This design comes from an exercise in tuning for small area and a short achievable clock period on the open sky130 flow, not from production work. In this exercise RTL edits were held to simulation tests only and were not proved equivalent to the original. The series may have gaps, and a smaller design here may also do less where the tests do not look. No activity file was given, so power comes from the tool's default toggle rates.

### flow/config.mk
export PLATFORM = sky130hd
export DESIGN_NAME = processor
export DESIGN_NICKNAME = processor
export VERILOG_FILES = /design/flow/design.v
export SDC_FILE = /design/flow/constraint.sdc
export NUM_CORES = 4
export LEC_CHECK = 0
export CAP_MARGIN = 20
export CORE_MARGIN = 2
export CORE_UTILIZATION = 40
export PLACE_DENSITY = 0.5
export SETUP_SLACK_MARGIN = 4.7
export SLEW_MARGIN = 20
export TNS_END_PERCENT = 10
### flow/constraint.sdc
create_clock -name core_clock -period 8.0 [get_ports {clk_i}]
set_input_delay 1.6000 -clock core_clock [delete_from_list [all_inputs] [get_ports {clk_i}]]
set_output_delay 1.6000 -clock core_clock [all_outputs]
set_load 0.01 [all_outputs]
### flow/design.v
module processor(
      input wire rst_i,
      input wire clk_i,
      input wire [79:0] inst_i,
      input wire [63:0] data_i,
      input wire i_mem_error_i,
      input wire d_mem_error_i,
      output wire write_o,
      output wire [63:0] pc_o,
      output wire [63:0] addr_o,
      output wire [63:0] data_o,
      output wire [63:0] rax_o, rcx_o, rdx_o, rbx_o, rsp_o, rbp_o, rsi_o, rdi_o, r8_o, r9_o, r10_o, r11_o, r12_o, r13_o, r14_o
      );
      localparam [3:0] I_HALT = 4'h0, I_NOP = 4'h1, I_CXX = 4'h2, I_IXX = 4'h3,
                       I_RMMOVQ = 4'h4, I_MRMOVQ = 4'h5, I_OPQ = 4'h6, I_JXX = 4'h7,
                       I_CALL = 4'h8, I_RET = 4'h9, I_PUSHQ = 4'hA, I_POPQ = 4'hB;
      localparam [3:0] NREG = 4'hF, RSP = 4'h4;
      wire clk = clk_i;
      wire rst = rst_i;
      reg  [63:0] F_predPC;
      reg  [63:0] PC;                
      reg  [3:0]  D_icode;
      reg  [3:0]  D_ifun;
      reg  [3:0]  D_srcA, D_srcB, D_dstE, D_dstM;
      reg  [63:0] D_val;             
      reg         D_exc;
      reg  [63:0] E_valA;            
      reg  [63:0] E_aluA;            
      reg  [63:0] E_aluB;            
      reg  [3:0]  E_ifun;
      reg  [3:0]  E_dstE, E_dstM;
      reg         E_exc;
      reg         E_sub, E_and, E_xor, E_arith;   
      reg         E_opq, E_cxx, E_jxx, E_ret, E_load;
      reg         E_wr, E_aE, E_aA;               
      reg         cc_Z, cc_S, cc_O;               
      reg         cc_pend, cc_ofen, cc_ob;        
      reg  [63:0] M_valE, M_valA;
      reg  [3:0]  M_dstE, M_dstM;
      reg         M_exc;
      reg  [63:0] M_addr;            
      reg         M_wr, M_ret;
      reg  [63:0] W_valE, W_valM;
      reg  [3:0]  W_dstE, W_dstM;
      reg         W_exc, W_ret;
      reg  [64*15-1:0] rf;
      wire [63:0] e_valE;            
      wire [63:0] e_valA;
      wire mz = ~|M_valE;
      wire Z_eff = cc_pend ? mz : cc_Z;
      wire S_eff = cc_pend ? M_valE[63] : cc_S;
      wire O_eff = cc_pend ? (cc_ofen & (cc_ob ^ M_valE[63])) : cc_O;
      wire SxO = S_eff ^ O_eff;
      reg  e_Cnd;
      always @(*) begin
            case (E_ifun)
                  4'h0: e_Cnd = 1'b1;
                  4'h1: e_Cnd = SxO | Z_eff;
                  4'h2: e_Cnd = SxO;
                  4'h3: e_Cnd = Z_eff;
                  4'h4: e_Cnd = ~Z_eff;
                  4'h5: e_Cnd = ~SxO;
                  4'h6: e_Cnd = ~SxO & ~Z_eff;
                  default: e_Cnd = 1'b0;
            endcase
      end
      wire [3:0] e_dstE = (E_cxx & ~e_Cnd) ? NREG : E_dstE;
      wire m_exc = M_exc | d_mem_error_i;
      wire exc = m_exc | W_exc;
      wire D_ret = (D_icode == I_RET);
      wire lu = E_load & ((E_dstM == D_srcA) | (E_dstM == D_srcB));
      wire misp = E_jxx & ~e_Cnd;
      reg  F_stall, D_stall, D_bubble, E_bubble;
      always @(*) begin
            F_stall = 1'b0; D_stall = 1'b0; D_bubble = 1'b0; E_bubble = 1'b0;
            if (M_ret) begin
                  F_stall = 1'b1; D_bubble = 1'b1;
            end else if (lu) begin
                  F_stall = 1'b1; D_stall = 1'b1; E_bubble = 1'b1;
            end else if (misp) begin
                  D_bubble = 1'b1; E_bubble = 1'b1;
            end else if (E_ret | D_ret) begin
                  F_stall = 1'b1; D_bubble = 1'b1;
            end
            if (exc) F_stall = 1'b1;
      end
      wire [63:0] f_pc = PC;
      wire [3:0] f_icode = inst_i[79:76];
      wire [3:0] f_ifun  = inst_i[75:72];
      wire       ierr    = i_mem_error_i;
      wire [3:0] f_rA    = ierr ? NREG : inst_i[71:68];
      wire [3:0] f_rB    = ierr ? NREG : inst_i[67:64];
      wire [63:0] valC10 = {inst_i[7:0], inst_i[15:8], inst_i[23:16], inst_i[31:24],
                            inst_i[39:32], inst_i[47:40], inst_i[55:48], inst_i[63:56]};
      wire [63:0] valC9  = {inst_i[15:8], inst_i[23:16], inst_i[31:24], inst_i[39:32],
                            inst_i[47:40], inst_i[55:48], inst_i[63:56], inst_i[71:64]};
      wire [4:0] lo1  = {1'b0, f_pc[3:0]} + 5'd1;
      wire [4:0] lo2  = {1'b0, f_pc[3:0]} + 5'd2;
      wire [4:0] lo9  = {1'b0, f_pc[3:0]} + 5'd9;
      wire [4:0] lo10 = {1'b0, f_pc[3:0]} + 5'd10;
      wire [59:0] inc_all [0:6];
      assign inc_all[0] = f_pc[63:4];
      genvar il, ib;
      generate
            for (il = 0; il < 6; il = il + 1) begin : inc_lvl
                  for (ib = 0; ib < 60; ib = ib + 1) begin : inc_bit
                        if (ib & (1 << il))
                              assign inc_all[il+1][ib] = inc_all[il][ib] & inc_all[il][((ib >> il) << il) - 1];
                        else
                              assign inc_all[il+1][ib] = inc_all[il][ib];
                  end
            end
      endgenerate
      wire [59:0] hi_inc = f_pc[63:4] ^ {inc_all[6][58:0], 1'b1};
      wire f_jc  = (f_icode == I_JXX) | (f_icode == I_CALL);
      wire f_ret = (f_icode == I_RET);
      wire f_k2  = (f_icode == I_CXX) | (f_icode == I_OPQ) | (f_icode == I_PUSHQ) | (f_icode == I_POPQ);
      wire f_k10 = (f_icode == I_IXX) | (f_icode == I_RMMOVQ) | (f_icode == I_MRMOVQ);
      wire [4:0] lo_n = f_k2 ? lo2 : f_k10 ? lo10 : lo1;      
      wire [63:0] f_valP9 = {lo9[4] ? hi_inc : f_pc[63:4], lo9[3:0]};
      wire p_new  = ~ierr & ~f_jc & ~f_ret;
      wire p_inc  = p_new & lo_n[4];
      wire p_same = p_new & ~lo_n[4];
      wire [63:0] f_predPC = ({64{~ierr & f_jc}} & valC9) |
                             {({60{p_inc}} & hi_inc) | ({60{p_same}} & f_pc[63:4]), {4{p_new}} & lo_n[3:0]};
      wire [63:0] f_val    = ierr ? 64'd0 : f_jc ? f_valP9 : valC10;
      wire f_exc = ierr | (f_icode == I_HALT) | (f_icode[3:2] == 2'b11);
      reg [3:0] f_srcA, f_srcB, f_dstE, f_dstM;
      always @(*) begin
            f_srcA = NREG; f_srcB = NREG; f_dstE = NREG; f_dstM = NREG;
            case (f_icode)
                  I_CXX:    begin f_srcA = f_rA; f_dstE = f_rB; end
                  I_IXX:    begin f_dstE = f_rB; end
                  I_RMMOVQ: begin f_srcA = f_rA; f_srcB = f_rB; end
                  I_MRMOVQ: begin f_srcB = f_rB; f_dstM = f_rA; end
                  I_OPQ:    begin f_srcA = f_rA; f_srcB = f_rB; f_dstE = f_rB; end
                  I_CALL:   begin f_srcB = RSP; f_dstE = RSP; end
                  I_RET:    begin f_srcA = RSP; f_srcB = RSP; f_dstE = RSP; end
                  I_PUSHQ:  begin f_srcA = f_rA; f_srcB = RSP; f_dstE = RSP; end
                  I_POPQ:   begin f_srcA = RSP; f_srcB = RSP; f_dstE = RSP; f_dstM = f_rA; end
                  default: ;
            endcase
      end
      wire [63:0] F_next = F_stall ? F_predPC : f_predPC;
      always @(posedge clk) begin
            if (rst)
                  F_predPC <= 64'd0;
            else
                  F_predPC <= F_next;
      end
      wire next_Wret = W_exc ? W_ret : M_ret;
      wire [63:0] next_WvalM = W_exc ? W_valM : data_i;
      always @(posedge clk) begin
            if (rst)
                  PC <= 64'd0;
            else if (~exc & misp)
                  PC <= e_valA;
            else if (next_Wret)
                  PC <= next_WvalM;
            else
                  PC <= F_next;
      end
      always @(posedge clk) begin
            if (!D_stall) begin
                  D_ifun <= f_ifun;
                  D_val  <= f_val;
            end
            if (rst) begin
                  D_icode <= I_HALT;
                  D_srcA <= NREG; D_srcB <= NREG; D_dstE <= NREG; D_dstM <= NREG;
                  D_exc <= 1'b0;
            end else if (D_stall) begin
            end else if (D_bubble) begin
                  D_icode <= I_NOP;
                  D_srcA <= NREG; D_srcB <= NREG; D_dstE <= NREG; D_dstM <= NREG;
                  D_exc <= 1'b0;
            end else begin
                  D_icode <= f_icode;
                  D_srcA <= f_srcA; D_srcB <= f_srcB; D_dstE <= f_dstE; D_dstM <= f_dstM;
                  D_exc <= f_exc;
            end
      end
      wire d_jc  = (D_icode == I_JXX) | (D_icode == I_CALL);
      wire d_co  = (D_icode == I_CXX) | (D_icode == I_OPQ);
      wire d_c   = (D_icode == I_IXX) | (D_icode == I_RMMOVQ) | (D_icode == I_MRMOVQ);
      wire d_p8  = (D_icode == I_RET) | (D_icode == I_POPQ);
      wire d_m8  = (D_icode == I_CALL) | (D_icode == I_PUSHQ);
      wire d_useB = (D_icode == I_RMMOVQ) | (D_icode == I_MRMOVQ) | (D_icode == I_OPQ) |
                    (D_icode == I_CALL) | (D_icode == I_PUSHQ) | (D_icode == I_RET) | (D_icode == I_POPQ);
      wire d_opq = (D_icode == I_OPQ);
      function [63:0] rdval;
            input [3:0] src;
            input [3:0] mE, wM, wE;
            input [63:0] mvE, wvM, wvE;
            input [64*15-1:0] regs;
            integer k;
            reg hM, hWM, hWE;
            begin
                  hM  = (src == mE);
                  hWM = ~hM & (src == wM);
                  hWE = ~hM & ~hWM & (src == wE);
                  rdval = ({64{hM}} & mvE) | ({64{hWM}} & wvM) | ({64{hWE}} & wvE);
                  for (k = 0; k < 15; k = k + 1)
                        rdval = rdval | ({64{~hM & ~hWM & ~hWE & (src == k)}} & regs[64*k +: 64]);
            end
      endfunction
      wire [63:0] d_rA = rdval(D_srcA, M_dstE, W_dstM, W_dstE, M_valE, W_valM, W_valE, rf);
      wire [63:0] d_rB = rdval(D_srcB, M_dstE, W_dstM, W_dstE, M_valE, W_valM, W_valE, rf);
      wire hA_e = (D_srcA == e_dstE);
      wire hA_m = ~hA_e & (D_srcA == M_dstM);
      wire hB_e = (D_srcB == e_dstE);
      wire hB_m = ~hB_e & (D_srcB == M_dstM);
      wire sA_e = ~d_jc & hA_e;
      wire sA_m = ~d_jc & hA_m;
      wire sA_r = ~d_jc & ~hA_e & ~hA_m;
      wire sB_r = ~hB_e & ~hB_m;
      wire d_sub = d_opq & (D_ifun == 4'h1);
      wire [63:0] d_valA = ({64{sA_e}} & e_valE) | ({64{sA_m}} & data_i) | ({64{sA_r}} & d_rA) |
                           ({64{d_jc}} & D_val);
      wire [63:0] d_aluA = (({64{d_co & sA_e}} & e_valE) | ({64{d_co & sA_m}} & data_i) |
                            ({64{d_co & sA_r}} & d_rA) | ({64{d_c}} & D_val) |
                            {{60{d_m8}}, d_m8 | d_p8, 3'b000}) ^ {64{d_sub}};
      wire [63:0] d_aluB = ({64{d_useB & hB_e}} & e_valE) | ({64{d_useB & hB_m}} & data_i) |
                           ({64{d_useB & sB_r}} & d_rB);
      always @(posedge clk) begin
            E_valA <= d_valA;
            E_aluA <= d_aluA;
            E_aluB <= d_aluB;
            E_ifun <= D_ifun;
            if (rst | E_bubble) begin
                  E_dstE <= NREG; E_dstM <= NREG; E_exc <= 1'b0;
                  E_sub <= 1'b0; E_and <= 1'b0; E_xor <= 1'b0; E_arith <= 1'b0;
                  E_opq <= 1'b0; E_cxx <= 1'b0; E_jxx <= 1'b0; E_ret <= 1'b0; E_load <= 1'b0;
                  E_wr <= 1'b0; E_aE <= 1'b0; E_aA <= 1'b0;
            end else begin
                  E_dstE <= D_dstE;
                  E_dstM <= D_dstM;
                  E_exc <= D_exc;
                  E_sub <= d_sub;
                  E_and <= d_opq & (D_ifun == 4'h2);
                  E_xor <= d_opq & (D_ifun == 4'h3);
                  E_arith <= ~d_opq | (D_ifun == 4'h0) | (D_ifun == 4'h1);
                  E_opq <= d_opq;
                  E_cxx <= (D_icode == I_CXX);
                  E_jxx <= (D_icode == I_JXX);
                  E_ret <= (D_icode == I_RET);
                  E_load <= (D_icode == I_MRMOVQ) | (D_icode == I_POPQ);
                  E_wr <= (D_icode == I_RMMOVQ) | (D_icode == I_CALL) | (D_icode == I_PUSHQ);
                  E_aE <= (D_icode == I_RMMOVQ) | (D_icode == I_MRMOVQ) | (D_icode == I_CALL) | (D_icode == I_PUSHQ);
                  E_aA <= (D_icode == I_RET) | (D_icode == I_POPQ);
            end
      end
      assign e_valA = E_valA;
      wire [63:0] aluAx = E_aluA;
      wire [63:0] aluB = E_aluB;
      wire [63:0] kg = aluAx & aluB;
      wire [63:0] kp = aluAx ^ aluB;
      wire [64:0] e_sum1 = {aluB, 1'b1} + {aluAx, E_sub};
      wire [63:0] e_sum = e_sum1[64:1];
      assign e_valE = ({64{E_arith}} & e_sum) | ({64{E_and}} & kg) | ({64{E_xor}} & kp);
      wire e_ofen = E_arith & ~(aluAx[63] ^ aluB[63]);
      always @(posedge clk) begin
            if (rst) begin
                  cc_Z <= 1'b1; cc_S <= 1'b0; cc_O <= 1'b0; cc_pend <= 1'b0;
            end else begin
                  cc_Z <= Z_eff; cc_S <= S_eff; cc_O <= O_eff; cc_pend <= E_opq;
            end
            cc_ofen <= e_ofen;
            cc_ob <= aluB[63];
      end
      always @(posedge clk) begin
            M_valE <= e_valE;
            M_valA <= e_valA;
            M_dstE <= rst ? NREG : e_dstE;
            M_dstM <= rst ? NREG : E_dstM;
            M_exc <= ~rst & E_exc;
            if (rst | exc) begin
                  M_wr <= 1'b0; M_ret <= 1'b0; M_addr <= 64'd0;
            end else begin
                  M_wr <= E_wr; M_ret <= E_ret;
                  M_addr <= ({64{E_aE}} & e_sum) | ({64{E_aA}} & e_valA);
            end
      end
      assign addr_o  = M_addr;
      assign write_o = M_wr;
      assign data_o  = M_valA;
      assign pc_o    = PC;
      always @(posedge clk) begin
            W_valE <= M_valE;
            if (!W_exc) W_valM <= data_i;
            if (rst) begin
                  W_exc <= 1'b0; W_ret <= 1'b0; W_dstE <= NREG; W_dstM <= NREG;
            end else if (W_exc) begin
                  W_dstE <= NREG; W_dstM <= NREG;
            end else begin
                  W_exc <= m_exc; W_ret <= M_ret; W_dstE <= M_dstE; W_dstM <= M_dstM;
            end
      end
      wire wm = (W_dstM != NREG);
      wire [3:0]  w_dst = wm ? W_dstM : W_dstE;
      wire [63:0] w_val = rst ? 64'd0 : (wm ? W_valM : W_valE);
      wire [63:0] w_rsp = rst ? 64'd0 : ((W_dstM == RSP) ? W_valM : W_valE);
      wire rsp_we = rst | (W_dstM == RSP) | (W_dstE == RSP);
      genvar g;
      generate
            for (g = 0; g < 15; g = g + 1) begin : regs
                  if (g == 4) begin : sp
                        always @(posedge clk)
                              if (rsp_we) rf[64*g +: 64] <= w_rsp;
                  end else begin : gp
                        always @(posedge clk)
                              if (rst | (w_dst == g)) rf[64*g +: 64] <= w_val;
                  end
            end
      endgenerate
      assign rax_o = rf[64*0 +: 64];
      assign rcx_o = rf[64*1 +: 64];
      assign rdx_o = rf[64*2 +: 64];
      assign rbx_o = rf[64*3 +: 64];
      assign rsp_o = rf[64*4 +: 64];
      assign rbp_o = rf[64*5 +: 64];
      assign rsi_o = rf[64*6 +: 64];
      assign rdi_o = rf[64*7 +: 64];
      assign r8_o  = rf[64*8 +: 64];
      assign r9_o  = rf[64*9 +: 64];
      assign r10_o = rf[64*10 +: 64];
      assign r11_o = rf[64*11 +: 64];
      assign r12_o = rf[64*12 +: 64];
      assign r13_o = rf[64*13 +: 64];
      assign r14_o = rf[64*14 +: 64];
endmodule
### flow/flow/run.sh
#!/bin/bash
# Own flow: the standard layout, with single-drive buffers on the ports
# instead of the default delay-cell buffers. Each step's output goes to its
# own log in this folder.
set -euo pipefail
bash standard.sh synth > synth.log 2>&1
bash standard.sh 'BUFFER_PORTS_ARGS=-buffer_cell sky130_fd_sc_hd__buf_1' finish > layout.log 2>&1
### flow/standard.sh
#!/bin/bash
# synth_recipe.tcl (not shown) runs the flow's synth.tcl, then flattens the netlist and writes it again
# the make line also repeats each setting of config.mk as NAME=value (left out here)
make -C /OpenROAD-flow-scripts/flow DESIGN_CONFIG=/design/flow/config.mk WORK_HOME=/design/flow/orfs CLKGATE_MAP_FILE= SYNTH_SCRIPT=/design/flow/synth_recipe.tcl "${@:-finish}"
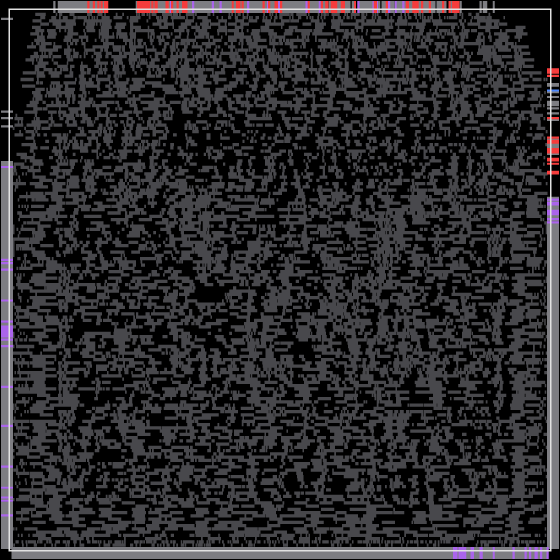
(run_1/io_placement.png)
Pins as bars across the die edge, other pins in gray.
- `i_mem_error_i`: blue (pins 1; direction input; edge right)
- `rsp_o`: purple (pins 64; direction output; edge 22 left, 19 bottom, 15 top, 8 right)
- `inst_i`: red (pins 80; direction input; edge 64 top, 16 right)
- all pins by edge: 487 bottom, 324 top, 248 right, 242 left
Port Buffers: 1300
chip height: 451 um
die width: 451 um

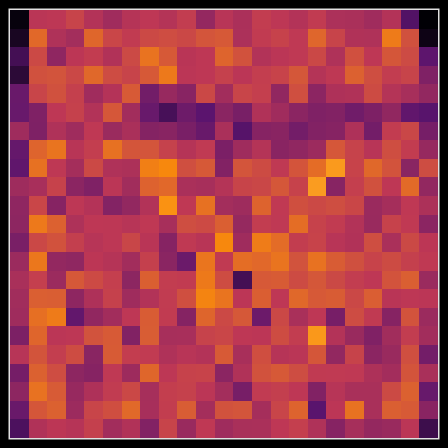
(run_1/cell_density.png)
The die is cut into 23 by 23 equal tiles; black is low, pale yellow is high, 0 to 100% covered.
- mean over tiles: 49%
- nearly empty tiles: 0.20%
- tiles over 75% full: 0.80%
Core Area: 199000 um2
Starting Density: 40.1%

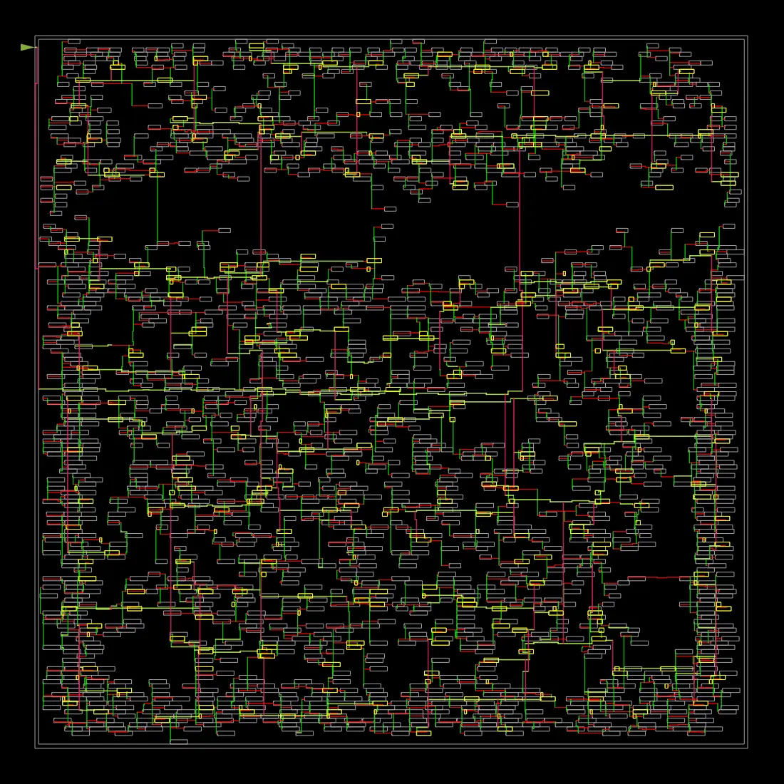
(run_1/clocks.png)
Sink Count: 1741
Clk power: 9.83 mW
clock buffer count: 249

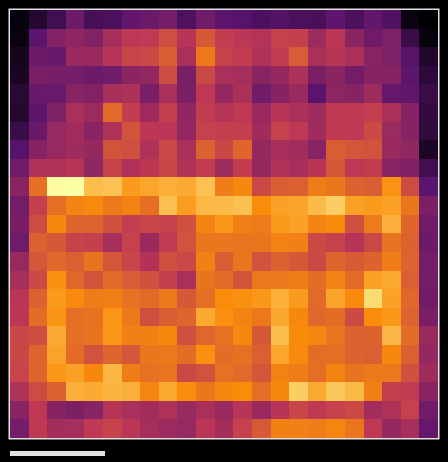
(run_1/metal_density.png)
The bar under the picture is 100 um long. The die is cut into 23 by 23 equal tiles; black is low, pale yellow is high, scaled to the fullest tile. Values are wire area over tile area, all layers added.
- nearly empty tiles: 0.40%
- fullest tile: 1.0
- tiles over half the peak: 60%
- mean over tiles: 0.55
routed length per instance: 49.8 um
GRT Util Overall: 54.4%
drt total wl: 582000 um
routed vias: 86200

==> out/qor.yml, run 1 <==
nFillCells: 18100
clockBufferDepth: 3
hold_viol_final: 0
p_per_area_nw_per_um2: 269
syn2layout_area_growth_pct: 28.9
drtIter0Drc: 18300
synthTopCellsByArea: "edfxtp_1 (39%), dfxtp_1 (18%), a22oi_1 (6.4%)"
crit_end: "E_valA[52]$_DFF_P_"
required_ns: 8.76
min_from: "M_valE[53]$_DFF_P_"
hold_path_class: "register to register"
grt_start_max_net_pins: 78
clockRootBuffer: "clkbuf_16"
status: "no timing/DRC/antenna violations"
nets: 9054
yosys.area.top_type_share_pct: 38.6
syn_area_um2: 80000
reg2regPathDepth: 19
p_leak_nw: 35.8
cp-start-kind: "register"
dp_hpwl_um: 398000
syn_inst: 7422
clk_pin_slew_ns: 0.07
end_kind: "register"
finalCriticalPeriod_ns: 4.20
synth_flop_cell: "edfxtp_1"
avgSynthCellArea_um2: 10.8
max_freq_mhz: 238
synth_nets: 7643
critPathMaxFanout: 5
rows: 164
grt_pass1_vias: 77800
fin_setup_tns_ns: 0
post-place-cells: 11000
grt_overflow: 0
drc_errors: 0
ys_seq_area_share_pct: 56.5
yosys.cell_types.count: 91
synth-seq-cells: 1741
antenna_found_initial: 38
post-route-period-util_pct: 52.4
ys_async_sr_fraction_pct: 0
tritoncts: "done"
maxSlewHeadroom_pct: 13.0
grt_pass1_wl_um: 746000
crit_start: "M_valE[21]$_DFF_P_"
stdcell_count: 11700
r2r_start: "M_valE[21]$_DFF_P_"
ys_warn_count: 1
holdBufCountCts: 0
worst_slew_pin_slew_ns: 1.29
yosysTopAreaCell: "edfxtp_1"
drive_gt1_share_pct: 18.0
critical_path_arrival_ns: 4.95
synth_edf_count: 1028
cts_buffers: 190
antenna_left: 0
setup_viol_count_final: 0
first_pass_iters: 14
design.die.area_um2: 203000
io_pins: 1301
r2r-end: "E_valA[52]$_DFF_P_"
mostFrequentLayoutCells: "buf_1 (1295), edfxtp_1 (1028), nand2_1 (779)"
layout_commonest_cell: "buf_1"
finalMaxSlewViolations: 0
criticalPathCategory: "register to register"
viasPerCell: 7.38
regToRegSetupSlack_ns: 3.80
whs_ns: 0.397
rsz0062_at_grt: "true"
peakVddDrop_mv: 0.264
==> run 1: repair_timing <==
action,CTS,global route
buffers inserted,195,83
setup endpoints to repair,1108,1009
pin swaps,137,100
resized for setup,679,335
gates cloned,29,9
==> run 1: power breakdown <==
part	internal [mW]	switching, mW	leakage, nW
sequential	10.6	1.45	16.6
combinational	1.79	4.01	15.9
clock	5.70	4.14	3.33
total	18.1	9.60	35.8
==> run 1: metrics by stage <==
| step | setup WS, ns | utilization [%] | area [um2] | power, mW |
|---|---|---|---|---|
| global placement | 2.18 | 44.3 | 88200 | 16.5 |
| CTS | 4.08 | 50.4 | 100000 | 26.9 |
| floorplan | 4.09 | - | 80000 | 13.4 |
| detailed placement | 2.17 | 44.3 | 88300 | 16.5 |
| finish | 3.80 | 51.7 | 103000 | 27.7 |
| global route | 3.88 | 51.7 | 103000 | 27.9 |
==> run 1: worst max-delay path: stages, from the launching register on <==
cell	delay, ns
dfxtp_4	0.36
nor4_4	0.35
nand4_1	0.41
nor4_4	0.37
buf_4	0.19
buf_6	0.10
a21boi_2	0.05
o211ai_1	0.19
buf_4	0.18
buf_6	0.10
a41o_1	0.21
o32ai_4	0.12
buf_6	0.14
buf_12	0.15
buf_12	0.14
buf_16	0.15
o221a_4	0.18
a21o_1	0.22
buf_4	0.15
mux2_4	0.25
==> run 1: registers in the layout (all words and copies together), names as in the netlist, 64 cells and up <==
signal    count
F_predPC     64
W_valM       64
M_addr       64
rf          960
W_valE       64
E_valA       64
M_valE       64
E_aluB       64
E_aluA       64
PC           64
M_valA       64
D_val        64
==> run 1: Yosys cell counts, drive strengths merged, types with 19 or more instances <==
cell type  count
and3          20
ha            72
nand2        795
a21oi        479
nor4          33
a221o        145
nand2b        33
a22o          70
a2111oi       22
a211oi        76
buf           79
inv           71
o22ai         60
a221oi       163
mux2i        143
edfxtp      1028
o21a          37
nor2         438
o211ai        29
and2          26
nor3          78
o221ai        46
o21ai        394
a21o          60
xor2          93
or3           38
clkbuf       541
a222oi        61
mux2         109
nand3        169
a22oi        683
a31oi         41
xnor2        180
nand4        160
dfxtp        713
or2           19
==> run 1: worst min path at each step <==
stage / endpoint / slack [ns] / cells past startpoint
floorplan: cc_ob$_DFF_P_ / 0.33 / 0
detailed placement: W_valE[59]$_DFF_P_ / 0.38 / 0
global placement: W_valE[19]$_DFF_P_ / 0.37 / 0
CTS: W_valE[19]$_DFF_P_ / 0.39 / 0
global route: W_valE[55]$_DFF_P_ / 0.40 / 0
finish: W_valE[53]$_DFF_P_ / 0.40 / 0
==> run 1: cell families (layout without fill, tap and decap cells) <==
| family | Yosys count | after routing | synth area share [%] |
|---|---|---|---|
| adder cells (fa/ha/maj) | 73 | 73 | 1.15 |
| XOR/XNOR | 273 | 273 | 2.99 |
| buffers and inverters | 691 | 2261 | 3.31 |
| AO/OA/AOI/OAI | 2518 | 2518 | 22.2 |
| AND/OR/NAND/NOR | 1873 | 1882 | 10.5 |
| multiplexers | 253 | 253 | 3.35 |
| other | 0 | 28 | 0 |
| flip-flops | 1741 | 1741 | 56.5 |
==> run 1: area by class of cell <==
class,instances,area (um2),share of cell area [%]
Antenna cell,28,70.1,0.0680
Clock buffer,249,5410,5.25
Clock inverter,111,1410,1.36
Inverter,71,267,0.259
Multi-Input combinational cell,4999,36600,35.5
Sequential cell,1741,45300,43.9
Tap cell,2656,3320,3.22
Timing Repair Buffer,1830,10800,10.4
==> run 1: layer usage <==
layer | GRT usage (%) | wire length, um | vias up
met5 | 1.56 | 595 | -
met4 | 53.2 | 75700 | 28
met3 | 24.2 | 87200 | 2882
met2 | 74.7 | 227000 | 9414
met1 | 61.7 | 191000 | 42300
li1 | - | - | 31700
==> inputs of run 2 (changes only) <==
--- a/flow/config.mk
+++ b/flow/config.mk
@@ -7,8 +7,8 @@
 export LEC_CHECK = 0
 export CAP_MARGIN = 20
 export CORE_MARGIN = 2
-export CORE_UTILIZATION = 40
-export PLACE_DENSITY = 0.5
+export CORE_UTILIZATION = 35
+export PLACE_DENSITY = 0.45
 export SETUP_SLACK_MARGIN = 4.7
 export SLEW_MARGIN = 20
 export TNS_END_PERCENT = 10
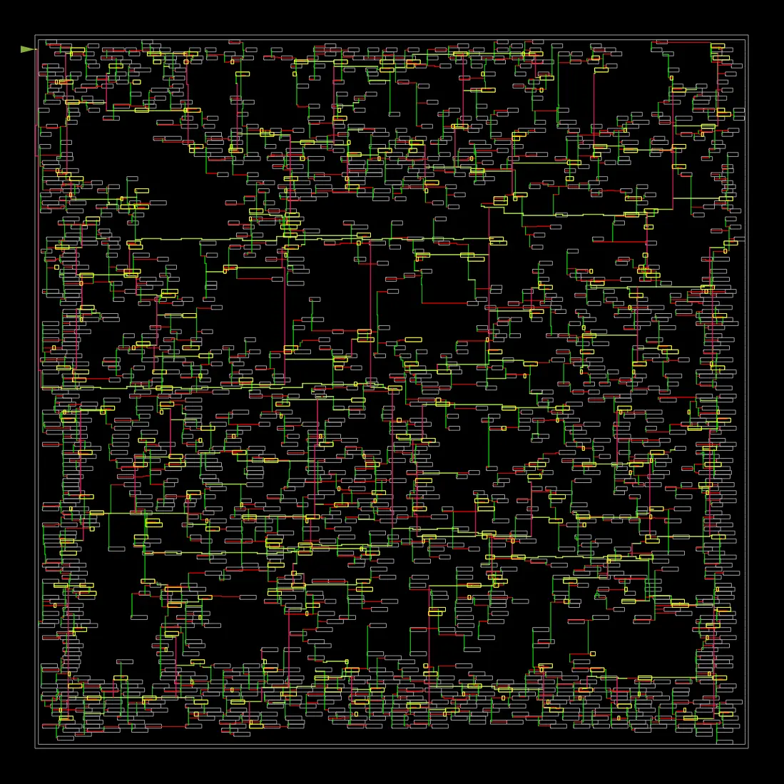
(run_2/clocks.png)
later-pin clock latency in the skew report: 0.89 ns
Clk power: 9.80 mW

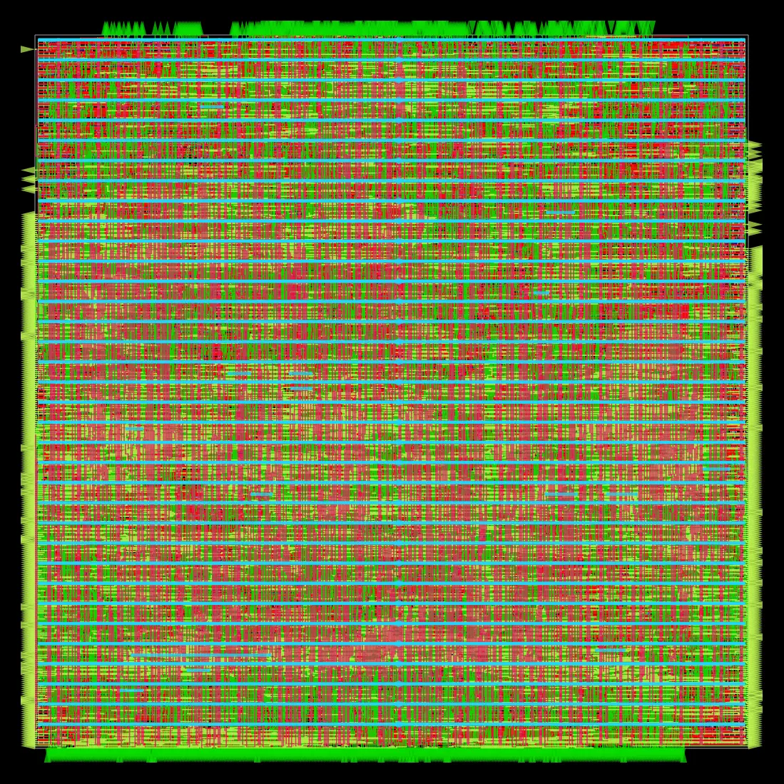
(run_2/layout.png)
die area: 232000 um2
Final Util: 46.0%
design area: 105000 um2

==> out/qor.yml, run 2 <==
status: "no timing/DRC/antenna violations"  # unchanged
syn2layout_area_growth_pct: 30.7  # was 28.9%
required_ns: 8.73  # was 8.76 ns
mostFrequentLayoutCells: "buf_1 (1297), edfxtp_1 (1028), nand2_1 (761)"  # was buf_1 (1295), edfxtp_1 (1028), nand2_1 (779)
cp_common_cell: "buf_12"
largest_reg_flops: 960  # unchanged
yosysMostFrequentCell: "edfxtp_1"  # unchanged
synth.top_cells.by_count: "edfxtp_1 (1028), nand2_1 (795), dfxtp_1 (713)"  # unchanged
die_h_um: 482  # was 451 um
grt_pass1_wl_um: 802000  # was 746000 um
setup_viol_count_final: 0  # unchanged
crit_chain: "buf_12 -> buf_12 -> or2_4 -> nor2_4 -> buf_16 -> a222oi_1 -> nand4_1 -> o221a_2 -> a21oi_2 -> o21ai_1 -> xnor2_1"  # was nor4_4 -> nand4_1 -> nor4_4 -> buf_4 -> buf_6 -> a21boi_2 -> o211ai_1 -> buf_4 -> buf_6 -> a41o_1 -> o32ai_4 -> buf_6 -> buf_12 -> buf_12 -> buf_16 -> o221a_4 -> a21o_1 -> buf_4 -> mux2_4
ys_warn_count: 1  # unchanged
crit_slowest_cell: "nand4_1"  # unchanged
cap_viol_max_count: 0  # unchanged
ys_seq_area_share_pct: 56.5  # unchanged
critical_path_arrival_ns: 4.83  # was 4.95 ns
peakVddDrop_mv: 0.179  # was 0.264 mV
gp_congestion: 1.08  # was 1.09
cts_sinks: 1741  # unchanged
finalCriticalPeriod_ns: 4.10  # was 4.20 ns
ys_async_sr_fraction_pct: 0  # unchanged
r2r-end: "E_aluA[46]$_DFF_P_"  # was E_valA[52]$_DFF_P_
finalPower_mw: 27.9  # was 27.7 mW
grt_start_max_net_pins: 68  # was 78
wl_um: 636000  # was 582000 um
internal_power_mw: 18.1  # about the same
pwr-share-clk_pct: 35.1  # was 35.5%
finalMaxSlewViolations: 0  # unchanged
hold_path_class: "register to register"  # unchanged
r2r_start: "D_srcA[0]$_SDFFE_PP1N_"  # was M_valE[21]$_DFF_P_
io_buffer_count: 1300  # unchanged
p_leak_nw: 36.4  # was 35.8 nW
antenna_found_initial: 74  # was 38
synth-seq-cells: 1741  # unchanged
drtIter0Drc: 15900  # was 18300
grt_pass1_vias: 78000  # was 77800
min_to: "M_valA[55]$_DFF_P_"  # was W_valE[53]$_DFF_P_
rsz0062_at_grt: "true"  # unchanged
fin_skew_ns: 0.0510  # was 0.0397 ns
whs_path_depth: 0  # unchanged
end_kind: "register"  # unchanged
antenna_left: 0  # unchanged
slowest_delay_ns: 0.98  # was 0.41 ns
rows: 175  # was 164
seq_power_share_pct: 43.4  # was 43.5%
yosys.area.top_type_share_pct: 38.6  # unchanged
drive_gt1_share_pct: 18.8  # was 18.0%
synth_nets: 7643  # unchanged
preCtsSetupSlack_ns: 2.17  # about the same
post-place-cells: 11300  # was 11000
stdcell_count: 12200  # was 11700
cts_buffers: 196  # was 190
critPathMaxFanout: 38  # was 5
yosys.cell_types.count: 91  # unchanged
viasPerCell: 7.13  # was 7.38
drc_errors: 0  # unchanged
top_register: "rf"  # unchanged
p_per_area_nw_per_um2: 267  # was 269 nW/um2
dr_wl_met2_um: 257000  # was 227000 um
yosysTopAreaCell: "edfxtp_1"  # unchanged
tritoncts: "done"  # unchanged
clockBufferDepth: 3  # unchanged
first_pass_iters: 11  # was 14
coreArea_um2: 227000  # was 199000 um2
drt-met1-wl_um: 220000  # was 191000 um
die_w_um: 482  # was 451 um
hold_viol_final: 0  # unchanged
criticalPathCategory: "register to register"  # unchanged
worst_slew_pin_slew_ns: 1.29  # about the same
grt_overflow: 0  # unchanged
cts_max_level: 4  # unchanged
combPwrFrac_pct: 21.5  # was 21.0%
top_layer: "met5"  # unchanged
avgSynthCellArea_um2: 10.8  # unchanged
synth_flop_cell: "edfxtp_1"  # unchanged
fin_setup_tns_ns: 0  # unchanged
layout_commonest_cell: "buf_1"  # unchanged
synthTopCellsByArea: "edfxtp_1 (39%), dfxtp_1 (18%), a22oi_1 (6.4%)"  # unchanged
syn_inst: 7422  # unchanged
wire_per_inst_um: 52.3  # was 49.8 um
routed-wl-met3_um: 83300  # was 87200 um
initial_core_util_pct: 35.2  # was 40.1%
clk_pin_slew_ns: 0.07  # about the same
reg2regPathDepth: 11  # was 19
power.switching_mw: 9.86  # was 9.60 mW
post-route-period-util_pct: 51.3  # was 52.4%
min_from: "E_valA[55]$_DFF_P_"  # was M_valE[53]$_DFF_P_
cp-start-kind: "register"  # unchanged
clockRootBuffer: "clkbuf_16"  # unchanged
swShare_pct: 35.3  # was 34.7%
nets: 9118  # was 9054
regToRegSetupSlack_ns: 3.90  # was 3.80 ns
setup_slack_ns: 3.90  # was 3.80 ns
synth_edf_count: 1028  # unchanged
holdBufCountCts: 0  # unchanged
dp_hpwl_um: 437000  # was 398000 um
syn_area_um2: 80000  # unchanged
maxSlewHeadroom_pct: 12.3  # was 13.0%
io_pins: 1301  # unchanged
max_freq_mhz: 244  # was 238 MHz
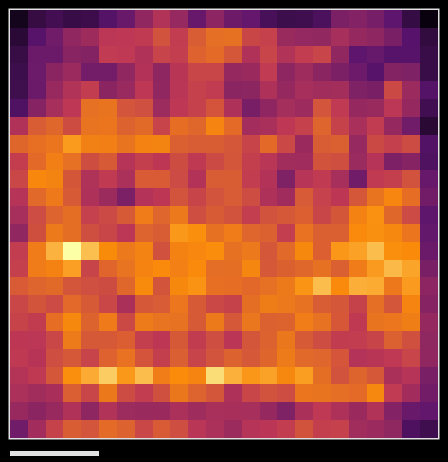
(run_2/metal_density.png)
The bar under the picture is 100 um long. The die is cut into 24 by 24 equal tiles; black is low, pale yellow is high, scaled to the fullest tile. Values are wire area over tile area, all layers added.
- mean over tiles: 0.51
- tiles over half the peak: 63%
- fullest tile: 0.95
- emptiest ninth of the die: top right
routed vias: 86700
GRT Util Overall: 52.2%

## run 2: layout make-up
class,instances,area [um2]
fillers,21700,123000
clock buffers,249,5370
multi-input cells,4997,36700
flip-flops and latches,1741,45200
well taps,3009,3760
repair buffers,1890,11600
diodes,74,185
clock inverters,122,1410
inverters,71,270
## run 2: cells by family (layout without fill, tap and decap cells)
| kind of cell | Yosys count | in the layout | synth area share, % |
|---|---|---|---|
| other | 0 | 74 | 0 |
| and+or+nand+nor | 1873 | 1878 | 10.5 |
| DFF | 1741 | 1741 | 56.5 |
| AOI/OAI and AO/OA | 2518 | 2520 | 22.2 |
| muxes | 253 | 253 | 3.35 |
| xor gates and xnor gates | 273 | 273 | 2.99 |
| adders and majority gates | 73 | 73 | 1.15 |
| buffers and inverters | 691 | 2332 | 3.31 |
## run 2: repair_timing
item,in CTS,in global routing
setup buffers,228,89
setup endpoints to repair,1393,1274
pin swaps,177,117
gates resized for setup,707,381
gates cloned,42,9
## run 2: metrics by stage
stage / area [um2] / hold slack [ns]
global placement: 88700 / 0.369
floorplan: 80000 / 0.334
CTS: 102000 / 0.378
global route: 104000 / 0.391
detailed placement: 88800 / 0.369
finish: 105000 / 0.378
## run 2: power groups by stage
stage	logic (mW)	registers (mW)	clock network, mW
after floorplan	1.88	11.5	0
after global placement	4.56	12.2	0
after detailed placement	4.56	12.2	0
after CTS	5.41	12.0	9.77
after global routing	5.95	12.1	10.1
final	6.00	12.1	9.80
## run 2: how the worst max path moves through the flow
stage               slack (ns)                    end                    from
finish                    3.90     E_aluA[46]$_DFF_P_  D_srcA[0]$_SDFFE_PP1N_
CTS                       4.08     E_aluA[62]$_DFF_P_       E_aluA[0]$_DFF_P_
global placement          1.97      E_aluA[8]$_DFF_P_  D_srcA[3]$_SDFFE_PP1N_
global route              3.92      PC[50]$_SDFF_PP0_      M_valE[36]$_DFF_P_
detailed placement        2.17     E_aluA[18]$_DFF_P_  D_srcA[3]$_SDFFE_PP1N_
floorplan                 4.09  rf[256]$_SDFFCE_PP0P_                   rst_i
## run 2: worst max-delay path: cells and delay by family, from the launching register on
kind / cells / cell delay (ns)
compound gates: 4 / 1.23
xor+xnor: 1 / 0.18
buf+inv: 3 / 0.60
simple gates: 3 / 1.44
flops: 1 / 0.45
## run 2: metal layers
layer  GRT usage [%]  vias up
met5           0.347        -
met4            48.3       30
met3            17.9     2513
met2            73.9     8693
met1            61.9    43600
li1                -    31800
==> inputs of run 3 (changes only) <==
--- a/flow/config.mk
+++ b/flow/config.mk
@@ -9,6 +9,4 @@
 export CORE_MARGIN = 2
 export CORE_UTILIZATION = 35
 export PLACE_DENSITY = 0.45
-export SETUP_SLACK_MARGIN = 4.7
 export SLEW_MARGIN = 20
-export TNS_END_PERCENT = 10
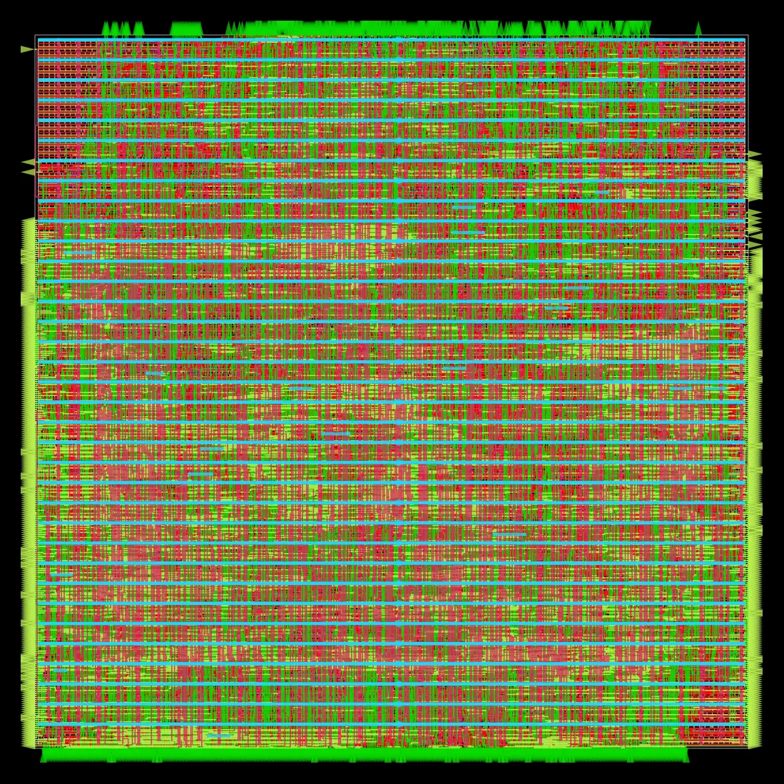
(run_3/layout.png)
chip height: 482 um
die width: 482 um
design area: 95500 um2
drt total wl: 584000 um

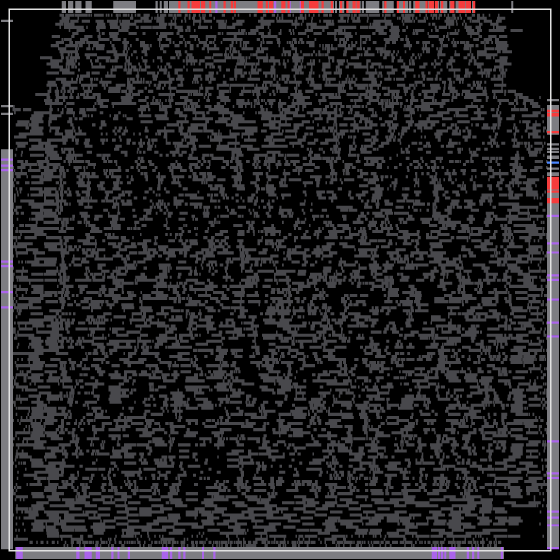
(run_3/io_placement.png)
Pins as bars across the die edge, other pins in gray.
- `rsp_o`: purple (pins 64; direction output; edge 38 bottom, 15 right, 7 left, 4 top)
- `i_mem_error_i`: blue (pins 1; direction input; edge right)
- `inst_i`: red (pins 80; direction input; edge 64 top, 16 right)
- all pins by edge: 473 bottom, 290 top, 273 right, 265 left

==> out/qor.yml, run 3 <==
synth_compound_area_share_pct: 22.2  # unchanged
cp-start-kind: "register"  # unchanged
nets: 8731  # was 9118
ys_warn_count: 1  # unchanged
grt_usage_pct: 48.1  # was 52.2%
yosys.area.top_type_share_pct: 38.6  # unchanged
grt_start_max_net_pins: 140  # was 68
cts_buffers: 196  # unchanged
swShare_pct: 35.0  # was 35.3%
yosys.area_share.simple_pct: 10.5  # unchanged
routed-wl-met3_um: 68800  # was 83300 um
peakVddDrop_mv: 0.187  # was 0.179 mV
design.die.area_um2: 232000  # unchanged
clockRootBuffer: "clkbuf_16"  # unchanged
p_per_area_nw_per_um2: 275  # was 267 nW/um2
combPwrFrac_pct: 17.9  # was 21.5%
synth_top_family_by_area: "compound AO/OA/AOI/OAI gates"  # unchanged
hold_viol_final: 0  # unchanged
yosysTopAreaCell: "edfxtp_1"  # unchanged
clockBufferDepth: 3  # unchanged
clk_pin_slew_ns: 0.06  # was 0.07 ns
finalMaxSlewViolations: 0  # unchanged
synthTopCellsByArea: "edfxtp_1 (39%), dfxtp_1 (18%), a22oi_1 (6.4%)"  # unchanged
post_cts_resized: 0  # was 707
preCtsSetupSlack_ns: 2.55  # was 2.17 ns
ys_async_sr_fraction_pct: 0  # unchanged
postCtsSetupBuffers: 0  # was 228
drtIter0Drc: 15600  # was 15900
wire_per_inst_um: 49.8  # was 52.3 um
synth_edf_count: 1028  # unchanged
grt_pass1_wl_um: 747000  # was 802000 um
setup_viol_count_final: 0  # unchanged
mostFrequentLayoutCells: "buf_1 (1299), edfxtp_1 (1028), nand2_1 (793)"  # was buf_1 (1297), edfxtp_1 (1028), nand2_1 (761)
syn_area_um2: 80000  # unchanged
synth-seq-cells: 1741  # unchanged
drive_gt1_share_pct: 9.45  # was 18.8%
rsz0062_at_grt: "false"  # was true
syn2layout_area_growth_pct: 19.4  # was 30.7%
cts_max_level: 4  # unchanged
io_pins: 1301  # unchanged
drc_errors: 0  # unchanged
finalCriticalPeriod_ns: 5.80  # was 4.10 ns
drt-met1-wl_um: 202000  # was 220000 um
syn_inst: 7422  # unchanged
first_pass_iters: 11  # unchanged
layout_commonest_cell: "buf_1"  # unchanged
max_freq_mhz: 172  # was 244 MHz
viasPerCell: 7.04  # was 7.13
synth.top_cells.by_count: "edfxtp_1 (1028), nand2_1 (795), dfxtp_1 (713)"  # unchanged
avgSynthCellArea_um2: 10.8  # unchanged
io_buffer_count: 1300  # unchanged
status: "no timing/DRC/antenna violations"  # unchanged
fin_skew_ns: 0.0489  # was 0.0510 ns
via_count: 82600  # was 86700
grt_overflow: 0  # unchanged
maxSlewHeadroom_pct: 11.6  # was 12.3%
power.switching_mw: 9.20  # was 9.86 mW
synth_nets: 7643  # unchanged
seq_power_share_pct: 46.2  # was 43.4%
muxShareOfSynthArea_pct: 3.35  # unchanged
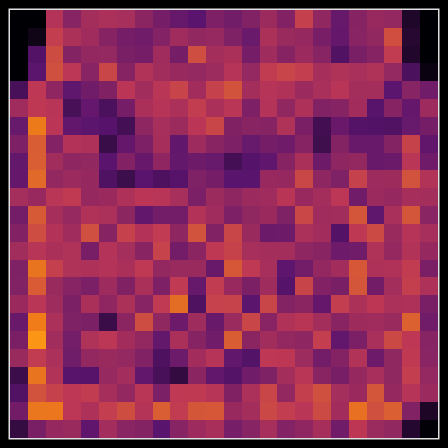
(run_3/cell_density.png)
The die is cut into 24 by 24 equal tiles; black is low, pale yellow is high, 0 to 100% covered.
- fullest tile: 77%
- tiles over 75% full: 0.20%
- mean over tiles: 39%
Core Area: 227000 um2
Starting Density: 35.2%
Final Util: 42.0%

run 3: cell counts after synthesis:
No cell type changed its count.
run 3: layer usage:
layer / track usage [%] / vias up
met3: 14.9 / 2315
met4: 44.4 / 36
met2: 70.5 / 7753
met1: 56.2 / 41500
li1: - / 31000
met5: 0 / -
run 3: worst max-delay path: stages, from the launching register on:
cell and delay, ns:
dfxtp_1 0.42, nor4_1 0.95, buf_4 0.27, nand4_1 0.10
nor4_1 0.70, a21boi_0 0.27, o211ai_1 0.74, and2_1 0.37
o22ai_1 0.16, nand2_4 0.56, o221ai_1 0.69, a21oi_1 0.41
run 3: layout make-up:
type                    count  area [um2]
fillers                 22200      132000
repair buffers           1510        6730
flip-flops and latches   1741       45200
multi-input cells        4990       32900
clock buffers             252        5510
inverters                  71         267
well taps                3009        3760
clock inverters           115        1070
diodes                     45         113
run 3: power by group through the flow:
stage / registers, mW / clock network, mW / logic, mW
global route: 12.1 / 9.74 / 4.73
CTS: 12.0 / 9.41 / 4.48
finish: 12.1 / 9.43 / 4.71
detailed placement: 12.2 / 0 / 4.46
global placement: 12.2 / 0 / 4.47
floorplan: 11.5 / 0 / 1.88
run 3: cell families after synthesis:
kind of cell | count (synthesis)
compound gates | 2518
xor+xnor | 273
fa+ha+maj | 73
buf+inv | 691
flops | 1741
mux | 253
simple gates | 1873
run 3: stage by stage:
step	power [mW]	hold slack [ns]
detailed placement	16.7	0.383
finish	26.3	0.395
CTS	25.9	0.392
floorplan	13.4	0.334
global route	26.6	0.399
global placement	16.7	0.375
run 3: path summary, 6_finish.rpt:
path / startpoint / endpoint / slack, ns
worst min-delay path: E_valA[56]$_DFF_P_ / M_valA[56]$_DFF_P_ / 0.39
worst max-delay path: M_valE[45]$_DFF_P_ / E_aluB[35]$_DFF_P_ / 2.20
worst min register to register: E_valA[56]$_DFF_P_ / M_valA[56]$_DFF_P_ / 0.39
worst max register to register: M_valE[45]$_DFF_P_ / E_aluB[35]$_DFF_P_ / 2.20
==> inputs of run 4 (changes only) <==
--- a/flow/config.mk
+++ b/flow/config.mk
@@ -9,4 +9,6 @@
 export CORE_MARGIN = 2
 export CORE_UTILIZATION = 35
 export PLACE_DENSITY = 0.45
+export SETUP_SLACK_MARGIN = 5.0
 export SLEW_MARGIN = 20
+export TNS_END_PERCENT = 10
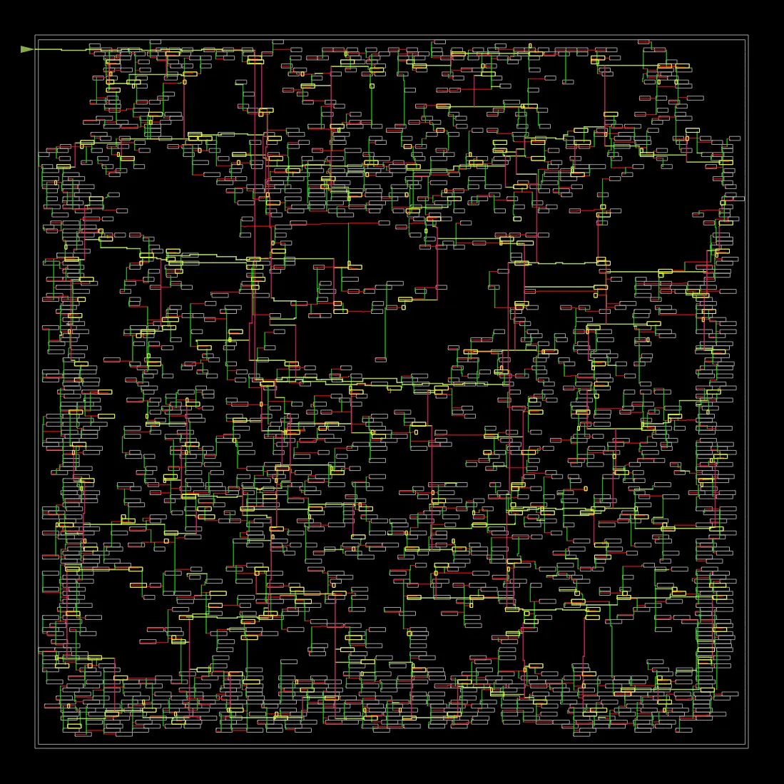
(run_4/clocks.png)
FFs & Latches: 1741
clock buffer count: 258
later-pin clock latency in the skew report: 0.93 ns
clock buffer count from CTS: 194

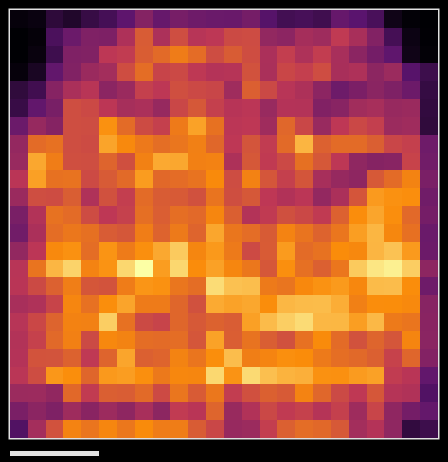
(run_4/metal_density.png)
The bar under the picture is 100 um long. The die is cut into 24 by 24 equal tiles; black is low, pale yellow is high, scaled to the fullest tile. Values are wire area over tile area, all layers added.
- nearly empty tiles: 1.6%
- mean over tiles: 0.50
- tiles over half the peak: 66%
- fullest tile: 0.89
drt total wl: 619000 um
routed vias: 86600
GRT Util Overall: 51.1%
routed length per instance: 50.9 um

==> out/qor.yml, run 4 <==
status: "no timing/DRC/antenna violations"  # unchanged
critPathMaxFanout: 7  # was 34
synthXorXnorAreaFrac_pct: 2.99  # unchanged
initial_core_util_pct: 35.2  # unchanged
synth-seq-cells: 1741  # unchanged
grt_util_met2_pct: 71.9  # was 70.5%
hold_viol_final: 0  # unchanged
avgSynthCellArea_um2: 10.8  # unchanged
cts_max_level: 4  # unchanged
fin_skew_ns: 0.0546  # was 0.0489 ns
antenna_left: 0  # unchanged
setup_viol_count_final: 0  # unchanged
finalMaxSlewViolations: 0  # unchanged
tritoncts: "done"  # unchanged
design.die.area_um2: 232000  # unchanged
regToRegSetupSlack_ns: 3.79  # was 2.20 ns
rsz0062_at_grt: "true"  # was false
gp_congestion: 1.08  # was 1.12
post-route-period-util_pct: 52.6  # was 72.5%
criticalPathCategory: "register to register"  # unchanged
ys_seq_area_share_pct: 56.5  # unchanged
finalCriticalPeriod_ns: 4.21  # was 5.80 ns
rows: 175  # unchanged
syn2layout_area_growth_pct: 32.7  # was 19.4%
synthAdderAreaFrac_pct: 1.15  # unchanged
p_per_area_nw_per_um2: 262  # was 275 nW/um2
layout_commonest_cell: "buf_1"  # unchanged
grt_start_max_net_pins: 72  # was 140
dp_hpwl_um: 421000  # was 423000 um
min_from: "M_valE[51]$_DFF_P_"  # was E_valA[56]$_DFF_P_
worst_slew_pin_slew_ns: 1.36  # was 1.33 ns
yosys.area.top_type_share_pct: 38.6  # unchanged
die_w_um: 482  # unchanged
crit_slowest_cell: "nand4_1"  # was nor4_1
multi_input_area_um2: 38000  # was 32900 um2
syn_inst: 7422  # unchanged
use_met3_pct: 18.7  # was 14.9%
clockBufferDepth: 3  # unchanged
synth_top_family_by_area: "compound AO/OA/AOI/OAI gates"  # unchanged
peakVddDrop_mv: 0.225  # was 0.187 mV
grt_pass1_wl_um: 789000  # was 747000 um
r2r-end: "E_aluA[52]$_DFF_P_"  # was E_aluB[35]$_DFF_P_
critical_path_arrival_ns: 4.96  # was 6.58 ns
ys_async_sr_fraction_pct: 0  # unchanged
nFillCells: 21300  # was 22200
stdcell_count: 12200  # was 11700
r2r_start: "M_valE[25]$_DFF_P_"  # was M_valE[45]$_DFF_P_
busiest_layer: "met2"  # unchanged
viasPerCell: 7.12  # was 7.04
max_freq_mhz: 238  # was 172 MHz
min_to: "W_valE[51]$_DFF_P_"  # was M_valA[56]$_DFF_P_
end_kind: "register"  # unchanged
muxShareOfSynthArea_pct: 3.35  # unchanged
cap_viol_max_count: 0  # unchanged
ys_warn_count: 1  # unchanged
yosys.area_share.simple_pct: 10.5  # unchanged
maxSlewHeadroom_pct: 8.02  # was 11.6%
grt_overflow: 0  # unchanged
synthTopCellsByArea: "edfxtp_1 (39%), dfxtp_1 (18%), a22oi_1 (6.4%)"  # unchanged
yosysMostFrequentCell: "edfxtp_1"  # unchanged
drtIter0Drc: 15800  # was 15600
whs_path_depth: 0  # unchanged
regArea_um2: 45300  # was 45200 um2
required_ns: 8.76  # was 8.78 ns
synth_compound_area_share_pct: 22.2  # unchanged
drc_errors: 0  # unchanged
cp-start-kind: "register"  # unchanged
grt_pass1_vias: 79100  # was 75000
fin_setup_tns_ns: 0  # unchanged
io_pins: 1301  # unchanged
cp_top_family: "simple AND/OR/NAND/NOR gates"  # unchanged
p_leak_nw: 36.7  # was 32.9 nW
cts_sinks: 1741  # unchanged
coreArea_um2: 227000  # unchanged
post-place-cells: 11300  # about the same
synth_flop_cell: "edfxtp_1"  # unchanged
use_met1_pct: 59.4  # was 56.2%
synth.top_cells.by_count: "edfxtp_1 (1028), nand2_1 (795), dfxtp_1 (713)"  # unchanged
worst-path-buf-inv: 7  # was 1
top_register: "rf"  # unchanged
clockRootBuffer: "clkbuf_16"  # unchanged
antenna_found_initial: 67  # was 73
hold_path_class: "register to register"  # unchanged
yosys.cell_types.count: 91  # unchanged
reg2regPathDepth: 18  # was 11
first_pass_iters: 15  # was 11
syn_area_um2: 80000  # unchanged
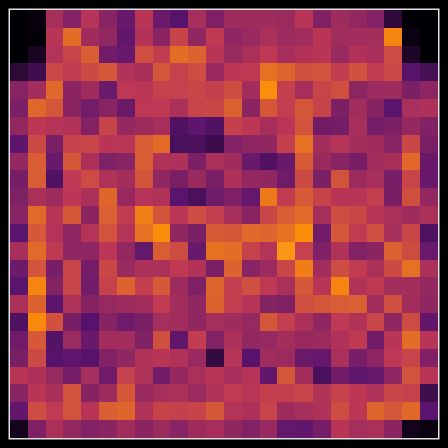
(run_4/cell_density.png)
The die is cut into 24 by 24 equal tiles; black is low, pale yellow is high, 0 to 100% covered.
- tiles over 75% full: 0.30%
- nearly empty tiles: 1.4%
- mean over tiles: 44%
- fullest tile: 77%
Final Util: 46.7%

## run 4: cell counts after synthesis
No cell type changed its count.
## run 4: per-stage QoR
stage	area, um2	util [%]	worst slack, ns	hold WS [ns]	total power [mW]
global route	106000	46.6	3.67	0.398	28.0
floorplan	80200	-	4.47	0.334	13.4
detailed placement	88700	39.0	2.22	0.372	16.7
global placement	88600	39.0	2.11	0.370	16.7
finish	106000	46.7	3.79	0.389	27.7
CTS	103000	45.5	4.09	0.387	27.0
## run 4: cells by family (layout without fill, tap and decap cells)
logic type	count (synthesis)	in the layout
adders and majority gates	73	73
other	0	46
DFF	1741	1741
and+or+nand+nor	1873	1893
AOI/OAI and AO/OA	2518	2519
muxes	253	253
xor gates and xnor gates	273	273
buffers and inverters	691	2352
## run 4: how the worst max path moves through the flow
stage | start | endpoint | slack [ns] | cells after the start
final | M_valE[25]$_DFF_P_ | E_aluA[52]$_DFF_P_ | 3.79 | 18
after global routing | M_valE[25]$_DFF_P_ | E_aluA[52]$_DFF_P_ | 3.67 | 18
after CTS | M_valE[20]$_DFF_P_ | E_aluA[58]$_DFF_P_ | 4.09 | 16
after detailed placement | M_valE[21]$_DFF_P_ | E_aluA[47]$_DFF_P_ | 2.22 | 13
after global placement | M_valE[21]$_DFF_P_ | E_aluA[47]$_DFF_P_ | 2.11 | 12
after floorplan | inst_i[76] | PC[55]$_SDFF_PP0_ | 4.47 | 13
## run 4: per-layer routing
metal,vias to the layer above,part of all wire (%)
li1,31900,-
met1,43400,34
met2,8602,41
met3,2600,13
met4,28,12
met5,-,0.074
## run 4: timing repair
item,CTS,global route
hold buffers,0,0
gates cloned,55,3
setup endpoints to repair,3002,2926
gates resized for setup,1041,396
buffers inserted,317,63
pin swaps,234,148
## run 4: power by group
group          total [mW]  switching (mW)  internal [mW]
logic                6.20            4.22           1.97
registers            12.2            1.57           10.6
clock network        9.38            4.11           5.27
## run 4: area by class of cell
type	instances	area share, %
clock inverter	101	0.992
inverter	71	0.258
sequential	1741	42.7
timing repair buffer	1922	11.5
multi-input combinational	5011	35.8
tap	3009	3.55
clock buffer	258	5.09
antenna	46	0.109
==> inputs of run 5 (changes only) <==
--- a/flow/config.mk
+++ b/flow/config.mk
@@ -8,7 +8,8 @@
 export CAP_MARGIN = 20
 export CORE_MARGIN = 2
 export CORE_UTILIZATION = 35
+export CTS_BUF_LIST = sky130_fd_sc_hd__clkbuf_8
 export PLACE_DENSITY = 0.45
-export SETUP_SLACK_MARGIN = 5.0
+export SETUP_SLACK_MARGIN = 4.7
 export SLEW_MARGIN = 20
 export TNS_END_PERCENT = 10
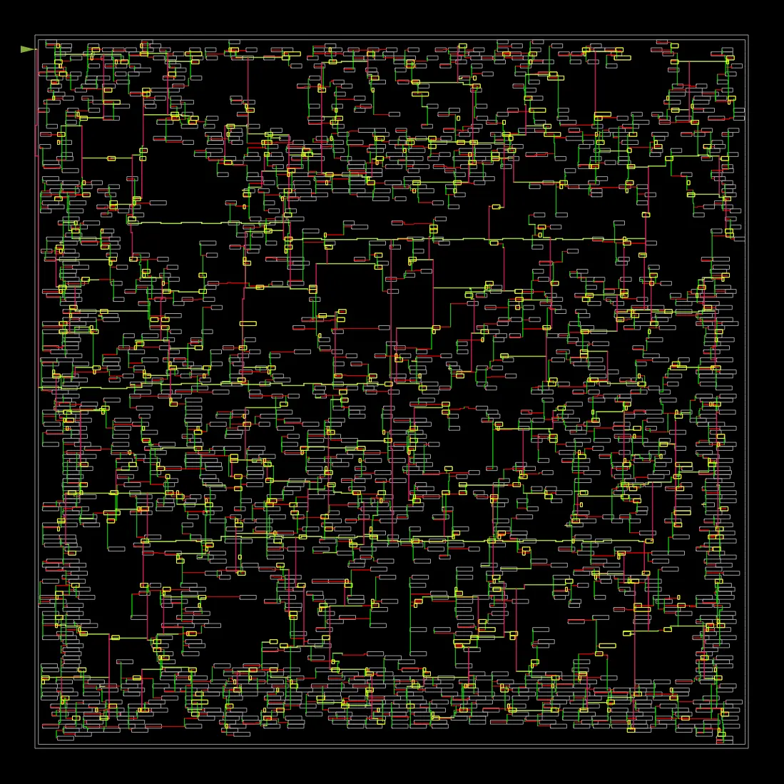
(run_5/clocks.png)
clock buffer count: 371
Clk power: 9.13 mW
clock buffer count from CTS: 334
Worst Clk Skew: 0.0827 ns
later-pin clock latency in the skew report: 1.12 ns

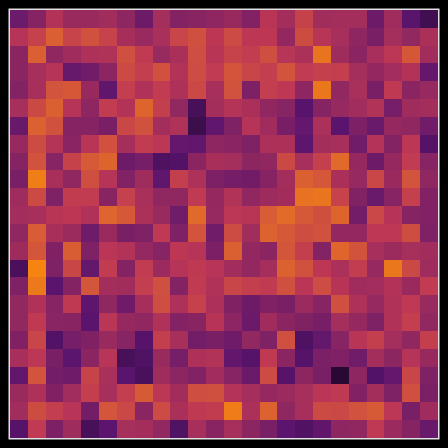
(run_5/cell_density.png)
The die is cut into 24 by 24 equal tiles; black is low, pale yellow is high, 0 to 100% covered.
- fullest tile: 73%
- mean over tiles: 44%
Final Util: 46.1%

==> out/qor.yml, run 5 <==
die_h_um: 482  # unchanged
yosys.area_share.simple_pct: 10.5  # unchanged
required_ns: 8.92  # was 8.76 ns
nFillCells: 21800  # was 21300
muxShareOfSynthArea_pct: 3.35  # unchanged
yosysTopAreaCell: "edfxtp_1"  # unchanged
synthAdderAreaFrac_pct: 1.15  # unchanged
first_pass_iters: 10  # was 15
slowest_delay_ns: 0.91  # was 0.48 ns
whs_path_depth: 0  # unchanged
grt_pass1_vias: 79800  # was 79100
dp_hpwl_um: 437000  # was 421000 um
cp_common_cell: "buf_4"
reg2regPathDepth: 12  # was 18
setup_slack_ns: 3.90  # was 3.79 ns
cts_max_level: 5  # was 4
synth_top_family_by_area: "compound AO/OA/AOI/OAI gates"  # unchanged
cp-start-kind: "register"  # unchanged
critPathMaxFanout: 34  # was 7
critical_path_arrival_ns: 5.02  # was 4.96 ns
criticalPathCategory: "register to register"  # unchanged
syn2layout_area_growth_pct: 31.2  # was 32.7%
fin_setup_tns_ns: 0  # unchanged
status: "no timing/DRC/antenna violations"  # unchanged
grt_start_max_net_pins: 68  # was 72
rsz0062_at_grt: "true"  # unchanged
wire_per_inst_um: 51.3  # was 50.9 um
finalMaxSlewViolations: 0  # unchanged
ys_warn_count: 1  # unchanged
layout_commonest_cell: "buf_1"  # unchanged
synth-seq-cells: 1741  # unchanged
ys_seq_area_share_pct: 56.5  # unchanged
placed_area_um2: 88800  # was 88700 um2
peakVddDrop_mv: 0.172  # was 0.225 mV
synthTopCellsByArea: "edfxtp_1 (39%), dfxtp_1 (18%), a22oi_1 (6.4%)"  # unchanged
synth_compound_area_share_pct: 22.2  # unchanged
syn_area_um2: 80000  # unchanged
synth_flop_cell: "edfxtp_1"  # unchanged
antenna_left: 0  # unchanged
gp_congestion: 1.08  # about the same
drc_errors: 0  # unchanged
yosysMostFrequentCell: "edfxtp_1"  # unchanged
mostFrequentLayoutCells: "buf_1 (1296), edfxtp_1 (1028), nand2_1 (764)"  # was buf_1 (1298), edfxtp_1 (1028), nand2_1 (759)
yosys.area.top_type_share_pct: 38.6  # unchanged
maxSlewHeadroom_pct: 8.29  # was 8.02%
hold_path_class: "register to register"  # unchanged
largest_reg_flops: 960  # unchanged
hold_viol_final: 0  # unchanged
max_freq_mhz: 244  # was 238 MHz
end_kind: "register"  # unchanged
cts_sinks: 1741  # unchanged
pwr-share-clk_pct: 33.4  # was 33.8%
min_to: "M_valA[55]$_DFF_P_"  # was W_valE[51]$_DFF_P_
drive_gt1_share_pct: 20.7  # was 20.6%
preCtsSetupSlack_ns: 2.17  # was 2.22 ns
grt_usage_pct: 52.4  # was 51.1%
seq_power_share_pct: 44.3  # was 43.9%
power.switching_mw: 10.0  # was 9.90 mW
die_w_um: 482  # unchanged
p_per_area_nw_per_um2: 261  # was 262 nW/um2
antenna_found_initial: 66  # was 67
crit_chain: "nor4_4 -> nand4_1 -> nor4_4 -> buf_4 -> a211o_1 -> o211ai_1 -> buf_4 -> buf_6 -> buf_4 -> and3_4 -> a21oi_1 -> a211oi_2"  # was nor4_4 -> nand4_1 -> nor4_4 -> buf_4 -> a21boi_2 -> o211ai_1 -> buf_4 -> buf_8 -> a41o_1 -> o32ai_4 -> buf_12 -> buf_16 -> buf_6 -> buf_12 -> o221a_4 -> a21o_4 -> a221oi_2 -> xnor2_1
post-route-period-util_pct: 51.3  # was 52.6%
synthXorXnorAreaFrac_pct: 2.99  # unchanged
swShare_pct: 36.6  # was 35.7%
avgSynthCellArea_um2: 10.8  # unchanged
yosys.cell_types.count: 91  # unchanged
r2r_start: "M_valE[28]$_DFF_P_"  # was M_valE[25]$_DFF_P_
grt_pass1_wl_um: 807000  # was 789000 um
nets: 9283  # was 9162
clockBufferDepth: 4  # was 3
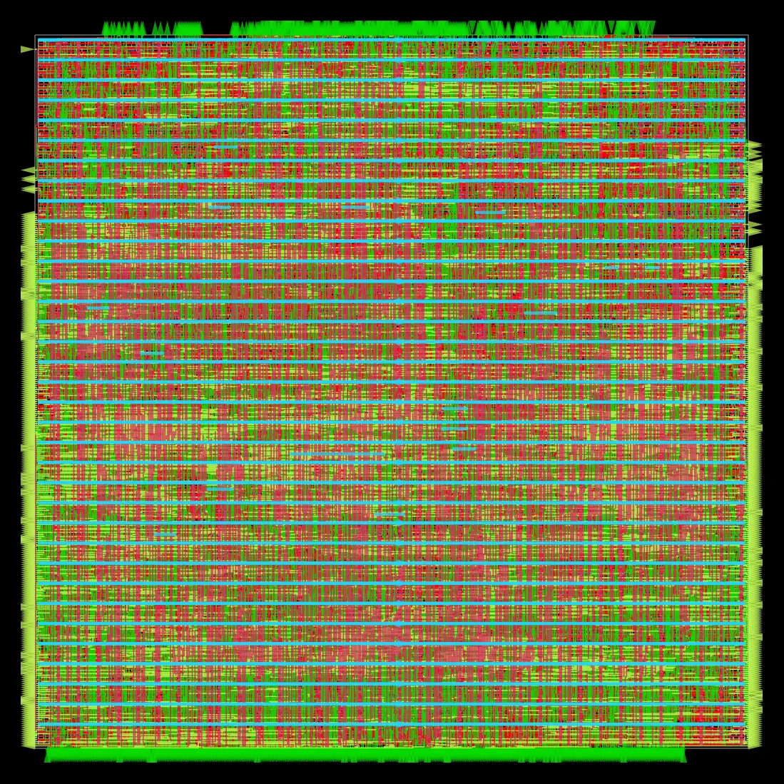
(run_5/layout.png)
IO Pins: 1301
drt total wl: 635000 um
final std cells w/o fill: 12400
design area: 105000 um2
Rows: 175

## run 5: area by class of cell
| cell class | count | area [um2] | area share, % |
|---|---|---|---|
| flip-flops and latches | 1741 | 45300 | 43.2 |
| multi-input cells | 4997 | 37100 | 35.4 |
| repair buffers | 1917 | 11800 | 11.3 |
| clock buffers | 371 | 5110 | 4.87 |
| well taps | 3009 | 3760 | 3.59 |
| clock inverters | 212 | 1390 | 1.32 |
| inverters | 71 | 270 | 0.258 |
| diodes | 57 | 143 | 0.136 |
## run 5: kinds of logic after synthesis
logic type	after synthesis
multiplexers	253
adder cells (fa/ha/maj)	73
buffers and inverters	691
AND/OR/NAND/NOR	1873
XOR/XNOR	273
flip-flops	1741
AO/OA/AOI/OAI	2518
## run 5: worst max-delay path, delay by kind of cell, from the launching register on
family	cells	cell delay, ns
AND/OR/NAND/NOR	4	1.62
AO/OA/AOI/OAI	4	1.31
flip-flops	1	0.35
buffers and inverters	4	0.60
## run 5: worst max path at each step
stage                            from                    end
4_1_cts            E_aluB[16]$_DFF_P_     E_aluA[46]$_DFF_P_
5_1_grt            E_aluA[13]$_DFF_P_     E_aluA[56]$_DFF_P_
2_1_floorplan                   rst_i  rf[256]$_SDFFCE_PP0P_
3_3_place_gp   D_srcA[3]$_SDFFE_PP1N_      E_aluA[8]$_DFF_P_
3_5_place_dp   D_srcA[3]$_SDFFE_PP1N_     E_aluA[18]$_DFF_P_
6_report           M_valE[28]$_DFF_P_       PC[3]$_SDFF_PP0_
## run 5: power by group through the flow
| stage | Sequential, mW | Clock [mW] | Combinational (mW) |
|---|---|---|---|
| finish | 12.1 | 9.13 | 6.10 |
| global route | 12.1 | 9.46 | 6.06 |
| global placement | 12.2 | 0 | 4.56 |
| detailed placement | 12.2 | 0 | 4.56 |
| CTS | 12.0 | 9.07 | 5.53 |
| floorplan | 11.5 | 0 | 1.88 |
## run 5: timing repair
| item | CTS | global route |
|---|---|---|
| gates cloned | 46 | 3 |
| pin swaps | 219 | 121 |
| endpoints found under the setup margin | 2204 | 2028 |
| gates resized for setup | 833 | 399 |
| buffers inserted | 266 | 79 |
## run 5: per-layer routing
layer,track usage (%),share of wire [%]
met5,0,0.043
met4,50.0,12
met3,17.7,13
met2,73.6,40
met1,62.3,35
## run 5: through the flow
| step | std cells | utilization (%) | power [mW] |
|---|---|---|---|
| floorplan | 7422 | - | 13.4 |
| global placement | 11300 | 39.0 | 16.7 |
| detailed placement | 11300 | 39.1 | 16.7 |
| CTS | 12200 | 45.0 | 26.6 |
| global route | 12300 | 46.1 | 27.6 |
| finish | 12400 | 46.1 | 27.4 |

==> re-timing with driven ports <==
The results above use ideal ports. As a check the final layouts listed here were re-extracted and re-timed, cells and wires unchanged. Step 1 sets driving cells, clkbuf_16 on the clock port and buf_2 on the other inputs (assumed; they add their load-dependent delay and slew). Step 2 also shifts input and output timing later by t, the mid clock arrival at the registers, as if the neighbouring blocks saw the same clock. Slacks: ideal ports / drivers / drivers and shift; pairs: ideal ports / drivers.
run | t (ns) | setup WS [ns] | worst register clock-pin slew, ns
run 1 | 0.981 | 3.805 / 3.805 / 3.305 | 0.08 / 0.08
run 2 | 0.978 | 3.897 / 3.897 / 3.188 | 0.07 / 0.07
run 3 | 0.990 | 2.201 / 2.201 / 2.201 | 0.07 / 0.07
run 4 | 1.006 | 3.794 / 3.794 / 2.939 | 0.07 / 0.07
run 5 | 1.181 | 3.896 / 3.896 / 3.119 | 0.07 / 0.07
After both steps setup and hold are still met in every run listed. The setup slack of run 4, which loses most, moves by 0.000 ns with the drivers and by -0.855 ns with both steps.
